What follows belongs to an exercise in optimizing a design on an open flow for small area and a short achievable clock period; a production flow would make more cautious choices. RTL that was checked went through simulation tests only; none was proved equivalent to the original. Not every run is shown, and edits may drop behaviour that the tests do not exercise. For runs 2, 3 and 6 to 9, only the layout was checked, not whether the RTL still works.

==> design.v <==
`timescale 1ns / 1ps
module FP32Multi
(
    input         clk,                 
    input         input_valid,         
    input [31:0]  x1,                  
    input [31:0]  x2,                  
    output [31:0] y,                   
    output reg    out_valid            
);
wire [23:0] x1_0 = (x1[30:23] == 8'h00) ? {1'b0, x1[22:0]} : {1'b1, x1[22:0]};
wire [23:0] x2_0 = (x2[30:23] == 8'h00) ? {1'b0, x2[22:0]} : {1'b1, x2[22:0]};
wire [ 1:0] state_0;
assign state_0[1] = (x1[30:23] == 8'hff) | (x2[30:23] == 8'hff);
assign state_0[0] = (x1[30: 0] == 31'h00000000) | (x2[30: 0] == 31'h00000000);
wire signed [9:0] expo_x1_base = (x1[30:23] == 8'h00) ? 126 : 127;
wire signed [9:0] expo_x2_base = (x2[30:23] == 8'h00) ? 126 : 127;
wire signed [9:0] expo_x1 = {2'h0, x1[30:23]};
wire signed [9:0] expo_x2 = {2'h0, x2[30:23]};
reg  signed [ 9:0] expo_1;     
reg         [47:0] mant_1;     
reg                sign_1;     
reg         [ 1:0] state_1;    
reg                valid_1;    
always @(posedge clk) begin
    begin
        expo_1  <= expo_x1 + expo_x2 - expo_x1_base - expo_x2_base;
        mant_1  <= x1_0 * x2_0;
        sign_1  <= x1[31] ^ x2[31];
        state_1 <= state_0;
        valid_1 <= input_valid;  
    end
end
reg  signed [ 9:0] expo_2;     
reg         [47:0] mant_2;     
reg                sign_2;     
reg         [ 1:0] state_2;    
reg                valid_2;    
always @(posedge clk) begin
    begin
        sign_2  <= sign_1;
        state_2 <= state_1;
        valid_2 <= valid_1;  
        if (mant_1[47:36] != 12'h000) begin  
            mant_2 <= mant_1;
            expo_2 <= expo_1;
        end else if (mant_1[35:24] != 12'h000) begin  
            mant_2 <= mant_1 << 12;
            expo_2 <= expo_1 - 12;
        end else if (mant_1[23:12] != 12'h000) begin  
            mant_2 <= mant_1 << 24;
            expo_2 <= expo_1 - 24;
        end else begin  
            mant_2 <= mant_1 << 36;
            expo_2 <= expo_1 - 36;
        end
    end
end
reg  signed [ 9:0] expo_3;     
reg         [47:0] mant_3;     
reg                sign_3;     
reg         [ 1:0] state_3;    
reg                valid_3;    
always @(posedge clk) begin
    begin
        sign_3  <= sign_2;
        state_3 <= state_2;
        valid_3 <= valid_2;  
        if (mant_2[47]) begin
            mant_3 <= mant_2 << 0;
            expo_3 <= expo_2 + 1;
        end else if (mant_2[46]) begin
            mant_3 <= mant_2 << 1;
            expo_3 <= expo_2 + 0;
        end else if (mant_2[45]) begin
            mant_3 <= mant_2 << 2;
            expo_3 <= expo_2 - 1;
        end else if (mant_2[44]) begin
            mant_3 <= mant_2 << 3;
            expo_3 <= expo_2 - 2;
        end else if (mant_2[43]) begin
            mant_3 <= mant_2 << 4;
            expo_3 <= expo_2 - 3;
        end else if (mant_2[42]) begin
            mant_3 <= mant_2 << 5;
            expo_3 <= expo_2 - 4;
        end else if (mant_2[41]) begin
            mant_3 <= mant_2 << 6;
            expo_3 <= expo_2 - 5;
        end else if (mant_2[40]) begin
            mant_3 <= mant_2 << 7;
            expo_3 <= expo_2 - 6;
        end else if (mant_2[39]) begin
            mant_3 <= mant_2 << 8;
            expo_3 <= expo_2 - 7;
        end else if (mant_2[38]) begin
            mant_3 <= mant_2 << 9;
            expo_3 <= expo_2 - 8;
        end else if (mant_2[37]) begin
            mant_3 <= mant_2 << 10;
            expo_3 <= expo_2 - 9;
        end else if (mant_2[36]) begin
            mant_3 <= mant_2 << 11;
            expo_3 <= expo_2 - 10;
        end else begin  
            mant_3 <= 48'h0;
            expo_3 <= 9'h0;
        end
    end
end
reg  signed [ 9:0] expo_4;     
reg         [47:0] mant_4;     
reg                sign_4;     
assign y[31]    = sign_4;                      
assign y[30:23] = expo_4[7:0];                 
assign y[22:0]  = mant_4[46:24];               
always @(posedge clk) begin
    begin
        if (state_3[1]) begin  
            expo_4 <= 9'h0ff;    
            mant_4 <= 48'h0;     
            sign_4 <= sign_3;
        end else if (state_3[0] || (valid_3 && mant_3 == 48'h0)) begin  
            expo_4 <= 9'h000;    
            mant_4 <= 48'h0;     
            sign_4 <= sign_3;
        end else if (expo_3 > 127) begin  
            expo_4 <= 9'h0ff;    
            mant_4 <= 48'h0;
            sign_4 <= sign_3;
        end else if (expo_3 < -126) begin  
            expo_4 <= 9'h000;    
            mant_4 <= mant_3 >> (-126 - expo_3);  
            sign_4 <= sign_3;
        end else begin  
            expo_4 <= expo_3 + 127;   
            mant_4 <= mant_3;         
            sign_4 <= sign_3;
        end
        out_valid <= valid_3;
    end
end
endmodule
==> run.sh <==
#!/bin/bash
# synth_recipe.tcl (not shown) runs the flow's synth.tcl, then flattens the netlist and writes it again
# the make line also repeats each setting of config.mk as NAME=value (left out here)
make -C /OpenROAD-flow-scripts/flow DESIGN_CONFIG=/design/flow/config.mk WORK_HOME=/design/flow/orfs CLKGATE_MAP_FILE= SYNTH_SCRIPT=/design/flow/synth_recipe.tcl finish
==> config.mk <==
export PLATFORM = sky130hd
export DESIGN_NAME = FP32Multi
export DESIGN_NICKNAME = FP32Multi
export VERILOG_FILES = /design/flow/design.v
export SDC_FILE = /design/flow/constraint.sdc
export NUM_CORES = 4
export LEC_CHECK = 0
export CAP_MARGIN = 20
export CORE_MARGIN = 2
export CORE_UTILIZATION = 40
export SLEW_MARGIN = 20
==> constraint.sdc <==
create_clock -name core_clock -period 8.5 [get_ports {clk}]
set_input_delay 1.7000 -clock core_clock [delete_from_list [all_inputs] [get_ports {clk}]]
set_output_delay 1.7000 -clock core_clock [all_outputs]
set_load 0.01 [all_outputs]
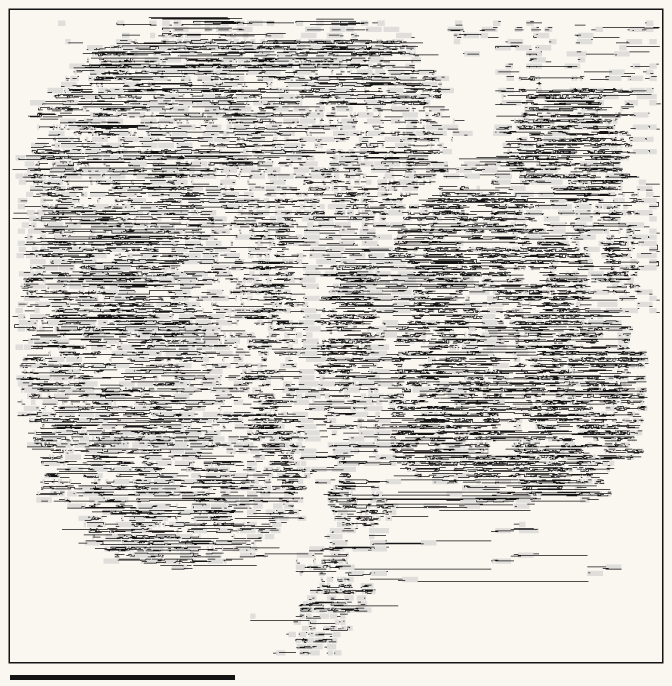
**Above:** run 1 (met1 routing).
Scale bar: 100 um. Cells faint in the background.
wire length on this layer: 41.8 mm
main direction: horizontal
longest straight run: 84.9 um

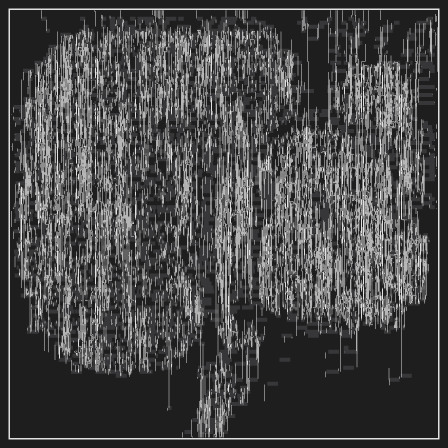
**Above:** run 1 (signal wires on met2).
Cells faint in the background.
wire length on this layer: 45.0 mm
longest straight run: 75.8 um
main direction: vertical
share of all routed wire: 47%

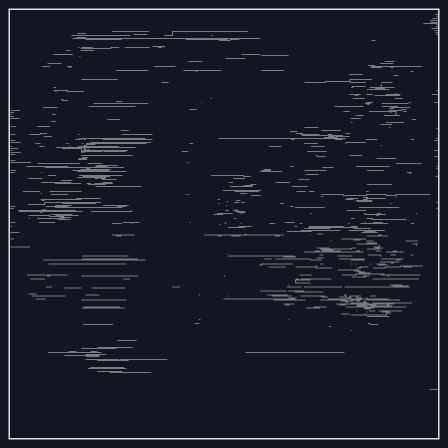
**Above:** run 1 (metal 3).
nets with wire on the layer: 344
main direction: horizontal
longest straight run: 127 um
wire length on this layer: 6,060 um

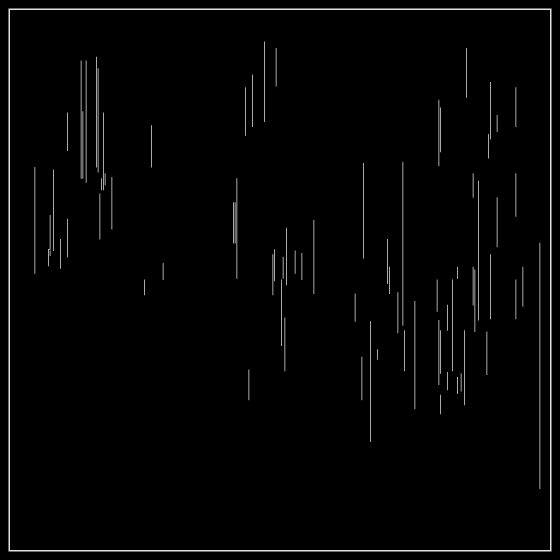
**Above:** run 1 (the metal 4 layer).
main direction: vertical
wire length on this layer: 2,240 um
longest straight run: 132 um
share of all routed wire: 2.4%
nets with wire on the layer: 65

-- run 1: cell usage after synthesis, types with 5 or more instances --
library cell | instances | share of area, %
fa_1 | 486 | 30
mux4_2 | 9 | 0.62
o211ai_1 | 92 | 2.1
inv_1 | 554 | 6.3
a22oi_1 | 84 | 1.9
a21oi_1 | 231 | 3.5
nor3_1 | 40 | 0.61
nor4_1 | 38 | 0.73
o21a_1 | 10 | 0.23
nand2b_1 | 5 | 0.096
clkbuf_1 | 282 | 3.2
o211a_1 | 31 | 0.95
a221oi_1 | 27 | 0.72
a22o_1 | 18 | 0.48
nand2_1 | 585 | 6.7
xor2_1 | 32 | 0.86
nand3b_1 | 5 | 0.11
a311oi_1 | 6 | 0.16
nor2_1 | 160 | 1.8
buf_1 | 22 | 0.25
o21bai_1 | 26 | 0.60
and3_1 | 10 | 0.19
nor2b_1 | 16 | 0.31
nand3_1 | 39 | 0.60
and2_1 | 237 | 4.5
xnor2_1 | 57 | 1.5
mux2i_1 | 33 | 1.0
o31ai_1 | 6 | 0.14
a2111oi_0 | 6 | 0.16
o21ai_0 | 171 | 2.6
a211oi_1 | 36 | 0.83
or2_2 | 5 | 0.096
o311ai_0 | 6 | 0.16
a21o_1 | 28 | 0.64
o221ai_1 | 6 | 0.16
mux2_2 | 10 | 0.34
dfxtp_1 | 219 | 13
o22ai_1 | 26 | 0.50
nand4_1 | 17 | 0.32
a31oi_1 | 11 | 0.21
ha_1 | 214 | 8.2
-- run 1: cells by family after synthesis --
family	after synthesis	synth area share (%)
AND/OR/NAND/NOR	1177	16.7
buffers and inverters	872	10.1
AO/OA/AOI/OAI	868	17.6
adder cells (fa/ha/maj)	700	37.9
flip-flops	219	13.4
XOR/XNOR	89	2.38
multiplexers	52	1.97
-- run 1: cell usage in the layout, fill, tap and decap left out, types with 84 or more instances in the layout --
| cell | n |
|---|---|
| and2_1 | 237 |
| ha_1 | 212 |
| inv_1 | 553 |
| o21ai_0 | 169 |
| o211ai_1 | 92 |
| nand2_1 | 585 |
| dfxtp_1 | 213 |
| a21oi_1 | 228 |
| a22oi_1 | 84 |
| clkdlybuf4s50_1 | 86 |
| nor2_1 | 159 |
| buf_4 | 234 |
| fa_1 | 486 |
-- run 1: metal layers --
metal	vias up	wire (um)	share of wire [%]	global-route usage, %
met5	-	0	0	0
met4	0	2240	2.4	5.84
met3	168	6060	6.4	2.31
met2	995	45000	47	37.5
met1	13903	41800	44	31.4
li1	13091	-	-	-
-- run 1: flip-flops by register name, indices dropped and copies added (netlist names), 2 cells and up --
name / flops
mant_4: 23
expo_4: 8
mant_2: 48
state_3: 2
state_2: 2
state_1: 2
mant_1: 48
mant_3: 48
expo_2: 10
expo_3: 10
expo_1: 10
-- run 1: per-stage QoR --
| stage | cells | instance area (um^2) |
|---|---|---|
| finish | 5116 | 36900 |
| global route | 5116 | 36900 |
| CTS | 5114 | 36800 |
| detailed placement | 5072 | 35900 |
| global placement | 5072 | 35900 |
| floorplan | 3977 | 32800 |
-- run 1: worst max-delay path, stage by stage --
cell             delay, ns
clkdlybuf4s50_1       0.51
buf_12                0.16
nand2_1               0.09
fa_1                  0.54
inv_1                 0.05
fa_1                  0.55
fa_1                  0.57
inv_1                 0.05
fa_1                  0.49
inv_1                 0.05
fa_1                  0.53
inv_1                 0.05
fa_1                  0.48
inv_1                 0.05
fa_1                  0.55
ha_4                  0.23
a21oi_4               0.15
buf_4                 0.12
o211ai_1              0.12
nor3_1                0.22
nand4_1               0.14
a31o_2                0.28
a21o_1                0.23
a2111oi_4             0.42
o21bai_1              0.10
a21oi_1               0.18
xnor2_1               0.12
-- run 1: final cells by class --
class / count / area [um^2] / share of cell area [%]
clock buffers: 29 / 639 / 1.73
clock inverters: 13 / 226 / 0.613
inverters: 559 / 2100 / 5.68
multi-input cells: 2886 / 25200 / 68.1
flip-flops and latches: 219 / 4390 / 11.9
well taps: 1060 / 1330 / 3.59
repair buffers: 350 / 3090 / 8.37
==> flow_metrics.env, run 1 <==
export IMPL_status="no timing/DRC/antenna violations"
export IMPL_path_class="in -> reg"
export IMPL_fillers=7969
export IMPL_syn_avg_cell_area_um2=8.24
export IMPL_drc=0
export IMPL_rows=104
export IMPL_clock_path_buffers=3
export IMPL_ant_nets=0
export IMPL_min_path_cells=0
export IMPL_finalWorstSetupSlack_ns=0.236
export IMPL_fmax_mhz=121
export IMPL_fin_worst_skew_ns=0.0250
export IMPL_die_height_um=290
export IMPL_r2r_start="expo_2[2]$_DFF_P_"
export IMPL_r2r_end="expo_3[9]$_DFF_P_"
export IMPL_cts_hold_buf=0
export IMPL_initial_utilization_pct=40.5
export IMPL_ys_types=84
export IMPL_fp_dieW_um=290
export IMPL_wl_mm=95.1
export IMPL_insertion_delay_ns=0.56
export IMPL_gp_congestion=0.909
export IMPL_ys_seq_elements=219
export IMPL_dp_slack_ns=-0.752
export IMPL_routed_via_density=5.50
export IMPL_synth_warnings=1
export IMPL_grt_max_degree=81
export IMPL_synth_edff_count=0
export IMPL_cts_buffers=24
export IMPL_finalHoldViolations=0
export IMPL_cts_root_buffer="clkbuf_16"
export IMPL_min_to="sign_2$_DFF_P_"
export IMPL_setup_viol=0
export IMPL_initialDrtViolationCount=2269
export IMPL_fin_nets=4806
export IMPL_critPathLaunchType="input port"
export IMPL_drive_above_1_share_pct=8.88
export IMPL_tightest_slew_ns=1.11
export IMPL_pin_count=99
export IMPL_crit_required_ns=8.99
export IMPL_gr_total_overflow=0
export IMPL_clkSinkCount=219
export IMPL_period_minus_slack_ns=8.26
export IMPL_cts_resized=3
export IMPL_ys_flop_type="dfxtp_1"
export IMPL_core_area_um2=80800
export IMPL_regToRegSetupSlack_ns=4.64
export IMPL_area_growth_pct=12.8
export IMPL_worstHoldStart="sign_1$_DFF_P_"
export IMPL_n_antenna_cell=0
export IMPL_synth_cells=3977
export IMPL_final_util_pct=45.7
export IMPL_dpl_hpwl_mm=74.5
export IMPL_hold_path_class="reg -> reg"
export IMPL_grt_pass1_vias=28200
export IMPL_cts_max_level=1
export IMPL_dieArea_um2=84200
export IMPL_syn_area_um2=32800
export IMPL_num_vias=28157
export IMPL_worst_slew_margin_rel_pct=26.0
export IMPL_wire_per_inst_um=18.6
export IMPL_cp_arrival_ns=8.76
export IMPL_crit_end="mant_1[44]$_DFF_P_"
export IMPL_timing_critical_path_from="x2[6]"
export IMPL_grt_usage_pct=22.6
--- run 2: outline of the changes from run 1 ---
design.v: 143 -> 1428 lines; modules unchanged: 0
  FP32Mul_fa: new, 4 lines
  FP32Mul_ha: new, 4 lines
  FP32Mul_bsel: new, 3 lines
  FP32Mul_tree: new, 1290 lines
  FP32Multi: edited, 142 -> 126 lines
==> module FP32Multi as of run 2 <==
module FP32Multi
(
    input         clk,
    input         input_valid,
    input [31:0]  x1,
    input [31:0]  x2,
    output [31:0] y,
    output reg    out_valid
);
function [4:0] lzc24;
    input [23:0] m;
    reg [31:0] t32;
    reg [15:0] t16;
    reg [7:0]  t8;
    reg [3:0]  t4;
    reg [1:0]  t2;
    reg z16, z8, z4, z2, z1;
    begin
        t32 = {m, 8'hff};
        z16 = ~|t32[31:16];
        t16 = z16 ? t32[15:0] : t32[31:16];
        z8  = ~|t16[15:8];
        t8  = z8 ? t16[7:0] : t16[15:8];
        z4  = ~|t8[7:4];
        t4  = z4 ? t8[3:0] : t8[7:4];
        z2  = ~|t4[3:2];
        t2  = z2 ? t4[1:0] : t4[3:2];
        z1  = ~t2[1];
        lzc24 = {z16, z8, z4, z2, z1};
    end
endfunction
wire [7:0]  e1 = x1[30:23];
wire [7:0]  e2 = x2[30:23];
wire        nz1 = |e1;
wire        nz2 = |e2;
wire        inf_0  = (&e1) | (&e2);
wire        zero_0 = ~(|x1[30:0]) | ~(|x2[30:0]);
wire [8:0]  esum_0 = {1'b0, e1[7:1], e1[0] | ~nz1} + {1'b0, e2[7:1], e2[0] | ~nz2};
wire [4:0]  lz_0 = (lzc24({1'b0, x1[22:0]}) & {5{~nz1}}) | (lzc24({1'b0, x2[22:0]}) & {5{~nz2}});
wire [24:0] bm = {nz2, x2[22:0], 1'b0};
wire [11:0] one_0, two_0, neg_0;
genvar gi;
generate for (gi = 0; gi < 12; gi = gi + 1) begin : g_booth
    assign one_0[gi] = bm[2*gi+1] ^ bm[2*gi];
    assign two_0[gi] = (bm[2*gi+2] & ~bm[2*gi+1] & ~bm[2*gi]) | (~bm[2*gi+2] & bm[2*gi+1] & bm[2*gi]);
    assign neg_0[gi] = bm[2*gi+2] & ~(bm[2*gi+1] & bm[2*gi]);
end endgenerate
reg [23:0] m1_1;
reg [11:0] one_1, two_1, neg_1;
reg        top_1;
reg [8:0]  es_1;
reg [4:0]  lz_1;
reg        s_1, v_1;
always @(posedge clk) begin
    m1_1  <= {nz1, x1[22:0]};
    one_1 <= one_0;
    two_1 <= two_0;
    neg_1 <= neg_0;
    top_1 <= nz2;
    es_1  <= inf_0 ? 9'h1ff : (zero_0 ? 9'h000 : esum_0);
    lz_1  <= lz_0;
    s_1   <= x1[31] ^ x2[31];
    v_1   <= input_valid;
end
wire [47:0] sa_1, sb_1;
FP32Mul_tree u_tree (.a(m1_1), .bone(one_1), .btwo(two_1), .bneg(neg_1), .btop(top_1),
                     .sa(sa_1), .sb(sb_1));
wire signed [10:0] d   = $signed({2'b0, es_1}) - $signed({6'b0, lz_1});
wire        sub_sel    = (d <= 11'sd127);
wire signed [10:0] shs = 11'sd150 - $signed({2'b0, es_1});
wire [5:0]  sh   = sub_sel ? ((shs > 11'sd63) ? 6'd63 : shs[5:0]) : (6'd23 - {1'b0, lz_1});
wire        ovf0 = ~sub_sel & (d >= 11'sd381);
wire        ovf1 = ~sub_sel & (d >= 11'sd382);
wire [7:0]  dm   = d[7:0] - 8'd126;
wire [7:0]  ex   = sub_sel ? {7'd0, d == 11'sd127} : dm;
reg [47:0] sa_2, sb_2;
reg [5:0]  sh_2;
reg [7:0]  ex_2;
reg        sub_2, ovf0_2, ovf1_2, s_2, v_2;
always @(posedge clk) begin
    sa_2   <= sa_1;
    sb_2   <= sb_1;
    sh_2   <= sh;
    ex_2   <= ex;
    sub_2  <= sub_sel;
    ovf0_2 <= ovf0;
    ovf1_2 <= ovf1;
    s_2    <= s_1;
    v_2    <= v_1;
end
wire [47:0] p = sa_2 + sb_2;
wire [24:0] w = p >> sh_2;
reg [24:0] w_3;
reg [7:0]  ex_3;
reg        sub_3, ovf0_3, ovf1_3, s_3, v_3;
always @(posedge clk) begin
    w_3    <= w;
    ex_3   <= ex_2;
    sub_3  <= sub_2;
    ovf0_3 <= ovf0_2;
    ovf1_3 <= ovf1_2;
    s_3    <= s_2;
    v_3    <= v_2;
end
wire        n = ~w_3[24];
reg  [7:0]  ey;
reg  [22:0] fy;
always @* begin
    if (sub_3) begin
        ey = {7'd0, ex_3[0] & w_3[24]};
        fy = w_3[23:1];
    end else if (n ? ovf1_3 : ovf0_3) begin
        ey = 8'hff;
        fy = 23'd0;
    end else begin
        ey = n ? ex_3 - 8'd1 : ex_3;
        fy = n ? w_3[22:0] : w_3[23:1];
    end
end
reg [31:0] y_4;
always @(posedge clk) begin
    y_4       <= {s_3, ey, fy};
    out_valid <= v_3;
end
assign y = y_4;
endmodule
==> module FP32Mul_fa as of run 2 <==
module FP32Mul_fa (input a, input b, input c, output s, output co);
    assign s  = a ^ b ^ c;
    assign co = (a & b) | (a & c) | (b & c);
endmodule
==> module FP32Mul_bsel as of run 2 <==
module FP32Mul_bsel (input one, input two, input neg, input a1, input a0, output p);
    assign p = ((one & a1) | (two & a0)) ^ neg;
endmodule
==> module FP32Mul_ha as of run 2 <==
module FP32Mul_ha (input a, input b, output s, output co);
    assign s  = a ^ b;
    assign co = a & b;
endmodule
--- a/config.mk
+++ b/config.mk
@@ -9,3 +9,5 @@
 export CORE_MARGIN = 2
 export CORE_UTILIZATION = 40
+export SETUP_SLACK_MARGIN = 5
 export SLEW_MARGIN = 20
+export SYNTH_HIERARCHICAL = 1
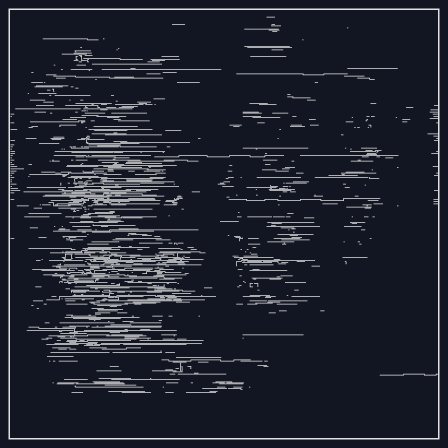
**Above:** run 2 (metal 3).
routed wire length: 106 mm
via count: 24,900
met3 Use GR: 5.08%

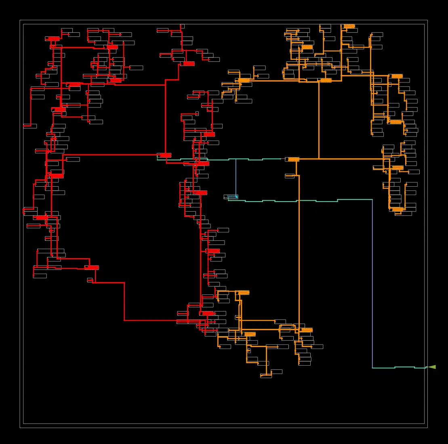
**Above:** run 2 (CTS result over the die).
TritonCTS Buffers: 28
H-tree levels: 1
# clock sinks: 263
FF+latch count: 263

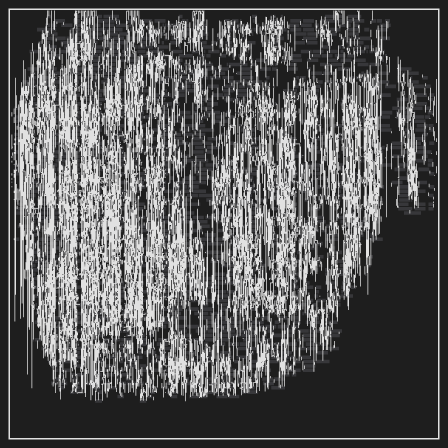
**Above:** run 2 (signal wires on met2).
Cells faint in the background.
met2 GRT Util: 46.5%

==> run 2 against run 1 <==
Compared with the run above: routed wire length grew 12%; highest routed layer is now met5; die area decreased by 16%; critical endpoint is now lz_1[1]$_DFF_P_; first-iteration DRC count grew 4.5%; global-route usage up 5.7 points; sequential share of layout area rose by 3.6 points; core utilization is 5.9 points higher; cell count down 22%.
==> flow_metrics.env, run 2 <==
export IMPL_status="no timing/DRC/antenna violations"
export IMPL_mostFrequentLayoutCell="xnor2_1"
export IMPL_crit_required_ns=8.98
export IMPL_grt_usage_pct=28.3
export IMPL_synth_cells=2777
export IMPL_ys_seq_elements=263
export IMPL_ys_types=97
export IMPL_ant_nets=0
export IMPL_grt_pass1_vias=24839
export IMPL_gp_congestion=0.971
export IMPL_critPathLaunchType="input port"
export IMPL_synth_edff_count=0
export IMPL_yosys_top_cells_area="dfxtp_1 (19%), fa_1 (19%), a22oi_2 (14%)"
export IMPL_drive_above_1_share_pct=36.2
export IMPL_rows=96
export IMPL_fin_nets=3508
export IMPL_synth_most_common_cell="xnor2_1"
export IMPL_fillers=5952
export IMPL_fmax_mhz=279
export IMPL_dpl_hpwl_mm=64.0
export IMPL_routed_via_density=6.26
export IMPL_initialDrtViolationCount=2372
export IMPL_wire_per_inst_um=26.7
export IMPL_cts_hold_buf=0
export IMPL_gr_total_overflow=0
export IMPL_syn_avg_cell_area_um2=9.93
export IMPL_finalHoldViolations=0
export IMPL_synth_commonest_cells="xnor2_1 (335), a22oi_2 (300), dfxtp_1 (263)"
export IMPL_pin_count=99
export IMPL_worst_slew_margin_rel_pct=30.8
export IMPL_grt_max_degree=47
export IMPL_fp_dieW_um=267
export IMPL_synth_top_area_share_pct=19.1
export IMPL_hold_path_class="reg -> reg"
export IMPL_path_class="in -> reg"
export IMPL_core_area_um2=68500
export IMPL_final_cell_mix="xnor2_1 (323), a22oi_2 (303), fa_1 (232), buf_4 (221), nor2_1 (198)"
export IMPL_dieArea_um2=71000
export IMPL_setup_viol=0
export IMPL_syn_area_um2=27600
export IMPL_fin_worst_skew_ns=0.0460
export IMPL_area_growth_pct=28.2
export IMPL_ys_flop_type="dfxtp_1"
export IMPL_cts_root_buffer="clkbuf_16"
export IMPL_tightest_slew_ns=1.04
export IMPL_initial_utilization_pct=40.3
export IMPL_die_height_um=267
export IMPL_final_util_pct=51.6
export IMPL_cp_arrival_ns=4.06
[run 2: changes by cell type after synthesis, moves of 74 or more]
cell,previous run,this run
clkbuf_1,282,48
fa_1,486,261
and2_1,237,26
buf_4,2,100
ha_1,214,111
o211ai_1,92,18
a22oi_2,0,300
nand2_1,585,156
o21ai_0,171,81
a22oi_1,84,8
xnor2_1,57,335
inv_1,554,86
a21oi_1,231,154
[run 2: per-layer routing]
layer	track usage (%)	routed length, um
met4	16.7	8280
met1	34.6	39800
met5	0	15
met3	5.08	9700
met2	46.5	48400
[run 2: layout make-up]
type / count / area [um^2] / share of cell area, %
clock inverter: 20 / 245 / 0.694
timing repair buffer: 422 / 4670 / 13.2
sequential: 263 / 5490 / 15.5
clock buffer: 31 / 742 / 2.10
multi-input combinational: 2266 / 22700 / 64.4
inverter: 89 / 340 / 0.963
tap: 882 / 1100 / 3.12
antenna: 2 / 5.00 / 0.0142
[run 2: modules after synthesis, one instance, submodules excluded]
module / copies in the design / cells inside / flip-flops and latches
FP32Multi: 1 / 1722 / 263
FP32Mul_tree: 1 / 169 / 0
FP32Mul_bsel: 300 / 2 / 0
FP32Mul_fa: 258 / 1 / 0
FP32Mul_ha: 28 / 1 / 0
[run 2: worst max-delay path, cell delays in order]
cell	delay [ns]
buf_6	0.10
or4_4	0.56
nor4bb_4	0.36
a21oi_4	0.11
buf_4	0.15
buf_4	0.13
nand2_2	0.15
a21oi_2	0.09
nor2_1	0.15
o21ai_2	0.09
buf_4	0.14
o32ai_1	0.34
[run 2: path summary, 6_finish.rpt]
path	from	to	slack [ns]	depth (start not counted)
setup / recovery	x1[15]	lz_1[1]$_DFF_P_	4.92	12
setup reg to reg	one_1[7]$_DFF_P_	sb_2[32]$_DFF_P_	4.94	7
hold / removal	ex_2[4]$_SDFF_PN0_	ex_3[4]$_DFF_P_	0.33	0
hold reg to reg	ex_2[4]$_SDFF_PN0_	ex_3[4]$_DFF_P_	0.33	0
[run 2: logic make-up after synthesis]
| family | share of synthesized area, % |
|---|---|
| AO/OA/AOI/OAI | 25.6 |
| AND/OR/NAND/NOR | 11.3 |
| adder cells (fa/ha/maj) | 24.0 |
| XOR/XNOR | 11.2 |
| buffers and inverters | 5.30 |
| flip-flops | 19.1 |
| multiplexers | 3.42 |
| other | 0.0136 |
[run 2: repair_timing]
item | in CTS | in global routing
gates resized for setup | 219 | 280
setup endpoints to repair | 78 | 60
cloned | 0 | 1
setup buffers | 151 | 155
pin swaps | 50 | 126
[run 2: metrics by stage]
step | cells | hold slack [ns] | setup WS (ns) | instance area, um^2
floorplan | 2801 | 0.310 | 4.54 | 27900
global placement | 3615 | 0.311 | 3.62 | 29000
detailed placement | 3615 | 0.312 | 3.67 | 29000
CTS | 3817 | 0.326 | 4.85 | 32900
global route | 3973 | 0.329 | 4.84 | 35300
finish | 3975 | 0.326 | 4.92 | 35300
## Run 3: what changed since run 2
--- a/config.mk
+++ b/config.mk
@@ -5,6 +5,7 @@
 export SDC_FILE = /design/flow/constraint.sdc
 export NUM_CORES = 4
 export LEC_CHECK = 0
+export ABC_AREA = 1
 export CAP_MARGIN = 20
 export CORE_MARGIN = 2
 export CORE_UTILIZATION = 40
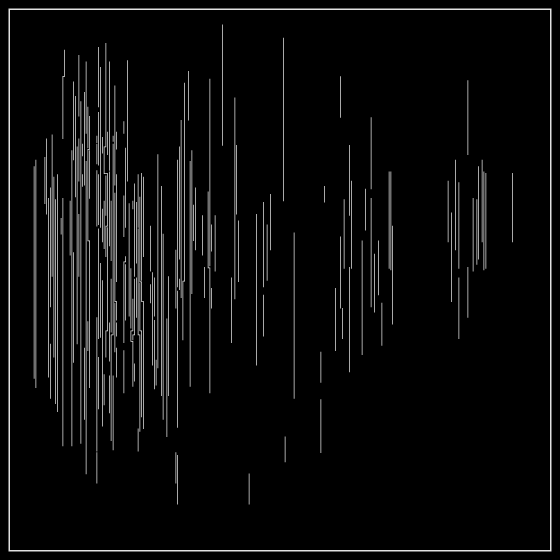
**Above:** run 3 (the metal 4 layer).
wire length on this layer: 8,120 um
share of all routed wire: 7.2%

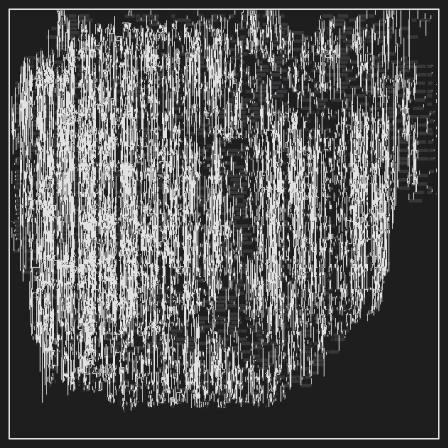
**Above:** run 3 (signal wires on met2).
Cells faint in the background.
longest straight run: 127 um
nets with wire on the layer: 4,102
wire length on this layer: 49.3 mm

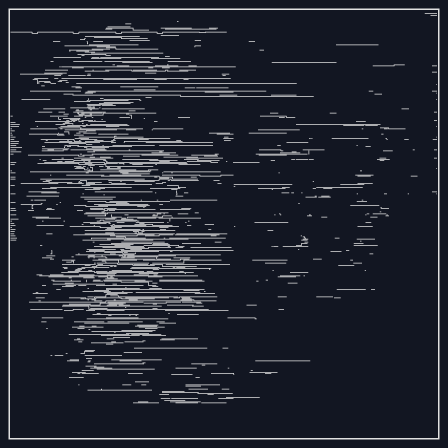
**Above:** run 3 (metal 3).
met3 Use GR: 4.81%
routed wire length: 113 mm
via count: 31,443

==> run 3 against run 2 <==
Compared with the run above: still clean on timing, DRC and antenna; maximum frequency increased by 1.9%; cell count grew 51%; sequential share of layout area rose by 0.14 points; cell area shrank 1.3%; worst setup slack better by 0.068 ns; core utilization fell by 4.6 points; first-iteration DRC count is 34% higher.
==> flow_metrics.env, run 3 <==
export IMPL_synth_cells=4832
export IMPL_core_area_um2=74200
export IMPL_fin_nets=5443
export IMPL_top_regs="sa_2: 48 flops, sb_2: 48 flops, y_4: 32 flops"
export IMPL_worst_slew_margin_rel_pct=36.2
export IMPL_cp_arrival_ns=3.98
export IMPL_hold_path_class="reg -> reg"
export IMPL_fp_dieW_um=277
export IMPL_insertion_delay_ns=0.62
export IMPL_crit_slowest_cell="fa_1"
export IMPL_syn_avg_cell_area_um2=6.18
export IMPL_ant_nets=0
export IMPL_finalHoldViolations=0
export IMPL_rsz0062_at_grt="yes"
export IMPL_routed_via_density=5.24
export IMPL_dieArea_um2=76900
export IMPL_ys_types=53
export IMPL_critPathTopFamily="adder cells"
export IMPL_dpl_hpwl_mm=70.2
export IMPL_initialDrtViolationCount=3173
export IMPL_clock_path_buffers=3
export IMPL_status="no timing/DRC/antenna violations"
export IMPL_synth_top_area_share_pct=27.8
export IMPL_yosys_top_cells_area="nand2_1 (28%), dfxtp_1 (18%), fa_1 (17%)"
export IMPL_maxCapViolCount=0
export IMPL_slew_violations=0
export IMPL_async_reset_ff_share_pct=0
export IMPL_synth_most_common_cell="nand2_1"
export IMPL_setup_viol=0
export IMPL_clkSinkCount=263
export IMPL_crit_top_cell="fa_1"
export IMPL_clk_pin_slew_ns=0.06
export IMPL_wire_per_inst_um=18.9
export IMPL_cts_max_level=1
export IMPL_mostFrequentLayoutCell="nand2_1"
export IMPL_period_minus_slack_ns=3.51
export IMPL_ys_seq_elements=263
export IMPL_pin_count=99
export IMPL_path_class="reg -> reg"
export IMPL_synth_seq_area_share_pct=17.6
export IMPL_synth_commonest_cells="nand2_1 (2,210), inv_1 (651), nand3_1 (637)"
export IMPL_cts_hold_buf=0
export IMPL_rows=100
export IMPL_grt_pass1_vias=29094
export IMPL_firstDrtPassIters=9
export IMPL_n_antenna_cell=0
export IMPL_ys_flop_type="dfxtp_1"
export IMPL_slowest_delay_ns=0.54
export IMPL_portBuffers=98
export IMPL_cts_buffers=31
export IMPL_area_growth_pct=16.8
export IMPL_synth_warnings=7
export IMPL_die_height_um=277
export IMPL_crit_chain="buf_6 > nand2_1 > nand2_1 > nand2_1 > nand2_1 > fa_1 > fa_1 > fa_1 > fa_1 > fa_1"
export IMPL_grt_pass1_wl_mm=164
export IMPL_yosysTopAreaCell="nand2_1"
export IMPL_crit_fanout=6
export IMPL_critPathLaunchType="register"
export IMPL_crit_required_ns=8.97
export IMPL_drc=0
export IMPL_drive_above_1_share_pct=8.33
export IMPL_cts_root_buffer="clkbuf_16"
export IMPL_grt_max_degree=56
export IMPL_fmax_mhz=285
export IMPL_stdcell_count=5999
export IMPL_syn_area_um2=29900
export IMPL_critPathCaptureType="register"
export IMPL_period_share_pct=41.3
export IMPL_final_cell_mix="nand2_1 (2,209), inv_1 (647), nand3_1 (637), fa_1 (244), dfxtp_1 (206)"
export IMPL_tritoncts="built"
export IMPL_fillers=7534
export IMPL_gp_congestion=0.930
export IMPL_synth_edff_count=0
export IMPL_critPathBufInv=1
export IMPL_setup_tns_ns=0
export IMPL_dp_cells=5796
export IMPL_antenna_found_initial=0
export IMPL_gr_total_overflow=0
export IMPL_initial_utilization_pct=40.2
export IMPL_tightest_slew_ns=0.956
export IMPL_grt_usage_pct=27.3
export IMPL_fin_worst_skew_ns=0.0302
## run 3: changes by cell type in the layout (fill, tap and decap cells not counted), sizes merged, moves of 27 or more
cell | previous run | this run
a21o | 28 | 1
a21oi | 162 | 111
a22oi | 308 | 0
and2 | 47 | 0
buf | 326 | 162
inv | 93 | 668
mux2i | 48 | 0
nand2 | 156 | 2232
nand3 | 35 | 654
nor2 | 206 | 179
o21ai | 108 | 59
xnor2 | 336 | 14
## run 3: per-layer routing
metal	track usage, %	vias to the layer above	wire length [um]
met4	13.3	0	8120
met2	44.8	1566	49300
met3	4.81	390	11500
met1	34.7	14252	44400
met5	0	-	0
li1	-	15235	-
## run 3: cells by family (layout without fill, tap and decap cells)
group                      count (synthesis)  count (layout)  synth area share [%]
and+or+nand+nor                         3128            3128                  43.4
buffers and inverters                    822             996                  11.7
adders and majority gates                372             372                  22.1
DFF                                      263             263                  17.6
AOI/OAI and AO/OA                        214             214                  4.05
xor gates and xnor gates                  32              32                 0.964
other                                      1              25                0.0126
## run 3: path summary, 6_finish.rpt
| kind | start | endpoint | slack [ns] | cells past startpoint |
|---|---|---|---|---|
| hold / removal | sub_2$_DFF_P_ | sub_3$_DFF_P_ | 0.32 | 0 |
| setup reg to reg | m1_1[17]$_DFF_P_ | sb_2[30]$_DFF_P_ | 4.99 | 10 |
| setup / recovery | m1_1[17]$_DFF_P_ | sb_2[30]$_DFF_P_ | 4.99 | 10 |
| hold reg to reg | sub_2$_DFF_P_ | sub_3$_DFF_P_ | 0.32 | 0 |
## run 3: timing repair
item	in CTS	in global routing
pin swaps	5	23
resized for setup	74	84
setup buffers	43	96
gates cloned	0	6
endpoints found under the setup margin	52	42
## run 3: cell type report
cell class / count / area [um^2] / area share, %
Clock buffer: 42 / 877 / 2.51
Clock inverter: 16 / 171 / 0.491
Inverter: 667 / 2520 / 7.21
Multi-Input combinational cell: 3771 / 21300 / 61.1
Sequential cell: 263 / 5460 / 15.7
Tap cell: 969 / 1210 / 3.48
Timing Repair Buffer: 271 / 3310 / 9.50
## run 3: stage by stage
step	util, %	setup WS, ns	hold WS (ns)	instance area [um^2]
after floorplan	-	4.97	0.310	30100
after global placement	42.4	3.66	0.310	31500
after detailed placement	42.4	3.71	0.312	31500
after CTS	45.0	4.99	0.311	33400
after global routing	47.0	4.85	0.320	34900
final	47.0	4.99	0.324	34900
## run 3: Yosys stat by module (local to each module, per instance)
| module | flip-flops and latches | cells | times used |
|---|---|---|---|
| FP32Mul_bsel | 0 | 7 | 300 |
| FP32Mul_fa | 0 | 1 | 258 |
| FP32Mul_ha | 0 | 1 | 28 |
| FP32Mul_tree | 0 | 193 | 1 |
| FP32Multi | 263 | 2253 | 1 |
## Run 4: what changed since run 3
--- a/design.v
+++ b/design.v
@@ -1367,14 +1367,14 @@
 wire [47:0] sa_1, sb_1;
 FP32Mul_tree u_tree (.a(m1_1), .bone(one_1), .btwo(two_1), .bneg(neg_1), .btop(top_1),
                      .sa(sa_1), .sb(sb_1));
-wire signed [10:0] d   = $signed({2'b0, es_1}) - $signed({6'b0, lz_1});
-wire        sub_sel    = (d <= 11'sd127);
-wire signed [10:0] shs = 11'sd150 - $signed({2'b0, es_1});
-wire [5:0]  sh   = sub_sel ? ((shs > 11'sd63) ? 6'd63 : shs[5:0]) : (6'd23 - {1'b0, lz_1});
-wire        ovf0 = ~sub_sel & (d >= 11'sd381);
-wire        ovf1 = ~sub_sel & (d >= 11'sd382);
-wire [7:0]  dm   = d[7:0] - 8'd126;
-wire [7:0]  ex   = sub_sel ? {7'd0, d == 11'sd127} : dm;
+wire [9:0]  d      = {1'b0, es_1} + 10'd64 - {5'b0, lz_1};
+wire        sub_sel = (d <= 10'd191);
+wire [9:0]  shs    = 10'd150 - {1'b0, es_1};
+wire [5:0]  sh     = sub_sel ? ((|shs[9:6]) ? 6'd63 : shs[5:0]) : (6'd23 - {1'b0, lz_1});
+wire        ovf0   = ~sub_sel & (d >= 10'd445);
+wire        ovf1   = ~sub_sel & (d >= 10'd446);
+wire [7:0]  dm     = d[7:0] - 8'd190;
+wire [7:0]  ex     = sub_sel ? {7'd0, d == 10'd191} : dm;
 reg [47:0] sa_2, sb_2;
 reg [5:0]  sh_2;
 reg [7:0]  ex_2;
--- a/config.mk
+++ b/config.mk
@@ -12,3 +12,4 @@
 export SETUP_SLACK_MARGIN = 5
 export SLEW_MARGIN = 20
 export SYNTH_HIERARCHICAL = 1
+export TNS_END_PERCENT = 0
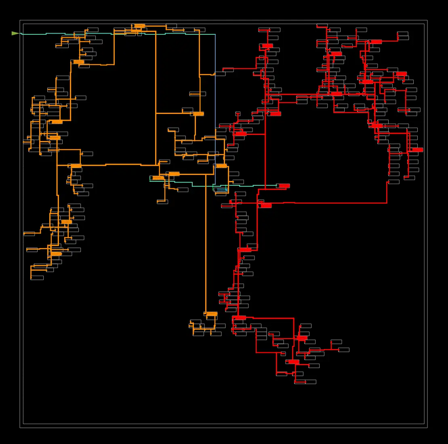
**Above:** run 4 (CTS result over the die).
TritonCTS Buffers: 29
root buffer cell: clkbuf_16

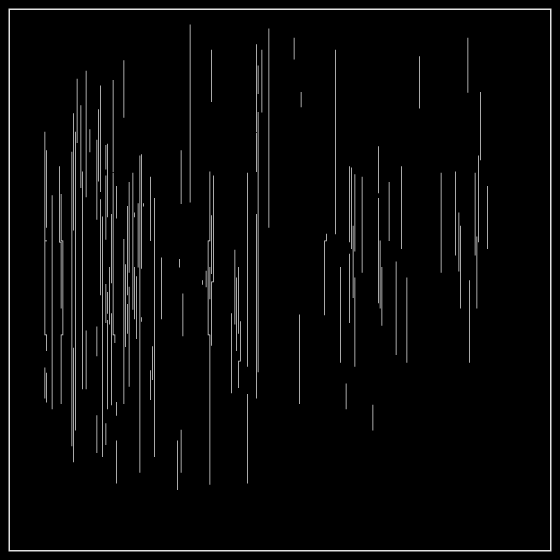
**Above:** run 4 (the metal 4 layer).
routed wire length: 103 mm
via count: 30,455

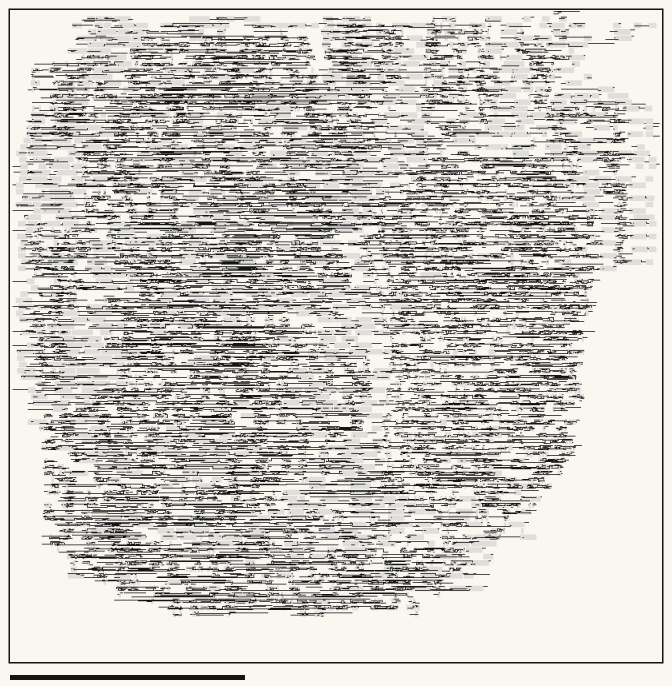
**Above:** run 4 (met1 routing).
Scale bar: 100 um. Cells faint in the background.
GR met1 Demand/Resource: 33.7%

==> run 4 against run 3 <==
Compared with the run above: still clean; non-clock buffer count decreased by 87; hold slack got worse by 0.0064 ns; core utilization down 1.7 points; routed wire length down 8.8%; sequential share of layout area increased by 0.32 points; critical path type unchanged; largest cell class unchanged.
==> flow_metrics.env, run 4 <==
export IMPL_synth_edff_count=0
export IMPL_dr_wl_met2_mm=46.7
export IMPL_async_reset_ff_share_pct=0
export IMPL_critPathBufInv=1
export IMPL_cts_hold_buf=0
export IMPL_setup_tns_ns=0
export IMPL_top_regs="sa_2: 48 flops, sb_2: 48 flops, y_4: 32 flops"
export IMPL_regToRegSetupSlack_ns=4.93
export IMPL_synth_cells=4827
export IMPL_yosysTopAreaCell="nand2_1"
export IMPL_r2r_cells=9
export IMPL_area_growth_pct=12.6
export IMPL_crit_chain="buf_12 > nand2_1 > nand3_1 > nand2_1 > fa_1 > fa_1 > fa_1 > fa_1 > fa_1"
export IMPL_rows=100
export IMPL_gp_congestion=0.956
export IMPL_ys_seq_elements=263
export IMPL_insertion_delay_ns=0.60
export IMPL_wire_per_inst_um=17.5
export IMPL_fin_worst_skew_ns=0.0206
export IMPL_synth_warnings=7
export IMPL_hold_path_class="reg -> reg"
export IMPL_clkSinkCount=263
export IMPL_slew_violations=0
export IMPL_critPathLaunchType="register"
export IMPL_rsz0062_at_grt="yes"
export IMPL_clk_pin_slew_ns=0.07
export IMPL_path_class="reg -> reg"
export IMPL_setup_viol=0
export IMPL_dieArea_um2=76800
export IMPL_synth_commonest_cells="nand2_1 (2,198), nand3_1 (651), inv_1 (649)"
export IMPL_cts_max_level=1
export IMPL_drc=0
export IMPL_gr_total_overflow=0
export IMPL_crit_slowest_cell="fa_1"
export IMPL_antenna_found_initial=0
export IMPL_grt_pass1_vias=29076
export IMPL_fmax_mhz=280
export IMPL_crit_fanout=25
export IMPL_mostFrequentLayoutCell="nand2_1"
export IMPL_worstHoldStart="v_3$_DFF_P_"
export IMPL_grt_max_degree=55
export IMPL_drt_met1_wl_mm=43.1
export IMPL_synth_most_common_cell="nand2_1"
export IMPL_ys_types=50
export IMPL_synth_seq_area_share_pct=17.6
export IMPL_ys_flop_type="dfxtp_1"
export IMPL_routed_top_layer="met4"
export IMPL_r2r_start="one_1[0]$_DFF_P_"
export IMPL_critPathTopFamily="adder cells"
export IMPL_pin_count=99
export IMPL_holdWs_ns=0.318
export IMPL_drive_above_1_share_pct=5.52
export IMPL_firstDrtPassIters=8
export IMPL_period_minus_slack_ns=3.57
export IMPL_syn_avg_cell_area_um2=6.19
export IMPL_crit_top_cell="fa_1"
export IMPL_tightest_slew_ns=1.01
export IMPL_period_share_pct=42.0
export IMPL_portBuffers=98
export IMPL_final_cell_mix="nand2_1 (2,195), nand3_1 (651), inv_1 (647), fa_1 (259), dfxtp_1 (230)"
export IMPL_crit_required_ns=8.95
export IMPL_core_area_um2=74200
export IMPL_worst_slew_margin_rel_pct=32.4
export IMPL_r2r_end="sb_2[19]$_DFF_P_"
export IMPL_status="no timing/DRC/antenna violations"
export IMPL_dpl_hpwl_mm=70.0
export IMPL_clock_path_buffers=3
export IMPL_fillers=7779
export IMPL_fp_dieW_um=277
export IMPL_maxCapViolCount=0
export IMPL_fin_nets=5356
export IMPL_cp_arrival_ns=4.02
export IMPL_routed_wl_met3_mm=7.96
export IMPL_finalHoldViolations=0
-- run 4: cell count changes after synthesis, moves of 5 or more --
cell	change
buf_2	-6
nor2_2	-10
ha_1	+9
nand3_1	+14
nand3_2	-5
nand2_1	-12
nor3_1	-5
nor2_1	+5
o21ai_0	+6
-- run 4: how the worst max path moves through the flow --
stage                      from                 end  cells after the start
2_1_floorplan            x1[27]  es_1[8]$_SDFF_PP1_                     14
3_3_place_gp             x1[27]  es_1[8]$_SDFF_PP1_                     15
3_5_place_dp             x1[27]  es_1[8]$_SDFF_PP1_                     15
4_1_cts        one_1[2]$_DFF_P_    sb_2[22]$_DFF_P_                     10
5_1_grt                   x1[9]     lz_1[1]$_DFF_P_                     18
6_report       one_1[0]$_DFF_P_    sb_2[19]$_DFF_P_                      9
-- run 4: cell families (layout without fill, tap and decap cells) --
logic type / count (synthesis) / after routing / share of synthesized area (%)
and+or+nand+nor: 3120 / 3121 / 43.2
DFF: 263 / 263 / 17.6
AOI/OAI and AO/OA: 214 / 214 / 3.96
adders and majority gates: 381 / 381 / 22.5
xor gates and xnor gates: 31 / 31 / 0.909
buffers and inverters: 817 / 897 / 11.8
other: 1 / 26 / 0.0126
-- run 4: Yosys stat by module, one instance, submodules excluded --
module,times used,cells inside
FP32Mul_ha,28,1
FP32Mul_bsel,300,7
FP32Multi,1,2248
FP32Mul_fa,258,1
FP32Mul_tree,1,193
-- run 4: metal layers --
layer | vias to the layer above | GRT usage (%)
met5 | - | 0
met4 | 0 | 11.4
met3 | 275 | 3.48
met2 | 1238 | 44.2
met1 | 13886 | 33.7
li1 | 15056 | -
-- run 4: per-stage QoR --
stage | setup slack (ns) | instance area, um^2 | utilization [%] | cells
3_3_place_gp | 3.78 | 31500 | 42.5 | 5809
2_1_floorplan | 4.93 | 30000 | - | 4851
4_1_cts | 4.95 | 33000 | 44.5 | 5880
6_report | 4.93 | 33600 | 45.3 | 5902
5_1_grt | 4.87 | 33600 | 45.3 | 5901
3_5_place_dp | 3.76 | 31500 | 42.5 | 5809
-- run 4: cell type report --
class | instances | area [um^2] | share of cell area [%]
clock buffers | 33 | 761 | 2.26
well taps | 969 | 1210 | 3.61
repair buffers | 184 | 2230 | 6.63
flip-flops and latches | 263 | 5370 | 16.0
diodes | 1 | 2.50 | 0.00745
multi-input cells | 3772 | 21300 | 63.4
clock inverters | 21 | 234 | 0.696
inverters | 659 | 2480 | 7.38
-- run 4: timing repair --
action	in CTS	in global routing
endpoints found under the setup margin	52	53
buffers inserted	17	18
hold endpoints to repair	0	0
gates resized for setup	68	101
pin swaps	3	18
cloned	0	3
## Run 5: what changed since run 4
--- a/config.mk
+++ b/config.mk
@@ -12,4 +12,3 @@
 export SETUP_SLACK_MARGIN = 5
 export SLEW_MARGIN = 20
 export SYNTH_HIERARCHICAL = 1
-export TNS_END_PERCENT = 0
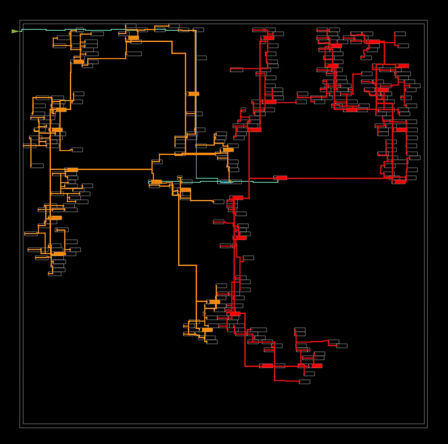
**Above:** run 5 (CTS result over the die).
TritonCTS Buffers: 31

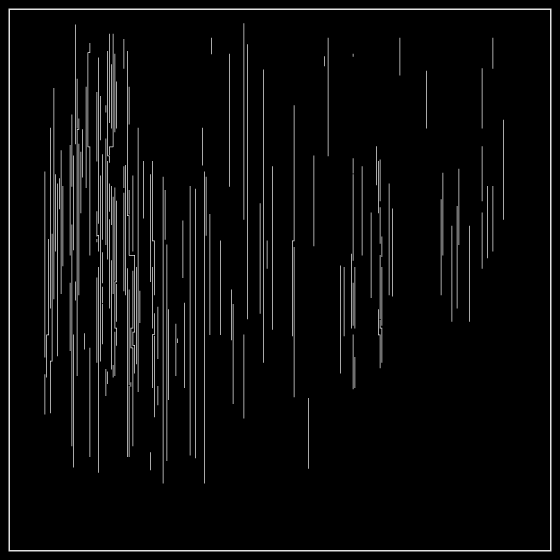
**Above:** run 5 (the metal 4 layer).
nets with wire on the layer: 114
wire length on this layer: 7,450 um
share of all routed wire: 6.6%
longest straight run: 160 um

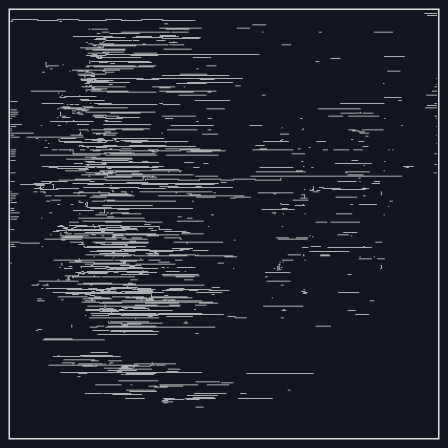
**Above:** run 5 (metal 3).
longest straight run: 99.4 um
share of all routed wire: 9.3%
wire length on this layer: 10,400 um

==> run 5 against run 4 <==
Compared with the run above: still clean on timing, DRC and antenna; die area did not move; critical path depth rose by 1; synthesized area did not move; worst setup slack better by 0.074 ns; maximum frequency grew 2.1%; sequential share of layout area is 0.36 points lower; first-iteration DRC count rose by 12%; critical path type unchanged; highest routed layer is now met5.
==> flow_metrics.env, run 5 <==
export IMPL_status="no timing/DRC/antenna violations"
export IMPL_setup_tns_ns=0
export IMPL_wire_per_inst_um=18.8
export IMPL_ys_seq_elements=263
export IMPL_slew_violations=0
export IMPL_fillers=7479
export IMPL_n_antenna_cell=0
export IMPL_maxCapViolCount=0
export IMPL_antenna_found_initial=1
export IMPL_synth_seq_area_share_pct=17.6
export IMPL_pin_count=99
export IMPL_rows=100
export IMPL_yosysTopAreaCell="nand2_1"
export IMPL_wl_mm=112
export IMPL_initial_utilization_pct=40.2
export IMPL_fmax_mhz=286
export IMPL_async_reset_ff_share_pct=0
export IMPL_portBuffers=98
export IMPL_gr_total_overflow=0
export IMPL_period_share_pct=41.1
export IMPL_worst_slew_margin_rel_pct=33.0
export IMPL_yosys_top_cells_area="nand2_1 (28%), dfxtp_1 (18%), fa_1 (18%)"
export IMPL_grt_max_degree=53
export IMPL_cts_hold_buf=0
export IMPL_insertion_delay_ns=0.62
export IMPL_clkSinkCount=263
export IMPL_synth_warnings=7
export IMPL_die_height_um=277
export IMPL_cts_max_level=1
export IMPL_hold_path_class="reg -> reg"
export IMPL_dpl_hpwl_mm=69.8
export IMPL_finalWorstSetupSlack_ns=5.01
export IMPL_tightest_slew_ns=1.00
export IMPL_finalHoldViolations=0
export IMPL_path_class="reg -> reg"
export IMPL_crit_fanout=25
export IMPL_rsz0062_at_grt="yes"
export IMPL_final_cell_mix="nand2_1 (2,191), nand3_1 (650), inv_1 (647), fa_1 (254), dfxtp_1 (211)"
export IMPL_clk_pin_slew_ns=0.06
export IMPL_grt_pass1_wl_mm=162
export IMPL_initialDrtViolationCount=2875
export IMPL_seq_area_um2=5440
export IMPL_top_regs="sa_2: 48 flops, sb_2: 48 flops, y_4: 32 flops"
export IMPL_drive_above_1_share_pct=7.50
export IMPL_area_growth_pct=16.7
export IMPL_grt_usage_pct=26.9
export IMPL_critPathCaptureType="register"
export IMPL_core_area_um2=74200
export IMPL_cp_arrival_ns=3.98
export IMPL_synth_cells=4827
export IMPL_fp_dieW_um=277
export IMPL_dp_slack_ns=3.76
export IMPL_synth_edff_count=0
export IMPL_drc=0
export IMPL_fin_nets=5432
export IMPL_multi_input_area_um2=21300
export IMPL_ys_types=50
export IMPL_firstDrtPassIters=8
export IMPL_fin_worst_skew_ns=0.0151
export IMPL_num_vias=31420
export IMPL_crit_required_ns=8.98
export IMPL_synth_commonest_cells="nand2_1 (2,198), nand3_1 (651), inv_1 (649)"
export IMPL_ant_nets=0
export IMPL_synth_top_area_share_pct=27.6
export IMPL_dieArea_um2=76800
export IMPL_setup_viol=0
export IMPL_mostFrequentLayoutCell="nand2_1"
export IMPL_syn_avg_cell_area_um2=6.19
export IMPL_cts_root_buffer="clkbuf_16"
export IMPL_ys_flop_type="dfxtp_1"
export IMPL_synth_most_common_cell="nand2_1"
export IMPL_tritoncts="built"
export IMPL_gp_congestion=0.960
export IMPL_period_minus_slack_ns=3.49
export IMPL_syn_area_um2=29900
export IMPL_routed_via_density=5.26
export IMPL_critPathLaunchType="register"
export IMPL_grt_pass1_vias=29093
export IMPL_clock_path_buffers=3
[run 5: cell count changes in the layout (fill, tap and decap cells not counted), sizes merged, moves of 2 or more]
cell	before	now
bufinv	3	8
clkbuf	36	46
buf	83	153
inv	661	659
clkdlybuf4s50	82	80
clkinvlp	6	1
dlymetal6s2s	13	16
[run 5: metrics by stage]
step                std cells  hold slack [ns]  util [%]  instance area [um^2]
floorplan                4851            0.310         -                 30000
global placement         5789            0.310      42.3                 31400
detailed placement       5789            0.312      42.3                 31400
CTS                      5884            0.329      45.0                 33400
global route             5979            0.330      46.9                 34800
finish                   5979            0.326      46.9                 34800
[run 5: per-layer routing]
metal,vias up,GRT usage [%],routed length (um)
met5,-,0,14
met3,359,4.30,10400
met2,1512,44.6,49800
met4,2,11.8,7450
met1,14337,34.6,44600
li1,15210,-,-
[run 5: cell type report]
class | instances | share of cell area [%]
tap | 969 | 3.48
clock inverter | 19 | 1.00
inverter | 659 | 7.12
sequential | 263 | 15.6
clock buffer | 39 | 2.43
multi-input combinational | 3772 | 61.2
timing repair buffer | 258 | 9.10
[run 5: path summary, 6_finish.rpt]
path	start	to	slack, ns	cells after the start
worst min-delay path	v_2$_DFF_P_	v_3$_DFF_P_	0.33	0
worst max register to register	two_1[2]$_DFF_P_	sb_2[22]$_DFF_P_	5.01	10
worst max-delay path	two_1[2]$_DFF_P_	sb_2[22]$_DFF_P_	5.01	10
worst min register to register	v_2$_DFF_P_	v_3$_DFF_P_	0.33	0
[run 5: critical path, cell delays in order, from the launching register on]
cell     delay [ns]
dfxtp_1        0.39
buf_12         0.22
nand2_1        0.10
nand2_1        0.06
nand2_1        0.04
nand2_1        0.07
fa_2           0.48
fa_1           0.52
fa_1           0.41
fa_1           0.59
fa_1           0.43
[run 5: cells by family after synthesis]
logic type | share of synthesized area (%)
AO/OA/AOI/OAI | 3.96
XOR/XNOR | 0.909
adder cells (fa/ha/maj) | 22.5
buffers and inverters | 11.8
flip-flops | 17.6
other | 0.0126
AND/OR/NAND/NOR | 43.2
[run 5: repair_timing]
item | CTS | global route
setup buffers | 37 | 90
setup endpoints to repair | 55 | 38
gates cloned | 0 | 5
pin swaps | 4 | 15
resized for setup | 60 | 95
[run 5: modules after synthesis (local to each module, per instance)]
module | cell area, um^2 | cells inside
FP32Mul_bsel | 27.5 | 7
FP32Mul_ha | 12.5 | 1
FP32Multi | 14900 | 2248
FP32Mul_fa | 20.0 | 1
FP32Mul_tree | 1150 | 193
==> run 6: too many edits to list; what changed since run 5 <==
design.v: 1428 -> 1879 lines; modules unchanged: 3
  FP32Mul_add48: new, 261 lines
  FP32Mul_shr: new, 201 lines
  FP32Multi: edited, 126 -> 1405 lines
  removed: FP32Mul_tree
==> module FP32Mul_add48 as of run 6 <==
module FP32Mul_add48 (input [47:0] a, input [47:0] b, output [47:0] s);
    wire [47:0] p0 = a ^ b;
    wire [47:0] g0 = a & b;
    wire G1 = g0[1] | (p0[1] & g0[0]);
    wire G2 = g0[3] | (p0[3] & g0[2]);
    wire P2 = p0[3] & p0[2];
    wire G3 = g0[5] | (p0[5] & g0[4]);
    wire P3 = p0[5] & p0[4];
    wire G4 = g0[7] | (p0[7] & g0[6]);
    wire P4 = p0[7] & p0[6];
    wire G5 = g0[9] | (p0[9] & g0[8]);
    wire P5 = p0[9] & p0[8];
    wire G6 = g0[11] | (p0[11] & g0[10]);
    wire P6 = p0[11] & p0[10];
    wire G7 = g0[13] | (p0[13] & g0[12]);
    wire P7 = p0[13] & p0[12];
    wire G8 = g0[15] | (p0[15] & g0[14]);
    wire P8 = p0[15] & p0[14];
    wire G9 = g0[17] | (p0[17] & g0[16]);
    wire P9 = p0[17] & p0[16];
    wire G10 = g0[19] | (p0[19] & g0[18]);
    wire P10 = p0[19] & p0[18];
    wire G11 = g0[21] | (p0[21] & g0[20]);
    wire P11 = p0[21] & p0[20];
    wire G12 = g0[23] | (p0[23] & g0[22]);
    wire P12 = p0[23] & p0[22];
    wire G13 = g0[25] | (p0[25] & g0[24]);
    wire P13 = p0[25] & p0[24];
    wire G14 = g0[27] | (p0[27] & g0[26]);
    wire P14 = p0[27] & p0[26];
    wire G15 = g0[29] | (p0[29] & g0[28]);
    wire P15 = p0[29] & p0[28];
    wire G16 = g0[31] | (p0[31] & g0[30]);
    wire P16 = p0[31] & p0[30];
    wire G17 = g0[33] | (p0[33] & g0[32]);
    wire P17 = p0[33] & p0[32];
    wire G18 = g0[35] | (p0[35] & g0[34]);
    wire P18 = p0[35] & p0[34];
    wire G19 = g0[37] | (p0[37] & g0[36]);
    wire P19 = p0[37] & p0[36];
    wire G20 = g0[39] | (p0[39] & g0[38]);
    wire P20 = p0[39] & p0[38];
    wire G21 = g0[41] | (p0[41] & g0[40]);
    wire P21 = p0[41] & p0[40];
    wire G22 = g0[43] | (p0[43] & g0[42]);
    wire P22 = p0[43] & p0[42];
    wire G23 = g0[45] | (p0[45] & g0[44]);
    wire P23 = p0[45] & p0[44];
    wire G24 = g0[47] | (p0[47] & g0[46]);
    wire P24 = p0[47] & p0[46];
    wire G25 = g0[2] | (p0[2] & G1);
    wire G26 = G2 | (P2 & G1);
    wire G27 = g0[6] | (p0[6] & G3);
    wire P27 = p0[6] & P3;
    wire G28 = G4 | (P4 & G3);
    wire P28 = P4 & P3;
    wire G29 = g0[10] | (p0[10] & G5);
    wire P29 = p0[10] & P5;
    wire G30 = G6 | (P6 & G5);
    wire P30 = P6 & P5;
    wire G31 = g0[14] | (p0[14] & G7);
    wire P31 = p0[14] & P7;
    wire G32 = G8 | (P8 & G7);
    wire P32 = P8 & P7;
    wire G33 = g0[18] | (p0[18] & G9);
    wire P33 = p0[18] & P9;
    wire G34 = G10 | (P10 & G9);
    wire P34 = P10 & P9;
    wire G35 = g0[22] | (p0[22] & G11);
    wire P35 = p0[22] & P11;
    wire G36 = G12 | (P12 & G11);
    wire P36 = P12 & P11;
    wire G37 = g0[26] | (p0[26] & G13);
    wire P37 = p0[26] & P13;
    wire G38 = G14 | (P14 & G13);
    wire P38 = P14 & P13;
    wire G39 = g0[30] | (p0[30] & G15);
    wire P39 = p0[30] & P15;
    wire G40 = G16 | (P16 & G15);
    wire P40 = P16 & P15;
    wire G41 = g0[34] | (p0[34] & G17);
    wire P41 = p0[34] & P17;
    wire G42 = G18 | (P18 & G17);
    wire P42 = P18 & P17;
    wire G43 = g0[38] | (p0[38] & G19);
    wire P43 = p0[38] & P19;
    wire G44 = G20 | (P20 & G19);
    wire P44 = P20 & P19;
    wire G45 = g0[42] | (p0[42] & G21);
    wire P45 = p0[42] & P21;
    wire G46 = G22 | (P22 & G21);
    wire P46 = P22 & P21;
    wire G47 = g0[46] | (p0[46] & G23);
    wire P47 = p0[46] & P23;
    wire G48 = G24 | (P24 & G23);
    wire P48 = P24 & P23;
    wire G49 = g0[4] | (p0[4] & G26);
    wire G50 = G3 | (P3 & G26);
    wire G51 = G27 | (P27 & G26);
    wire G52 = G28 | (P28 & G26);
    wire G53 = g0[12] | (p0[12] & G30);
    wire P53 = p0[12] & P30;
    wire G54 = G7 | (P7 & G30);
    wire P54 = P7 & P30;
    wire G55 = G31 | (P31 & G30);
    wire P55 = P31 & P30;
    wire G56 = G32 | (P32 & G30);
    wire P56 = P32 & P30;
    wire G57 = g0[20] | (p0[20] & G34);
    wire P57 = p0[20] & P34;
    wire G58 = G11 | (P11 & G34);
    wire P58 = P11 & P34;
    wire G59 = G35 | (P35 & G34);
    wire P59 = P35 & P34;
    wire G60 = G36 | (P36 & G34);
    wire P60 = P36 & P34;
    wire G61 = g0[28] | (p0[28] & G38);
    wire P61 = p0[28] & P38;
    wire G62 = G15 | (P15 & G38);
    wire P62 = P15 & P38;
    wire G63 = G39 | (P39 & G38);
    wire P63 = P39 & P38;
    wire G64 = G40 | (P40 & G38);
    wire P64 = P40 & P38;
    wire G65 = g0[36] | (p0[36] & G42);
    wire P65 = p0[36] & P42;
    wire G66 = G19 | (P19 & G42);
    wire P66 = P19 & P42;
    wire G67 = G43 | (P43 & G42);
    wire P67 = P43 & P42;
    wire G68 = G44 | (P44 & G42);
    wire P68 = P44 & P42;
    wire G69 = g0[44] | (p0[44] & G46);
    wire P69 = p0[44] & P46;
    wire G70 = G23 | (P23 & G46);
    wire P70 = P23 & P46;
    wire G71 = G47 | (P47 & G46);
    wire P71 = P47 & P46;
    wire G72 = G48 | (P48 & G46);
    wire P72 = P48 & P46;
    wire G73 = g0[8] | (p0[8] & G52);
    wire G74 = G5 | (P5 & G52);
    wire G75 = G29 | (P29 & G52);
    wire G76 = G30 | (P30 & G52);
    wire G77 = G53 | (P53 & G52);
    wire G78 = G54 | (P54 & G52);
    wire G79 = G55 | (P55 & G52);
    wire G80 = G56 | (P56 & G52);
    wire G81 = g0[24] | (p0[24] & G60);
    wire P81 = p0[24] & P60;
    wire G82 = G13 | (P13 & G60);
    wire P82 = P13 & P60;
    wire G83 = G37 | (P37 & G60);
    wire P83 = P37 & P60;
    wire G84 = G38 | (P38 & G60);
    wire P84 = P38 & P60;
    wire G85 = G61 | (P61 & G60);
    wire P85 = P61 & P60;
    wire G86 = G62 | (P62 & G60);
    wire P86 = P62 & P60;
    wire G87 = G63 | (P63 & G60);
    wire P87 = P63 & P60;
    wire G88 = G64 | (P64 & G60);
    wire P88 = P64 & P60;
    wire G89 = g0[40] | (p0[40] & G68);
    wire P89 = p0[40] & P68;
    wire G90 = G21 | (P21 & G68);
    wire P90 = P21 & P68;
    wire G91 = G45 | (P45 & G68);
    wire P91 = P45 & P68;
    wire G92 = G46 | (P46 & G68);
    wire P92 = P46 & P68;
    wire G93 = G69 | (P69 & G68);
    wire P93 = P69 & P68;
    wire G94 = G70 | (P70 & G68);
    wire P94 = P70 & P68;
    wire G95 = G71 | (P71 & G68);
    wire P95 = P71 & P68;
    wire G96 = G72 | (P72 & G68);
    wire P96 = P72 & P68;
    wire G97 = g0[16] | (p0[16] & G80);
    wire G98 = G9 | (P9 & G80);
    wire G99 = G33 | (P33 & G80);
    wire G100 = G34 | (P34 & G80);
    wire G101 = G57 | (P57 & G80);
    wire G102 = G58 | (P58 & G80);
    wire G103 = G59 | (P59 & G80);
    wire G104 = G60 | (P60 & G80);
    wire G105 = G81 | (P81 & G80);
    wire G106 = G82 | (P82 & G80);
    wire G107 = G83 | (P83 & G80);
    wire G108 = G84 | (P84 & G80);
    wire G109 = G85 | (P85 & G80);
    wire G110 = G86 | (P86 & G80);
    wire G111 = G87 | (P87 & G80);
    wire G112 = G88 | (P88 & G80);
    wire G113 = g0[32] | (p0[32] & G112);
    wire G114 = G17 | (P17 & G112);
    wire G115 = G41 | (P41 & G112);
    wire G116 = G42 | (P42 & G112);
    wire G117 = G65 | (P65 & G112);
    wire G118 = G66 | (P66 & G112);
    wire G119 = G67 | (P67 & G112);
    wire G120 = G68 | (P68 & G112);
    wire G121 = G89 | (P89 & G112);
    wire G122 = G90 | (P90 & G112);
    wire G123 = G91 | (P91 & G112);
    wire G124 = G92 | (P92 & G112);
    wire G125 = G93 | (P93 & G112);
    wire G126 = G94 | (P94 & G112);
    wire G127 = G95 | (P95 & G112);
    wire G128 = G96 | (P96 & G112);
    assign s[0] = p0[0];
    assign s[1] = p0[1] ^ g0[0];
    assign s[2] = p0[2] ^ G1;
    assign s[3] = p0[3] ^ G25;
    assign s[4] = p0[4] ^ G26;
    assign s[5] = p0[5] ^ G49;
    assign s[6] = p0[6] ^ G50;
    assign s[7] = p0[7] ^ G51;
    assign s[8] = p0[8] ^ G52;
    assign s[9] = p0[9] ^ G73;
    assign s[10] = p0[10] ^ G74;
    assign s[11] = p0[11] ^ G75;
    assign s[12] = p0[12] ^ G76;
    assign s[13] = p0[13] ^ G77;
    assign s[14] = p0[14] ^ G78;
    assign s[15] = p0[15] ^ G79;
    assign s[16] = p0[16] ^ G80;
    assign s[17] = p0[17] ^ G97;
    assign s[18] = p0[18] ^ G98;
    assign s[19] = p0[19] ^ G99;
    assign s[20] = p0[20] ^ G100;
    assign s[21] = p0[21] ^ G101;
    assign s[22] = p0[22] ^ G102;
    assign s[23] = p0[23] ^ G103;
    assign s[24] = p0[24] ^ G104;
    assign s[25] = p0[25] ^ G105;
    assign s[26] = p0[26] ^ G106;
    assign s[27] = p0[27] ^ G107;
    assign s[28] = p0[28] ^ G108;
    assign s[29] = p0[29] ^ G109;
    assign s[30] = p0[30] ^ G110;
    assign s[31] = p0[31] ^ G111;
    assign s[32] = p0[32] ^ G112;
    assign s[33] = p0[33] ^ G113;
    assign s[34] = p0[34] ^ G114;
    assign s[35] = p0[35] ^ G115;
    assign s[36] = p0[36] ^ G116;
    assign s[37] = p0[37] ^ G117;
    assign s[38] = p0[38] ^ G118;
    assign s[39] = p0[39] ^ G119;
    assign s[40] = p0[40] ^ G120;
    assign s[41] = p0[41] ^ G121;
    assign s[42] = p0[42] ^ G122;
    assign s[43] = p0[43] ^ G123;
    assign s[44] = p0[44] ^ G124;
    assign s[45] = p0[45] ^ G125;
    assign s[46] = p0[46] ^ G126;
    assign s[47] = p0[47] ^ G127;
endmodule
==> flow/run.sh (new file) <==
#!/bin/bash
# Layout flow: the standard ORFS flow, with synthesis mapped by the ABC
# script in flow/abc.script (no ABC-side buffering/sizing; OpenROAD sizes
# the gates after placement) at a tighter ABC delay target.
set -euo pipefail
HERE=$(pwd)
ABC_D=${ABC_D:-$(cat flow/abc_d.txt 2>/dev/null || echo 3300)}
{
  cat <<'EOT'
proc abc {args} {
  set new {}
  set skip 0
  foreach a $args {
    if {$skip} { set skip 0; continue }
    if {$a eq "-script"} { lappend new -script $::env(MY_ABC_SCRIPT); set skip 1; continue }
    if {$a eq "-D"} { lappend new -D $::env(MY_ABC_D); set skip 1; continue }
    lappend new $a
  }
  puts "flow abc: $new"
  yosys abc {*}$new
}
EOT
  cat synth_recipe.tcl
} > my_synth.tcl
export MY_ABC_SCRIPT=$HERE/flow/abc.script
export MY_ABC_D=$ABC_D
sed "s#SYNTH_SCRIPT=[^ ]*#SYNTH_SCRIPT=$HERE/my_synth.tcl#" standard.sh > my_standard.sh
bash my_standard.sh > flow_make.log 2>&1
==> flow/abc.script (new file) <==
&get -n
&st
&dch
&nf -R 1000
&put
topo
stime -c
==> standard.sh (new file) <==
#!/bin/bash
# synth_recipe.tcl (not shown) runs the flow's synth.tcl, then flattens the netlist and writes it again
# the make line also repeats each setting of config.mk as NAME=value (left out here)
make -C /OpenROAD-flow-scripts/flow DESIGN_CONFIG=/design/flow/config.mk WORK_HOME=/design/flow/orfs CLKGATE_MAP_FILE= SYNTH_SCRIPT=/design/flow/synth_recipe.tcl "${@:-finish}"
--- a/config.mk
+++ b/config.mk
@@ -6,5 +6,4 @@
 export NUM_CORES = 4
 export LEC_CHECK = 0
-export ABC_AREA = 1
 export CAP_MARGIN = 20
 export CORE_MARGIN = 2
@@ -13,2 +12,3 @@
 export SLEW_MARGIN = 20
 export SYNTH_HIERARCHICAL = 1
+export TNS_END_PERCENT = 0
removed: run.sh
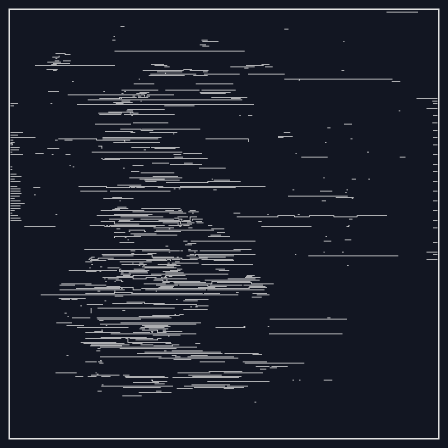
**Above:** run 6 (metal 3).
longest straight run: 110 um
wire length on this layer: 6,580 um

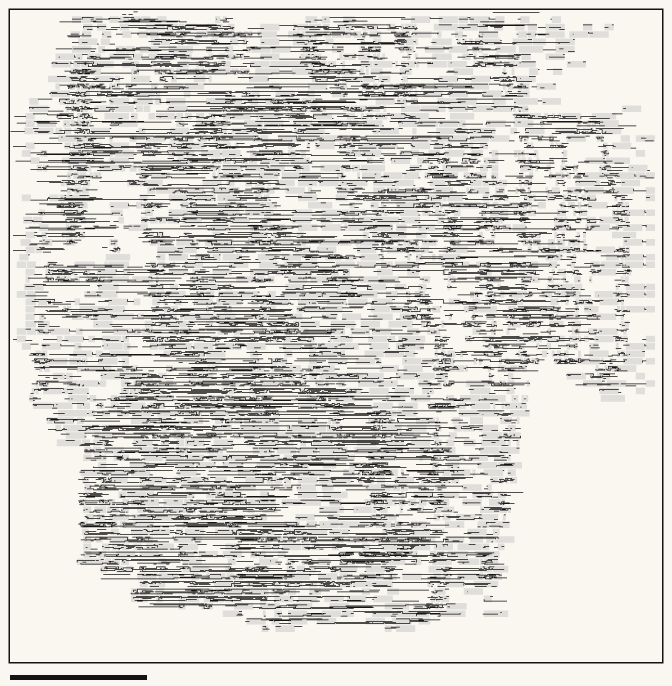
**Above:** run 6 (met1 routing).
Scale bar: 50 um. Cells faint in the background.
wire length on this layer: 28.8 mm
share of all routed wire: 41%
main direction: horizontal
longest straight run: 48.8 um

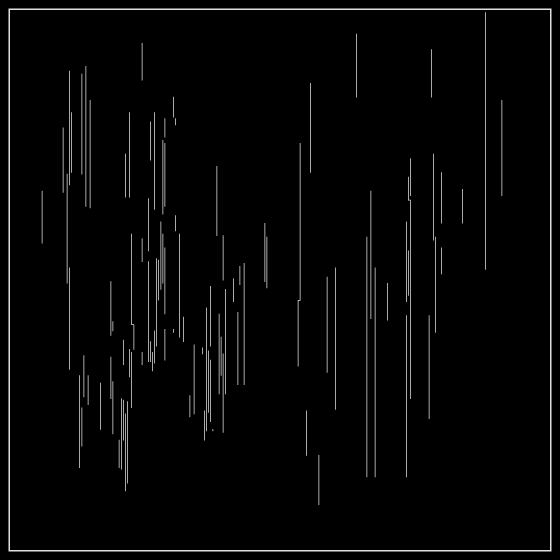
**Above:** run 6 (the metal 4 layer).
routed wire length: 70.3 mm
via count: 18,557

==> run 6 against run 5 <==
Compared with the run above: critical path depth up 6; count of clock-buffer cells in the layout unchanged; hold slack lost 0.0062 ns; flip-flop and latch count shrank 1; sequential share of layout area rose by 4.3 points; routed wire length decreased by 37%; register-to-register slack got worse by 0.68 ns; cell count down 47%; synthesized area fell by 26%; largest cell class unchanged.
==> flow_metrics.env, run 6 <==
export IMPL_synth_commonest_cells="xnor2_1 (341), a22oi_1 (300), fa_1 (266)"
export IMPL_ys_types=50
export IMPL_ys_flop_type="dfxtp_1"
export IMPL_fin_area_um2=26400
export IMPL_finalWorstSetupSlack_ns=4.29
export IMPL_initial_utilization_pct=40.3
export IMPL_grt_max_degree=53
export IMPL_r2r_start="sb_2[0]$_DFF_P_"
export IMPL_fin_worst_skew_ns=0.0133
export IMPL_fin_nets=2905
export IMPL_setup_tns_ns=0
export IMPL_critPathLaunchType="input port"
export IMPL_dpl_hpwl_mm=47.6
export IMPL_tightest_slew_ns=1.10
export IMPL_r2r_cells=24
export IMPL_hold_path_class="reg -> reg"
export IMPL_synth_most_common_cell="xnor2_1"
export IMPL_rsz0062_at_grt="yes"
export IMPL_worst_slew_margin_rel_pct=26.5
export IMPL_yosys_top_cells_area="fa_1 (24%), dfxtp_1 (24%), xnor2_1 (14%)"
export IMPL_dieArea_um2=57000
export IMPL_firstDrtPassIters=6
export IMPL_wire_per_inst_um=22.1
export IMPL_mostFrequentLayoutCell="xnor2_1"
export IMPL_min_path_cells=0
export IMPL_clk_pin_slew_ns=0.06
export IMPL_finalHoldViolations=0
export IMPL_yosysTopAreaCell="fa_1"
export IMPL_dp_slack_ns=3.34
export IMPL_worstHoldStart="ex_2[4]$_SDFF_PP0_"
export IMPL_min_to="ex_3[4]$_DFF_P_"
export IMPL_core_area_um2=54800
export IMPL_top_regs="sa_2: 48 flops, sb_2: 47 flops, y_4: 32 flops"
export IMPL_syn_area_um2=22100
export IMPL_synth_edff_count=0
export IMPL_insertion_delay_ns=0.58
export IMPL_period_minus_slack_ns=4.21
export IMPL_rows=86
export IMPL_critPathCaptureType="register"
export IMPL_period_share_pct=49.5
export IMPL_drc=0
export IMPL_top_register="sa_2"
export IMPL_syn_avg_cell_area_um2=9.98
export IMPL_area_growth_pct=19.6
export IMPL_antenna_found_initial=1
export IMPL_maxCapViolCount=0
export IMPL_portBuffers=98
export IMPL_synth_top_area_share_pct=24.1
export IMPL_synth_warnings=7
export IMPL_r2r_end="w_3[5]$_DFF_P_"
export IMPL_cts_buffers=29
export IMPL_crit_fanout=6
export IMPL_initialDrtViolationCount=1615
export IMPL_status="no timing/DRC/antenna violations"
export IMPL_path_class="in -> reg"
export IMPL_placed_area_um2=24500
export IMPL_ys_seq_elements=262
export IMPL_clock_path_buffers=3
export IMPL_cts_hold_buf=0
export IMPL_synth_seq_area_share_pct=23.8
export IMPL_fp_dieW_um=239
export IMPL_routed_via_density=5.84
export IMPL_slew_violations=0
export IMPL_final_cell_mix="xnor2_1 (338), a22oi_1 (300), fa_1 (264), dfxtp_1 (246), nand2_1 (142)"
export IMPL_gr_total_overflow=0
export IMPL_fmax_mhz=238
export IMPL_synth_cells=2210
export IMPL_pin_count=99
export IMPL_cp_arrival_ns=4.70
export IMPL_drive_above_1_share_pct=11.0
export IMPL_clkSinkCount=262
-- run 6: changes by cell type in the layout (fill, tap and decap cells not counted), moves of 44 or more --
cell and change:
nand2_1 -2049, inv_1 -647, nand3_1 -632, xnor2_1 +324, a22oi_1 +300, clkinv_1 +91, dfxtp_4 -44
-- run 6: what timing repair did --
action	CTS	global route
setup buffers	23	9
pin swaps	45	48
resized for setup	109	82
endpoints found under the setup margin	94	96
-- run 6: metrics by stage --
stage          hold WS [ns]  utilization (%)  cells
2_1_floorplan         0.310                -   2234
3_3_place_gp          0.311             44.8   3094
3_5_place_dp          0.312             44.8   3094
4_1_cts               0.319             47.5   3171
5_1_grt               0.329             48.2   3180
6_report              0.320             48.2   3180
-- run 6: how the worst max path moves through the flow --
stage | endpoint | cells past startpoint | slack (ns) | start
after floorplan | lz_1[0]$_DFF_P_ | 15 | 4.28 | x2[8]
after global placement | lz_1[0]$_DFF_P_ | 16 | 3.34 | x2[11]
after detailed placement | lz_1[0]$_DFF_P_ | 16 | 3.34 | x2[11]
after CTS | w_3[22]$_DFF_P_ | 25 | 4.40 | sa_2[0]$_DFF_P_
after global routing | lz_1[0]$_DFF_P_ | 16 | 4.11 | x2[8]
final | lz_1[0]$_DFF_P_ | 16 | 4.29 | x2[8]
-- run 6: cell families (layout without fill, tap and decap cells) --
kind of cell / Yosys count / in the layout / synth area share (%)
muxes: 25 / 25 / 1.15
adders and majority gates: 386 / 386 / 31.0
and+or+nand+nor: 435 / 435 / 9.17
xor gates and xnor gates: 366 / 366 / 14.5
other: 1 / 25 / 0.0170
buffers and inverters: 98 / 340 / 1.67
AOI/OAI and AO/OA: 637 / 637 / 18.7
DFF: 262 / 262 / 23.8
-- run 6: modules after synthesis, one instance, submodules excluded --
| module | copies in the design | flops+latches |
|---|---|---|
| FP32Mul_ha | 28 | 0 |
| FP32Mul_add48 | 1 | 0 |
| FP32Mul_bsel | 300 | 0 |
| FP32Mul_fa | 258 | 0 |
| FP32Multi | 1 | 262 |
| FP32Mul_shr | 1 | 0 |
-- run 6: per-layer routing --
metal  GRT usage [%]  vias to the layer above  wire length, um
met3            5.55                      231             6580
li1                -                     8344                -
met5               0                        -               13
met1            31.1                     9008            28800
met4            10.7                        2             3030
met2            39.6                      972            31900
-- run 6: final cells by class --
class,count,area (um^2)
inverters,98,377
fillers,5095,28400
well taps,704,881
clock inverters,15,159
multi-input cells,1874,17200
flip-flops and latches,262,5270
clock buffers,39,823
repair buffers,188,1680
-- run 6: worst max-delay path, cell delays in order --
cell and delay [ns]:
clkdlybuf4s15_2 0.21, or4_1 0.52, nor4_1 0.23, and4_4 0.31, buf_4 0.13, a21oi_1 0.09, nand3b_1 0.15, nor4_4 0.06
buf_4 0.15, o21ai_0 0.10, nand3_2 0.16, nor4bb_4 0.38, nand2_1 0.12, nand3b_1 0.13, a31oi_1 0.06, o31ai_1 0.20
## Run 7: what changed since run 6
--- a/config.mk
+++ b/config.mk
@@ -7,7 +7,8 @@
 export LEC_CHECK = 0
 export CAP_MARGIN = 20
 export CORE_MARGIN = 2
-export CORE_UTILIZATION = 40
+export CORE_UTILIZATION = 60
+export PLACE_DENSITY = 0.72
 export SETUP_SLACK_MARGIN = 5
 export SLEW_MARGIN = 20
 export SYNTH_HIERARCHICAL = 1
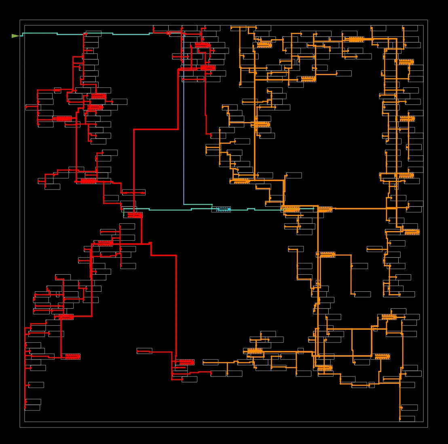
**Above:** run 7 (CTS result over the die).
# clock sinks: 262
TritonCTS Buffers: 28
FF+latch count: 262

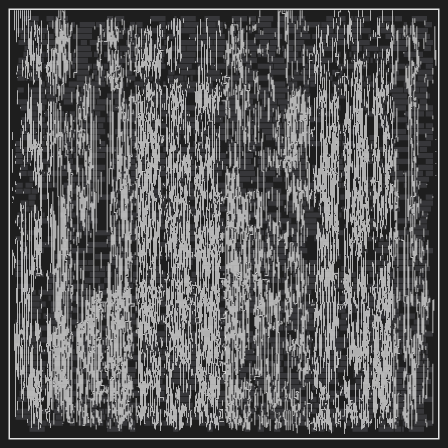
**Above:** run 7 (signal wires on met2).
Cells faint in the background.
wire length on this layer: 32.0 mm
share of all routed wire: 46%
longest straight run: 96.4 um
main direction: vertical
nets with wire on the layer: 2,507

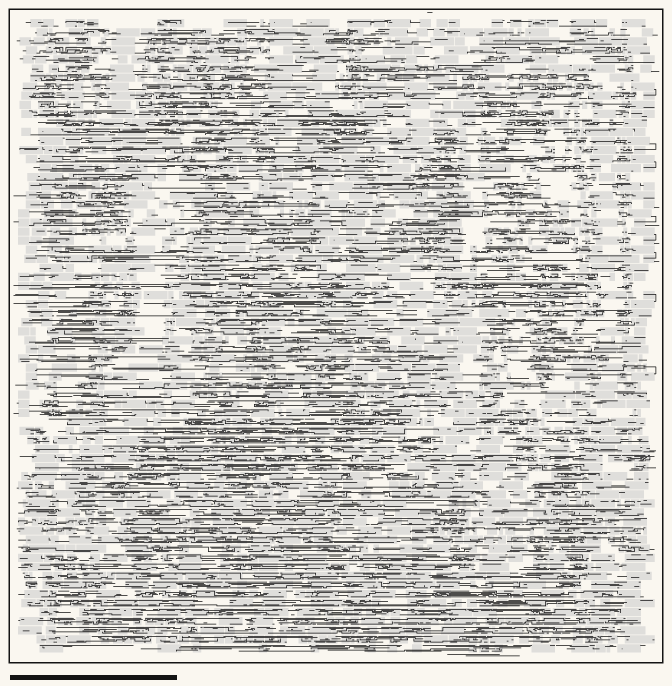
**Above:** run 7 (met1 routing).
Scale bar: 50 um. Cells faint in the background.
GR met1 Demand/Resource: 44.7%
via count: 19,073
routed wire length: 69.6 mm

==> run 7 against run 6 <==
Compared with the run above: first-iteration DRC count is 19% higher; sequential share of layout area rose by 0.18 points; clock skew grew 0.0038 ns; largest cell class unchanged.
==> flow_metrics.env, run 7 <==
export IMPL_synth_top_area_share_pct=24.1
export IMPL_critPathLaunchType="input port"
export IMPL_hold_path_class="reg -> reg"
export IMPL_r2r_start="sb_2[0]$_DFF_P_"
export IMPL_fillers=2790
export IMPL_grt_usage_pct=36.5
export IMPL_cts_root_buffer="clkbuf_16"
export IMPL_worst_slew_margin_rel_pct=24.7
export IMPL_grt_pass1_vias=20033
export IMPL_crit_required_ns=8.96
export IMPL_syn_avg_cell_area_um2=9.98
export IMPL_slew_violations=0
export IMPL_insertion_delay_ns=0.58
export IMPL_crit_slowest_cell="or4_4"
export IMPL_slowest_delay_ns=0.51
export IMPL_critPathCaptureType="register"
export IMPL_synth_warnings=7
export IMPL_yosys_top_cells_area="fa_1 (24%), dfxtp_1 (24%), xnor2_1 (14%)"
export IMPL_critPathTopFamily="simple AND/OR/NAND/NOR gates"
export IMPL_rsz0062_at_grt="yes"
export IMPL_worstHoldStart="v_1$_DFF_P_"
export IMPL_drc=0
export IMPL_maxCapViolCount=0
export IMPL_r2r_end="w_3[1]$_DFF_P_"
export IMPL_path_class="in -> reg"
export IMPL_status="no timing/DRC/antenna violations"
export IMPL_r2r_cells=23
export IMPL_ys_seq_elements=262
export IMPL_clock_path_buffers=3
export IMPL_portBuffers=98
export IMPL_firstDrtPassIters=7
export IMPL_yosysTopAreaCell="fa_1"
export IMPL_period_minus_slack_ns=4.13
export IMPL_regToRegSetupSlack_ns=4.44
export IMPL_finalHoldViolations=0
export IMPL_clk_pin_slew_ns=0.06
export IMPL_cts_max_level=1
export IMPL_period_share_pct=48.6
export IMPL_holdWs_ns=0.326
export IMPL_synth_seq_area_share_pct=23.8
export IMPL_ys_types=50
export IMPL_die_height_um=196
export IMPL_synth_cells=2210
export IMPL_crit_chain="clkdlybuf4s50_1 > or4_4 > nor4_4 > buf_4 > a41oi_2 > nor4bb_2 > nand4_1 > buf_4 > o21ai_0 > nor2_1 > and3_1 > nor3_1 > o21ai_1 > o31ai_1"
export IMPL_ys_flop_type="dfxtp_1"
==> run 7: cell counts after synthesis <==
No cell type changed its count.
==> run 7: how the worst max path moves through the flow <==
| stage | cells after the start | slack, ns | end |
|---|---|---|---|
| final | 14 | 4.37 | lz_1[0]$_DFF_P_ |
| after global routing | 24 | 4.20 | w_3[21]$_DFF_P_ |
| after CTS | 22 | 4.51 | w_3[1]$_DFF_P_ |
| after detailed placement | 16 | 3.36 | lz_1[0]$_DFF_P_ |
| after global placement | 16 | 3.41 | lz_1[0]$_DFF_P_ |
| after floorplan | 15 | 4.28 | lz_1[0]$_DFF_P_ |
==> run 7: cell type report <==
class	count	area (um^2)	share of cell area, %
antenna	2	5.00	0.0192
clock buffer	35	757	2.90
clock inverter	16	233	0.892
inverter	98	373	1.43
multi-input combinational	1875	17100	65.6
sequential	262	5260	20.1
tap	468	586	2.24
timing repair buffer	201	1770	6.78
==> run 7: stage by stage <==
stage | instance area [um^2] | util [%]
detailed placement | 24300 | 66.6
global placement | 24300 | 66.6
global route | 26100 | 71.6
CTS | 26000 | 71.3
floorplan | 22200 | -
finish | 26100 | 71.6
==> run 7: per-layer routing <==
layer | vias up | track usage [%] | part of all wire [%]
met5 | - | 0 | 0
met3 | 255 | 10.7 | 12
met2 | 1243 | 60.3 | 46
li1 | 8364 | - | -
met4 | 0 | 15.8 | 4.6
met1 | 9211 | 44.7 | 37
==> run 7: logic make-up after synthesis <==
group	Yosys count	share of synthesized area (%)
adder cells (fa/ha/maj)	386	31.0
XOR/XNOR	366	14.5
flip-flops	262	23.8
AO/OA/AOI/OAI	637	18.7
AND/OR/NAND/NOR	435	9.17
multiplexers	25	1.15
buffers and inverters	98	1.67
other	1	0.0170
==> run 7: timing repair <==
item	4_1_cts	5_1_grt
setup buffers	31	6
cloned	1	0
gates resized for setup	154	23
endpoints found under the setup margin	91	94
hold endpoints to repair	0	0
pin swaps	63	15
==> run 7: per-module statistics from Yosys (local to each module, per instance) <==
module         cells  copies in the design
FP32Mul_add48    259                     1
FP32Mul_bsel       2                   300
FP32Mul_fa         1                   258
FP32Mul_ha         1                    28
FP32Mul_shr      304                     1
FP32Multi        761                     1
==> run 7: worst reg2reg max path, cell delays in order (launching register included) <==
cell       delay, ns
dfxtp_2         0.34
ha_4            0.13
clkinv_2        0.05
fa_2            0.38
nor2_2          0.10
a211oi_2        0.07
o31a_1          0.32
o31ai_4         0.26
and3_4          0.25
a2111oi_4       0.05
buf_6           0.16
buf_6           0.14
nor4b_2         0.27
a211oi_2        0.07
xnor2_1         0.23
clkinv_2        0.15
a21oi_2         0.13
o21ai_1         0.08
a21oi_1         0.17
a21oi_1         0.09
a21o_1          0.23
a21oi_2         0.15
nor2_1          0.05
a21oi_1         0.14
## Run 8: large edit since run 7, in outline
design.v: 1879 -> 1879 lines; modules unchanged: 5
  FP32Multi: edited, 1405 -> 1405 lines
==> flow/abc.script (replaced) <==
&get -n
&st
&dch
&nf
&st
&syn2
&if -g -K 6
&synch2
&nf
&st
&syn2
&if -g -K 6
&synch2
&nf
&st
&syn2
&if -g -K 6
&synch2
&nf
&put
topo
stime -c
--- a/config.mk
+++ b/config.mk
@@ -8,6 +8,5 @@
 export CAP_MARGIN = 20
 export CORE_MARGIN = 2
-export CORE_UTILIZATION = 60
-export PLACE_DENSITY = 0.72
+export CORE_UTILIZATION = 40
 export SETUP_SLACK_MARGIN = 5
 export SLEW_MARGIN = 20
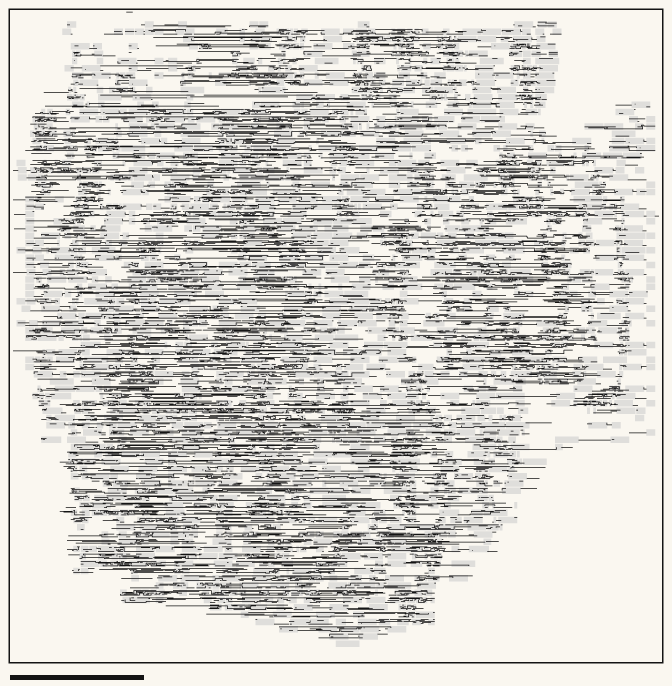
**Above:** run 8 (met1 routing).
Scale bar: 50 um. Cells faint in the background.
nets with wire on the layer: 2,562
wire length on this layer: 30.4 mm
main direction: horizontal
share of all routed wire: 41%
longest straight run: 66.2 um

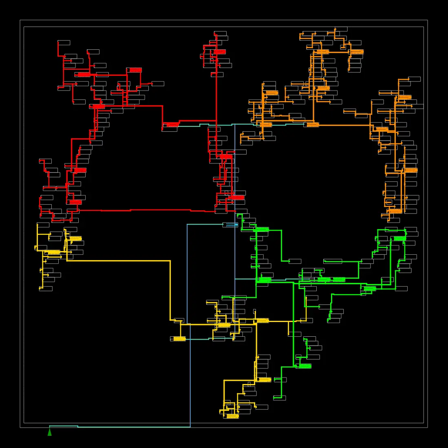
**Above:** run 8 (CTS result over the die).
H-tree levels: 2
TritonCTS Buffers: 34

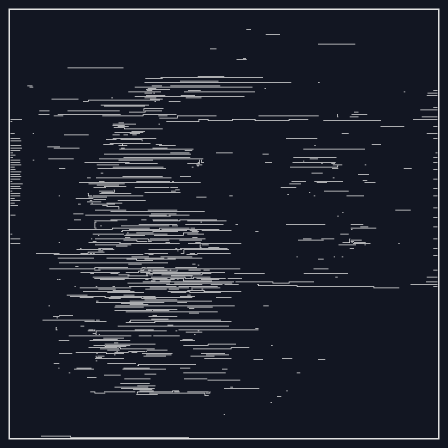
**Above:** run 8 (metal 3).
longest straight run: 83.3 um
nets with wire on the layer: 270
main direction: horizontal
share of all routed wire: 9.6%

==> run 8 against run 7 <==
Compared with the run above: synthesized area increased by 4.0%; critical path depth rose by 3; cell area rose by 3.5%; cell count up 8.2%; largest cell class unchanged; maximum frequency increased by 1.3%; flip-flop and latch count stayed put; register-to-register slack got worse by 0.02 ns; highest routed layer is now met5; still clean; non-clock buffer count is 32 lower; die area rose by 55%.
==> flow_metrics.env, run 8 <==
export IMPL_grt_usage_pct=24.9
export IMPL_critPathLaunchType="register"
export IMPL_r2r_start="sa_2[0]$_DFF_P_"
export IMPL_clock_path_buffers=3
export IMPL_num_vias=19022
export IMPL_maxCapViolCount=0
export IMPL_r2r_cells=17
export IMPL_path_class="reg -> reg"
export IMPL_area_growth_pct=17.8
export IMPL_fillers=5222
export IMPL_firstDrtPassIters=7
export IMPL_top_register="sa_2"
export IMPL_grt_pass1_wl_mm=115
export IMPL_die_height_um=243
export IMPL_cp_arrival_ns=4.54
export IMPL_initialDrtViolationCount=1893
export IMPL_mostFrequentLayoutCell="xnor2_1"
export IMPL_cp_depth=17
export IMPL_fin_nets=2870
export IMPL_tightest_slew_ns=1.06
export IMPL_largest_reg_flops=48
export IMPL_synth_warnings=7
export IMPL_crit_end="w_3[3]$_DFF_P_"
export IMPL_tritoncts="built"
export IMPL_portBuffers=98
export IMPL_fp_dieW_um=243
export IMPL_critPathTopFamily="compound AO/OA/AOI/OAI gates"
export IMPL_wire_per_inst_um=23.2
export IMPL_antenna_found_initial=2
export IMPL_gr_total_overflow=0
export IMPL_crit_slowest_cell="mux4_2"
export IMPL_dieArea_um2=59300
export IMPL_pin_count=99
export IMPL_yosysTopAreaCell="fa_1"
export IMPL_n_antenna_cell=0
export IMPL_clkSinkCount=262
export IMPL_ys_seq_elements=262
export IMPL_final_cell_mix="xnor2_1 (324), a22oi_1 (307), fa_1 (265), dfxtp_1 (249), nor2_1 (140)"
export IMPL_fin_worst_skew_ns=0.0378
export IMPL_ys_types=66
export IMPL_synth_most_common_cell="xnor2_1"
export IMPL_crit_chain="ha_2 > clkinv_2 > fa_2 > nand2b_4 > a21oi_4 > a21bo_1 > a41o_1 > a41oi_4 > o31ai_4 > buf_4 > o21a_1 > nor2_1 > xnor2_2 > nand2b_1 > mux4_2 > mux4_2 > mux2i_1"
export IMPL_routed_via_density=5.95
export IMPL_core_area_um2=56500
export IMPL_period_minus_slack_ns=4.08
export IMPL_slew_violations=0
export IMPL_finalHoldViolations=0
export IMPL_ys_flop_type="dfxtp_1"
export IMPL_regToRegSetupSlack_ns=4.42
export IMPL_grt_pass1_vias=19870
export IMPL_setup_viol=0
export IMPL_status="no timing/DRC/antenna violations"
export IMPL_grt_max_degree=62
export IMPL_crit_fanout=4
export IMPL_cts_hold_buf=0
export IMPL_cts_root_buffer="clkbuf_16"
export IMPL_async_reset_ff_share_pct=0
## run 8: Yosys stat by module, one instance, submodules excluded
module	flip-flops and latches	copies in the design
FP32Mul_add48	0	1
FP32Mul_bsel	0	300
FP32Multi	262	1
FP32Mul_ha	0	28
FP32Mul_fa	0	258
FP32Mul_shr	0	1
## run 8: worst min path at each step
stage,startpoint,endpoint,slack (ns),cells past startpoint
finish,ex_2[7]$_SDFF_PP0_,ex_3[7]$_DFF_P_,0.32,0
global route,ex_2[6]$_SDFF_PP0_,ex_3[6]$_DFF_P_,0.33,0
CTS,sub_2$_DFF_P_,sub_3$_DFF_P_,0.33,0
detailed placement,ex_2[7]$_SDFF_PP0_,ex_3[7]$_DFF_P_,0.31,0
global placement,ex_2[5]$_SDFF_PP0_,ex_3[5]$_DFF_P_,0.31,0
floorplan,ex_2[0]$_DFF_P_,ex_3[0]$_DFF_P_,0.31,0
## run 8: cell type report
type	instances	area (um^2)	share of cell area (%)
multi-input cells	1852	17700	65.6
flip-flops and latches	262	5260	19.5
repair buffers	169	1510	5.61
well taps	756	946	3.50
clock buffers	41	928	3.44
inverters	99	373	1.38
clock inverters	19	278	1.03
## run 8: logic make-up after synthesis
kind of cell / after synthesis / share of synthesized area (%)
adder cells (fa/ha/maj): 386 / 29.8
buffers and inverters: 99 / 1.62
flip-flops: 262 / 22.9
XOR/XNOR: 355 / 13.6
AO/OA/AOI/OAI: 602 / 18.6
other: 1 / 0.0164
multiplexers: 92 / 5.45
AND/OR/NAND/NOR: 392 / 8.11
## run 8: through the flow
stage / std cells / utilization [%] / cell area, um^2 / hold WS (ns)
2_1_floorplan: 2213 / - / 23100 / 0.310
3_3_place_gp: 3128 / 45.1 / 25500 / 0.312
3_5_place_dp: 3128 / 45.1 / 25500 / 0.312
4_1_cts: 3198 / 47.7 / 27000 / 0.325
5_1_grt: 3198 / 47.8 / 27000 / 0.331
6_report: 3198 / 47.8 / 27000 / 0.325
## run 8: worst register-to-register path, cell delays in order (launching register included)
cell,delay [ns]
dfxtp_1,0.31
ha_2,0.17
clkinv_2,0.05
fa_2,0.33
nand2b_4,0.16
a21oi_4,0.14
a21bo_1,0.17
a41o_1,0.28
a41oi_4,0.21
o31ai_4,0.29
buf_4,0.16
o21a_1,0.12
nor2_1,0.07
xnor2_2,0.27
nand2b_1,0.11
mux4_2,0.50
mux4_2,0.51
mux2i_1,0.14
## run 8: layer usage
metal / global-route usage [%] / vias to the layer above / part of all wire, %
li1: - / 8438 / -
met4: 8.84 / 2 / 3.5
met5: 0.327 / - / 0.018
met3: 6.10 / 202 / 9.6
met1: 31.9 / 9372 / 41
met2: 40.8 / 1008 / 46
## run 8: timing repair
item                       4_1_cts  5_1_grt
setup endpoints to repair       83       81
resized for setup               32        7
setup buffers                   10        0
pin swaps                       18        1
## Run 9: what changed since run 8
--- a/design.v
+++ b/design.v
@@ -472,6 +472,66 @@
     assign w[23] = sh[0] ? l4_24 : l4_23;
     assign w[24] = sh[0] ? l4_25 : l4_24;
 endmodule
+module FP32Mul_lzc (input [22:0] f, output [4:0] lz);
+    wire v0_0 = 1'b0 | f[22];
+    wire v0_1 = f[21] | f[20];
+    wire v0_2 = f[19] | f[18];
+    wire v0_3 = f[17] | f[16];
+    wire v0_4 = f[15] | f[14];
+    wire v0_5 = f[13] | f[12];
+    wire v0_6 = f[11] | f[10];
+    wire v0_7 = f[9] | f[8];
+    wire v0_8 = f[7] | f[6];
+    wire v0_9 = f[5] | f[4];
+    wire v0_10 = f[3] | f[2];
+    wire v0_11 = f[1] | f[0];
+    wire v0_12 = 1'b1 | 1'b1;
+    wire v0_13 = 1'b1 | 1'b1;
+    wire v0_14 = 1'b1 | 1'b1;
+    wire v0_15 = 1'b1 | 1'b1;
+    wire v1_0 = v0_0 | v0_1;
+    wire q1_0_0 = v0_0 ? ~1'b0 : ~f[21];
+    wire v1_1 = v0_2 | v0_3;
+    wire q1_1_0 = v0_2 ? ~f[19] : ~f[17];
+    wire v1_2 = v0_4 | v0_5;
+    wire q1_2_0 = v0_4 ? ~f[15] : ~f[13];
+    wire v1_3 = v0_6 | v0_7;
+    wire q1_3_0 = v0_6 ? ~f[11] : ~f[9];
+    wire v1_4 = v0_8 | v0_9;
+    wire q1_4_0 = v0_8 ? ~f[7] : ~f[5];
+    wire v1_5 = v0_10 | v0_11;
+    wire q1_5_0 = v0_10 ? ~f[3] : ~f[1];
+    wire v1_6 = v0_12 | v0_13;
+    wire q1_6_0 = v0_12 ? ~1'b1 : ~1'b1;
+    wire v1_7 = v0_14 | v0_15;
+    wire q1_7_0 = v0_14 ? ~1'b1 : ~1'b1;
+    wire v2_0 = v1_0 | v1_1;
+    wire q2_0_0 = v1_0 ? ~v0_0 : ~v0_2;
+    wire q2_0_1 = v1_0 ? q1_0_0 : q1_1_0;
+    wire v2_1 = v1_2 | v1_3;
+    wire q2_1_0 = v1_2 ? ~v0_4 : ~v0_6;
+    wire q2_1_1 = v1_2 ? q1_2_0 : q1_3_0;
+    wire v2_2 = v1_4 | v1_5;
+    wire q2_2_0 = v1_4 ? ~v0_8 : ~v0_10;
+    wire q2_2_1 = v1_4 ? q1_4_0 : q1_5_0;
+    wire v2_3 = v1_6 | v1_7;
+    wire q2_3_0 = v1_6 ? ~v0_12 : ~v0_14;
+    wire q2_3_1 = v1_6 ? q1_6_0 : q1_7_0;
+    wire v3_0 = v2_0 | v2_1;
+    wire q3_0_0 = v2_0 ? ~v1_0 : ~v1_2;
+    wire q3_0_1 = v2_0 ? q2_0_0 : q2_1_0;
+    wire q3_0_2 = v2_0 ? q2_0_1 : q2_1_1;
+    wire v3_1 = v2_2 | v2_3;
+    wire q3_1_0 = v2_2 ? ~v1_4 : ~v1_6;
+    wire q3_1_1 = v2_2 ? q2_2_0 : q2_3_0;
+    wire q3_1_2 = v2_2 ? q2_2_1 : q2_3_1;
+    wire v4_0 = v3_0 | v3_1;
+    assign lz[4] = ~v3_0;
+    assign lz[3] = v3_0 ? ~v2_0 : ~v2_2;
+    assign lz[2] = v3_0 ? q3_0_0 : q3_1_0;
+    assign lz[1] = v3_0 ? q3_0_1 : q3_1_1;
+    assign lz[0] = v3_0 ? q3_0_2 : q3_1_2;
+endmodule
 module FP32Multi
 (
     input         clk,
@@ -481,28 +541,6 @@
     output [31:0] y,
     output reg    out_valid
 );
-function [4:0] lzc24;
-    input [23:0] m;
-    reg [31:0] t32;
-    reg [15:0] t16;
-    reg [7:0]  t8;
-    reg [3:0]  t4;
-    reg [1:0]  t2;
-    reg z16, z8, z4, z2, z1;
-    begin
-        t32 = {m, 8'hff};
-        z16 = ~|t32[31:16];
-        t16 = z16 ? t32[15:0] : t32[31:16];
-        z8  = ~|t16[15:8];
-        t8  = z8 ? t16[7:0] : t16[15:8];
-        z4  = ~|t8[7:4];
-        t4  = z4 ? t8[3:0] : t8[7:4];
-        z2  = ~|t4[3:2];
-        t2  = z2 ? t4[1:0] : t4[3:2];
-        z1  = ~t2[1];
-        lzc24 = {z16, z8, z4, z2, z1};
-    end
-endfunction
 wire [7:0]  e1 = x1[30:23];
 wire [7:0]  e2 = x2[30:23];
 wire        nz1 = |e1;
@@ -510,7 +548,10 @@
 wire        inf_0  = (&e1) | (&e2);
 wire        zero_0 = ~(|x1[30:0]) | ~(|x2[30:0]);
 wire [8:0]  esum_0 = {1'b0, e1[7:1], e1[0] | ~nz1} + {1'b0, e2[7:1], e2[0] | ~nz2};
-wire [4:0]  lz_0 = (lzc24({1'b0, x1[22:0]}) & {5{~nz1}}) | (lzc24({1'b0, x2[22:0]}) & {5{~nz2}});
+wire [4:0]  lzf1, lzf2;
+FP32Mul_lzc u_lzc1 (.f(x1[22:0]), .lz(lzf1));
+FP32Mul_lzc u_lzc2 (.f(x2[22:0]), .lz(lzf2));
+wire [4:0]  lz_0 = (lzf1 & {5{~nz1}}) | (lzf2 & {5{~nz2}});
 wire [24:0] bm = {nz2, x2[22:0], 1'b0};
 wire [11:0] one_0, two_0, neg_0;
 genvar gi;
==> flow/abc.script (replaced) <==
&get -n
&st
&dch
&nf -R 1000
&put
topo
stime -c
--- a/config.mk
+++ b/config.mk
@@ -7,8 +7,8 @@
 export LEC_CHECK = 0
 export CAP_MARGIN = 20
 export CORE_MARGIN = 2
-export CORE_UTILIZATION = 40
+export CORE_UTILIZATION = 60
+export PLACE_DENSITY = 0.72
 export SETUP_SLACK_MARGIN = 5
 export SLEW_MARGIN = 20
 export SYNTH_HIERARCHICAL = 1
-export TNS_END_PERCENT = 0
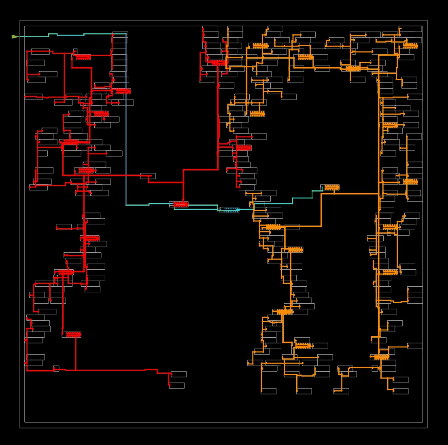
**Above:** run 9 (CTS result over the die).
TritonCTS Buffers: 27
H-tree levels: 1

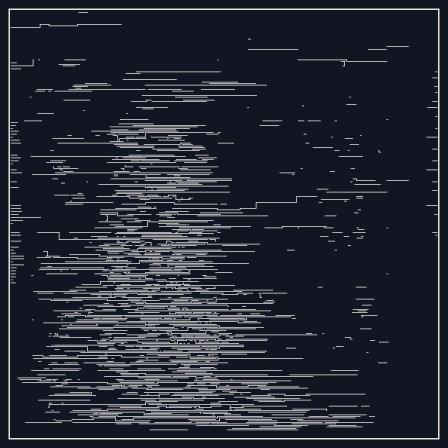
**Above:** run 9 (metal 3).
routed wire length: 75.7 mm
via count: 19,774
met3 Use GR: 11.7%

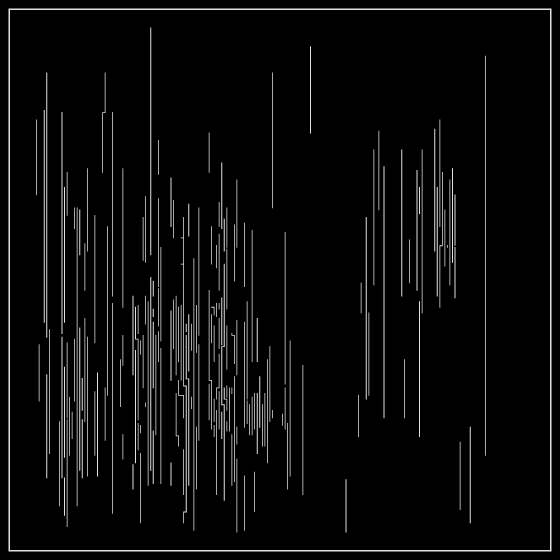
**Above:** run 9 (the metal 4 layer).
wire length on this layer: 5,220 um
longest straight run: 145 um
nets with wire on the layer: 122
main direction: vertical

==> run 9 against run 8 <==
Compared with the run above: synthesized cell count increased by 1.7%; cell area increased by 2.2%; still clean; largest cell class unchanged.
==> flow_metrics.env, run 9 <==
export IMPL_status="no timing/DRC/antenna violations"
export IMPL_synth_edff_count=0
export IMPL_path_class="reg -> reg"
export IMPL_final_cell_mix="xnor2_1 (334), a22oi_1 (274), fa_1 (237), dfxtp_1 (219), nand2_1 (148)"
export IMPL_rows=70
export IMPL_crit_slowest_cell="fa_2"
export IMPL_drive_above_1_share_pct=15.6
export IMPL_placed_area_um2=24300
export IMPL_crit_chain="ha_4 > inv_4 > fa_2 > nor2_2 > a211oi_2 > o31a_1 > o31ai_4 > and3_4 > a2111oi_4 > buf_4 > buf_8 > buf_4 > nor4b_4 > a211oi_2 > xnor2_1 > inv_2 > a21oi_1 > o21ai_1 > a21oi_1 > a21oi_2 > a21o_1 > a21oi_2 > nor2_1 > a21oi_1"
export IMPL_critPathLaunchType="register"
export IMPL_top_regs="sa_2: 48 flops, sb_2: 47 flops, y_4: 32 flops"
export IMPL_maxCapViolCount=0
export IMPL_antenna_found_initial=1
export IMPL_period_share_pct=47.5
export IMPL_n_antenna_cell=0
export IMPL_setup_viol=0
export IMPL_holdWs_ns=0.325
export IMPL_core_area_um2=36400
export IMPL_synth_seq_area_share_pct=23.7
export IMPL_slew_violations=0
export IMPL_fin_nets=2950
export IMPL_ys_flop_type="dfxtp_1"
export IMPL_gr_total_overflow=0
export IMPL_stdcell_count=2986
export IMPL_dpl_hpwl_mm=45.3
export IMPL_ys_types=49
export IMPL_drc=0
export IMPL_ant_nets=0
export IMPL_gp_congestion=0.960
export IMPL_routed_via_density=6.62
export IMPL_finalWorstSetupSlack_ns=4.47
export IMPL_rsz0062_at_grt="yes"
export IMPL_setup_tns_ns=0
export IMPL_portBuffers=98
export IMPL_slowest_delay_ns=0.38
export IMPL_dieArea_um2=38400
export IMPL_area_growth_pct=24.9
export IMPL_critPathTopFamily="compound AO/OA/AOI/OAI gates"
export IMPL_multi_input_area_um2=17500
export IMPL_grt_pass1_wl_mm=107
export IMPL_cts_hold_buf=0
export IMPL_yosys_top_cells_area="fa_1 (24%), dfxtp_1 (24%), xnor2_1 (14%)"
export IMPL_syn_area_um2=22100
export IMPL_wire_per_inst_um=25.4
export IMPL_fin_worst_skew_ns=0.0160
export IMPL_top_register="sa_2"
export IMPL_grt_usage_pct=35.9
export IMPL_critPathBufInv=5
export IMPL_cp_arrival_ns=4.53
export IMPL_crit_required_ns=9.00
export IMPL_crit_top_cell="a21oi_1"
export IMPL_synth_commonest_cells="xnor2_1 (342), a22oi_1 (300), fa_1 (266)"
export IMPL_synth_top_area_share_pct=24.1
export IMPL_fin_area_um2=27600
export IMPL_crit_fanout=5
export IMPL_synth_cells=2227
export IMPL_mostFrequentLayoutCell="xnor2_1"
export IMPL_async_reset_ff_share_pct=0
export IMPL_clock_path_buffers=3
export IMPL_firstDrtPassIters=10
export IMPL_initial_utilization_pct=60.7
export IMPL_ys_seq_elements=262
export IMPL_die_height_um=196
export IMPL_yosysTopAreaCell="fa_1"
export IMPL_initialDrtViolationCount=2288
export IMPL_dp_slack_ns=3.83
export IMPL_grt_max_degree=53
export IMPL_hold_path_class="reg -> reg"
export IMPL_cts_root_buffer="clkbuf_16"
export IMPL_tightest_slew_ns=0.821
export IMPL_insertion_delay_ns=0.57
export IMPL_largest_reg_flops=48
export IMPL_finalHoldViolations=0
export IMPL_grt_pass1_vias=19840
export IMPL_dp_cells=2871
export IMPL_critPathCaptureType="register"
export IMPL_pin_count=99
export IMPL_clkSinkCount=262
export IMPL_fillers=2590
export IMPL_seq_area_um2=5390
export IMPL_synth_warnings=7
export IMPL_clk_pin_slew_ns=0.06
export IMPL_synth_most_common_cell="xnor2_1"
export IMPL_fmax_mhz=248
export IMPL_period_minus_slack_ns=4.03
[run 9: final cells by class]
type	instances	share of cell area (%)
multi-input cells	1894	63.4
flip-flops and latches	262	19.5
repair buffers	218	10.4
clock buffers	33	2.64
well taps	468	2.12
inverters	95	1.31
clock inverters	16	0.599
[run 9: timing repair]
action                                  4_1_cts  5_1_grt
resized for setup                           139      248
cloned                                        1       21
endpoints found under the setup margin       81       66
pin swaps                                    50       85
hold endpoints to repair                      0        0
setup buffers                                24       20
[run 9: final timing paths]
kind | slack (ns) | endpoint | from | cells after the start
hold / removal | 0.33 | sub_3$_DFF_P_ | sub_2$_DFF_P_ | 0
setup / recovery | 4.47 | w_3[1]$_DFF_P_ | sb_2[0]$_DFF_P_ | 24
hold reg to reg | 0.33 | sub_3$_DFF_P_ | sub_2$_DFF_P_ | 0
setup reg to reg | 4.47 | w_3[1]$_DFF_P_ | sb_2[0]$_DFF_P_ | 24
[run 9: routing by layer]
layer  up-vias  global-route usage, %  wire length [um]
met1      9414                   44.9             27000
met2      1456                   56.8             33100
met4         0                   16.3              5220
met3       417                   11.7             10500
met5         -                      0                 0
li1       8487                      -                 -
[run 9: logic make-up (layout without fill, tap and decap cells)]
kind of cell / Yosys count / in the layout / share of synthesized area, %
compound gates: 630 / 630 / 18.5
simple gates: 466 / 466 / 9.77
fa+ha+maj: 386 / 386 / 30.9
xor+xnor: 363 / 363 / 14.4
flops: 262 / 262 / 23.7
buf+inv: 95 / 362 / 1.61
mux: 24 / 24 / 1.10
other cells: 1 / 25 / 0.0170
[run 9: per-stage QoR]
step / utilization [%]
after floorplan: -
after global placement: 66.7
after detailed placement: 66.8
after CTS: 71.2
after global routing: 75.7
final: 75.7
[run 9: per-module statistics from Yosys, one instance, submodules excluded]
module | cell area, um^2 | times used
FP32Mul_add48 | 1910 | 1
FP32Mul_bsel | 16.3 | 300
FP32Mul_fa | 20.0 | 258
FP32Mul_ha | 12.5 | 28
FP32Mul_lzc | 213 | 2
FP32Mul_shr | 1540 | 1
FP32Multi | 7830 | 1
## Run 10: large edit since run 9, in outline
design.v: 1920 -> 1877 lines; modules unchanged: 5
  FP32Mul_shr: edited, 201 -> 150 lines
  FP32Multi: edited, 1386 -> 1394 lines
--- a/flow/run.sh
+++ b/flow/run.sh
@@ -23,4 +23,6 @@
   cat synth_recipe.tcl
 } > my_synth.tcl
+# optional extra ORFS settings
+[ -f flow/env.sh ] && source flow/env.sh
 export MY_ABC_SCRIPT=$HERE/flow/abc.script
 export MY_ABC_D=$ABC_D
==> flow/abc.script (replaced) <==
&get -n
&st
&dch
&nf
&st
&syn2
&if -g -K 6
&synch2
&nf
&st
&syn2
&if -g -K 6
&synch2
&nf
&st
&syn2
&if -g -K 6
&synch2
&nf
&put
topo
stime -c
==> flow/env.sh (new file) <==
export BUFFER_PORTS_ARGS="-buffer_cell sky130_fd_sc_hd__buf_1"
--- a/config.mk
+++ b/config.mk
@@ -13,2 +13,3 @@
 export SLEW_MARGIN = 20
 export SYNTH_HIERARCHICAL = 1
+export TNS_END_PERCENT = 0
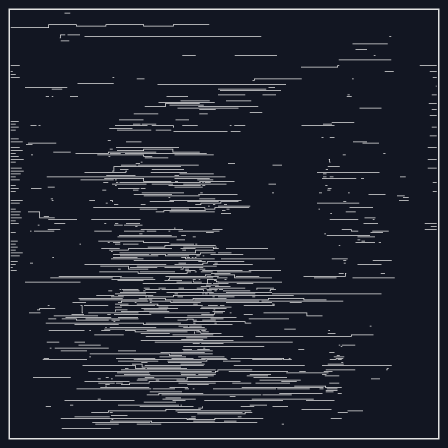
**Above:** run 10 (metal 3).
routed wire length: 68.3 mm
via count: 18,953
met3 Use GR: 9.99%

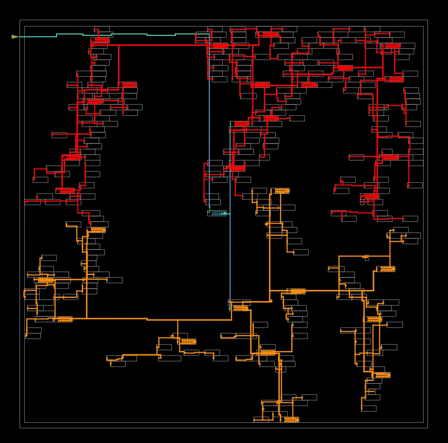
**Above:** run 10 (CTS result over the die).
TritonCTS Buffers: 30
FF+latch count: 269
# clock sinks: 269

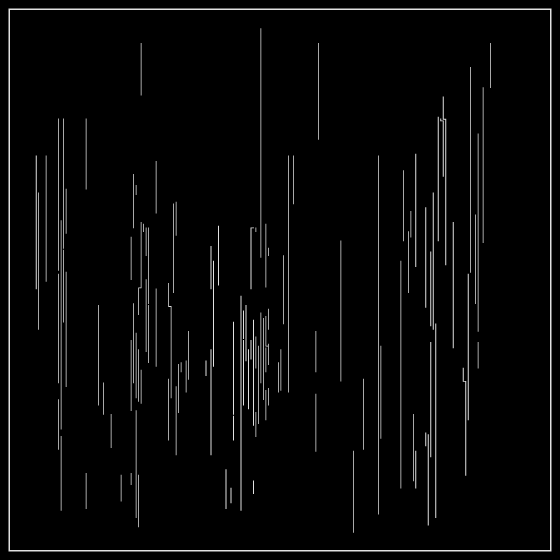
**Above:** run 10 (the metal 4 layer).
nets with wire on the layer: 84
wire length on this layer: 3,390 um
longest straight run: 132 um

==> run 10 against run 9 <==
Compared with the run above: synthesized cell count is 3.4% lower; register-to-register slack improved by 0.41 ns; cell area decreased by 5.8%; clock skew fell by 0.0029 ns; via count is 4.2% lower; non-clock buffer count decreased by 41; count of clock-buffer cells in the layout rose by 11.
==> flow_metrics.env, run 10 <==
export IMPL_setup_tns_ns=0
export IMPL_critPathLaunchType="register"
export IMPL_fillers=2859
export IMPL_final_util_pct=69.2
export IMPL_wire_per_inst_um=23.4
export IMPL_rows=71
export IMPL_finalWorstSetupSlack_ns=4.88
export IMPL_die_height_um=199
export IMPL_final_cell_mix="xnor2_1 (337), a22oi_1 (301), fa_1 (264), dfxtp_1 (245), ha_1 (113)"
export IMPL_grt_usage_pct=35.1
export IMPL_hold_path_class="reg -> reg"
export IMPL_synth_edff_count=0
export IMPL_dp_cells=2842
export IMPL_rsz0062_at_grt="yes"
export IMPL_fin_area_um2=26000
export IMPL_crit_fanout=25
export IMPL_grt_max_degree=48
export IMPL_syn_area_um2=22800
export IMPL_routed_via_density=6.49
export IMPL_status="no timing/DRC/antenna violations"
export IMPL_firstDrtPassIters=7
export IMPL_seq_area_um2=5440
export IMPL_slowest_delay_ns=0.52
export IMPL_slew_violations=0
export IMPL_clk_pin_slew_ns=0.06
export IMPL_synth_warnings=7
export IMPL_fp_dieW_um=199
export IMPL_syn_avg_cell_area_um2=10.6
export IMPL_multi_input_area_um2=17500
export IMPL_tritoncts="built"
export IMPL_cp_arrival_ns=4.07
export IMPL_fin_nets=2836
export IMPL_ys_seq_elements=269
export IMPL_portBuffers=98
export IMPL_maxCapViolCount=0
export IMPL_ant_nets=0
[run 10: cell count changes after synthesis, sizes merged, moves of 14 or more]
cell   before  now
nor2      146   87
nor3       19   36
a21o        7   21
mux2        3   17
o21ai     108   45
mux2i      21   39
mux4        0   26
nand2     148  107
a21oi     153   94
[run 10: path summary, 6_finish.rpt]
check        slack, ns          startpoint  cells after the start                to
max               4.88    one_1[4]$_DFF_P_                      8  sb_2[26]$_DFF_P_
max reg2reg       4.88    one_1[4]$_DFF_P_                      8  sb_2[26]$_DFF_P_
min reg2reg       0.32  ex_2[7]$_SDFF_PP0_                      0   ex_3[7]$_DFF_P_
min               0.32  ex_2[7]$_SDFF_PP0_                      0   ex_3[7]$_DFF_P_
[run 10: metal layers]
layer	track usage, %	vias to the layer above	share of wire (%)
met5	0	-	0.019
met4	16.9	2	5.0
met3	9.99	274	11
met2	54.5	1175	45
met1	45.4	9226	39
li1	-	8276	-
[run 10: layout make-up]
cell class	instances	area share, %
inverters	95	1.39
well taps	511	2.46
clock inverters	12	0.477
clock buffers	44	3.48
repair buffers	177	3.94
flip-flops and latches	269	20.9
multi-input cells	1811	67.3
diodes	1	0.00963
[run 10: per-module statistics from Yosys (local to each module, per instance)]
module | times used | cells | flip-flops and latches | cell area (um^2)
FP32Multi | 1 | 740 | 269 | 8690
FP32Mul_add48 | 1 | 254 | 0 | 1910
FP32Mul_shr | 1 | 183 | 0 | 1320
FP32Mul_lzc | 2 | 44 | 0 | 241
FP32Mul_fa | 258 | 1 | 0 | 20.0
FP32Mul_bsel | 300 | 2 | 0 | 16.3
FP32Mul_ha | 28 | 1 | 0 | 12.5
[run 10: cells by family after synthesis]
family | after synthesis | share of synthesized area, %
compound gates | 567 | 17.4
xor+xnor | 362 | 13.9
fa+ha+maj | 386 | 29.9
buf+inv | 95 | 1.56
flops | 269 | 23.6
mux | 82 | 5.12
other cells | 1 | 0.0164
simple gates | 389 | 8.43
[run 10: timing repair]
item                                    4_1_cts  5_1_grt
pin swaps                                    25       26
setup buffers                                15        6
hold buffers                                  0        0
gates resized for setup                      61       47
endpoints found under the setup margin       91       81
## Run 11: what changed since run 10
==> flow/abc.script (replaced) <==
&get -n
&st
&dch
&nf -R 1000
&put
topo
stime -c
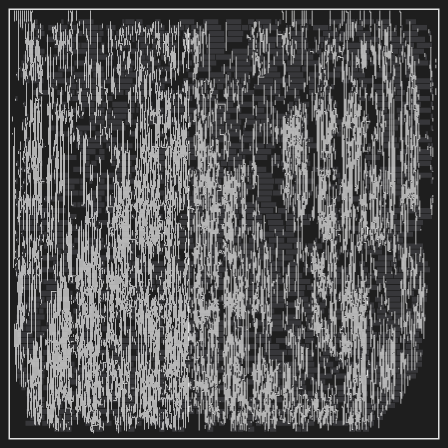
**Above:** run 11 (signal wires on met2).
Cells faint in the background.
routed wire length: 68.4 mm
met2 GRT Util: 56.6%

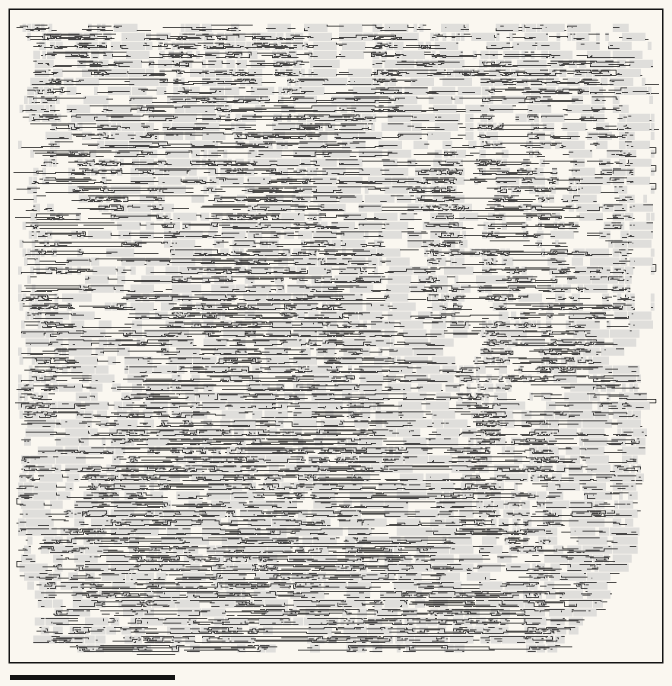
**Above:** run 11 (met1 routing).
Scale bar: 50 um. Cells faint in the background.
wire length on this layer: 26.0 mm
nets with wire on the layer: 2,567

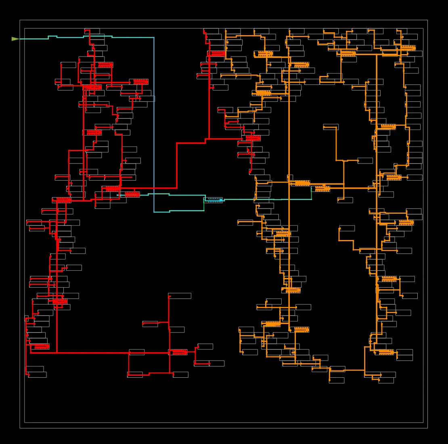
**Above:** run 11 (CTS result over the die).
TritonCTS Buffers: 29

==> run 11 against run 10 <==
Compared with the run above: clock skew up 0.0061 ns; highest routed layer unchanged; hold slack better by 0.0025 ns; count of clock-buffer cells in the layout shrank 3; still clean; first-iteration DRC count is 0.10% higher; critical endpoint is now sb_2[24]$_DFF_P_; worst setup slack lost 0.044 ns; cell area down 1.9%; via count down 0.56%; synthesized area down 1.8%.
==> flow_metrics.env, run 11 <==
export IMPL_status="no timing/DRC/antenna violations"
export IMPL_critPathBufInv=1
export IMPL_regToRegSetupSlack_ns=4.84
export IMPL_antenna_found_initial=1
export IMPL_largest_reg_flops=48
export IMPL_slowest_delay_ns=0.56
export IMPL_hold_path_class="reg -> reg"
export IMPL_synth_most_common_cell="xnor2_1"
export IMPL_r2r_end="sb_2[24]$_DFF_P_"
export IMPL_tightest_slew_ns=0.993
export IMPL_ant_nets=0
export IMPL_fin_nets=2844
export IMPL_min_to="out_valid$_DFF_P_"
export IMPL_pin_count=99
export IMPL_crit_required_ns=8.94
export IMPL_area_growth_pct=13.9
export IMPL_crit_fanout=25
export IMPL_final_util_pct=69.5
export IMPL_ys_seq_elements=269
export IMPL_critPathTopFamily="adder cells"
export IMPL_synth_seq_area_share_pct=24.1
export IMPL_worst_slew_margin_rel_pct=33.2
export IMPL_critPathCaptureType="register"
export IMPL_dpl_hpwl_mm=45.2
export IMPL_yosysTopAreaCell="dfxtp_1"
export IMPL_r2r_cells=8
export IMPL_synth_edff_count=0
export IMPL_wire_per_inst_um=23.7
export IMPL_mostFrequentLayoutCell="xnor2_1"
export IMPL_crit_chain="buf_4 > a22oi_1 > xnor2_1 > fa_1 > fa_1 > fa_1 > fa_1 > fa_1"
export IMPL_seq_area_um2=5430
export IMPL_final_cell_mix="xnor2_1 (340), a22oi_1 (300), fa_1 (263), dfxtp_1 (250), ha_1 (115)"
export IMPL_stdcell_count=2881
export IMPL_slew_violations=0
export IMPL_insertion_delay_ns=0.58
export IMPL_gp_congestion=0.975
export IMPL_synth_top_area_share_pct=24.1
export IMPL_yosys_top_cells_area="dfxtp_1 (24%), fa_1 (24%), xnor2_1 (13%)"
export IMPL_grt_usage_pct=35.4
export IMPL_top_register="sa_2"
export IMPL_clk_pin_slew_ns=0.06
export IMPL_die_height_um=197
export IMPL_ys_flop_type="dfxtp_1"
export IMPL_gr_total_overflow=0
export IMPL_setup_viol=0
export IMPL_path_class="reg -> reg"
export IMPL_fp_dieW_um=197
export IMPL_initialDrtViolationCount=1960
export IMPL_fin_worst_skew_ns=0.0191
export IMPL_setup_tns_ns=0
export IMPL_min_path_cells=0
export IMPL_crit_slowest_cell="fa_1"
export IMPL_multi_input_area_um2=17100
export IMPL_worstHoldStart="v_3$_DFF_P_"
export IMPL_synth_cells=2166
export IMPL_grt_max_degree=51
export IMPL_finalHoldViolations=0
export IMPL_firstDrtPassIters=9
export IMPL_grt_pass1_vias=19507
export IMPL_synth_warnings=7
export IMPL_period_minus_slack_ns=3.66
[run 11: changes by cell type in the layout (fill, tap and decap cells not counted), sizes merged, moves of 11 or more]
cell / change
a211oi: +20
nor3: -15
and2: +16
a21oi: +19
nand2: -11
o21ai: +34
mux4: -25
nand3: +15
[run 11: worst max path at each step]
stage	start	end	slack [ns]	cells past startpoint
finish	m1_1[15]$_DFF_P_	sb_2[24]$_DFF_P_	4.84	8
global route	sb_2[0]$_DFF_P_	w4_3[1]$_DFF_P_	4.71	20
CTS	sb_2[11]$_DFF_P_	w4_3[13]$_DFF_P_	4.93	17
detailed placement	sa_2[0]$_DFF_P_	w4_3[17]$_DFF_P_	4.10	17
global placement	sa_2[0]$_DFF_P_	w4_3[25]$_DFF_P_	4.15	16
floorplan	x2[27]	es_1[8]$_DFF_P_	4.72	12
[run 11: per-module statistics from Yosys (local to each module, per instance)]
module,flops+latches,cell area [um^2],cells,copies in the design
FP32Mul_fa,0,20.0,1,258
FP32Mul_bsel,0,16.3,2,300
FP32Mul_add48,0,1910,259,1
FP32Multi,269,8580,732,1
FP32Mul_shr,0,1070,205,1
FP32Mul_lzc,0,213,42,2
FP32Mul_ha,0,12.5,1,28
[run 11: repair_timing]
item	4_1_cts	5_1_grt
endpoints found under the setup margin	94	82
hold buffers	0	0
gates cloned	0	0
pin swaps	40	12
resized for setup	112	14
setup buffers	14	1
[run 11: worst reg2reg max path, stage by stage (launching register included)]
cell     delay [ns]
dfxtp_1        0.30
buf_4          0.38
a22oi_1        0.20
xnor2_1        0.26
fa_1           0.49
fa_1           0.50
fa_1           0.39
fa_1           0.56
fa_1           0.44
[run 11: logic make-up after synthesis]
family / count (synthesis) / synth area share (%)
other cells: 1 / 0.0168
compound gates: 591 / 17.7
flops: 269 / 24.1
fa+ha+maj: 386 / 30.5
mux: 64 / 3.06
buf+inv: 95 / 1.59
xor+xnor: 367 / 14.4
simple gates: 393 / 8.70
[run 11: cell type report]
cell class | instances | share of cell area [%]
Clock inverter | 10 | 0.687
Clock buffer | 41 | 3.18
Antenna cell | 1 | 0.00982
Sequential cell | 269 | 21.3
Tap cell | 468 | 2.30
Timing Repair Buffer | 171 | 4.03
Multi-Input combinational cell | 1826 | 67.1
Inverter | 95 | 1.43
[run 11: layer usage]
layer  GRT usage [%]  vias to the layer above  routed length, um
li1                -                     8225                  -
met4            15.2                        2               3290
met1            45.0                     9008              26000
met5               0                        -                  8
met2            56.6                     1330              30500
met3            10.3                      282               8550
[run 11: through the flow]
stage	worst slack, ns	hold WS, ns	area (um^2)
2_1_floorplan	4.72	0.310	22500
3_3_place_gp	4.15	0.310	23900
3_5_place_dp	4.10	0.313	23900
4_1_cts	4.93	0.329	25400
5_1_grt	4.71	0.325	25500
6_report	4.84	0.326	25500

[separate check: timing with driven ports]
No port has a modelled driver above. Below, the same layouts with a new extraction and two added sets of constraints. Step 1 sets driving cells, clkbuf_16 on the clock port and buf_2 on the other inputs (assumed; they add their load-dependent delay and slew). Step 2 moves the port delays by t, midway between the first and last clock arrival at a register: inputs arrive t later, outputs are due t later. That takes back most of the time a late clock gives input paths. Three values: ideal ports, drivers, drivers and shift; two values: the first two.
run | t (ns) | setup slack, ns | hold slack, ns | latest minus earliest clock arrival (ns)
run 1 | 0.603 | 0.236 / 0.263 / -0.341 | 0.328 / 0.328 / 0.328 | 0.025 / 0.025
run 2 | 0.654 | 4.921 / 4.936 / 4.297 | 0.326 / 0.326 / 0.326 | 0.046 / 0.046
run 3 | 0.671 | 4.989 / 4.989 / 4.383 | 0.324 / 0.324 / 0.324 | 0.030 / 0.030
run 4 | 0.655 | 4.933 / 4.933 / 4.420 | 0.318 / 0.318 / 0.318 | 0.021 / 0.021
run 5 | 0.671 | 5.007 / 5.007 / 4.453 | 0.326 / 0.326 / 0.326 | 0.016 / 0.016
run 6 | 0.635 | 4.291 / 4.330 / 3.694 | 0.320 / 0.320 / 0.320 | 0.015 / 0.015
run 7 | 0.626 | 4.370 / 4.401 / 3.775 | 0.326 / 0.326 / 0.326 | 0.017 / 0.018
run 8 | 0.607 | 4.422 / 4.422 / 3.959 | 0.325 / 0.325 / 0.325 | 0.038 / 0.037
run 9 | 0.618 | 4.466 / 4.466 / 4.466 | 0.325 / 0.325 / 0.325 | 0.017 / 0.016
run 10 | 0.634 | 4.880 / 4.880 / 4.441 | 0.324 / 0.324 / 0.324 | 0.014 / 0.014
run 11 | 0.629 | 4.836 / 4.836 / 4.343 | 0.326 / 0.326 / 0.326 | 0.022 / 0.023
With both steps, setup timing fails in run 1, where it was met with ideal ports. For run 2, which loses most, drivers alone change the setup slack by +0.015 ns; drivers and shift together by -0.624 ns.
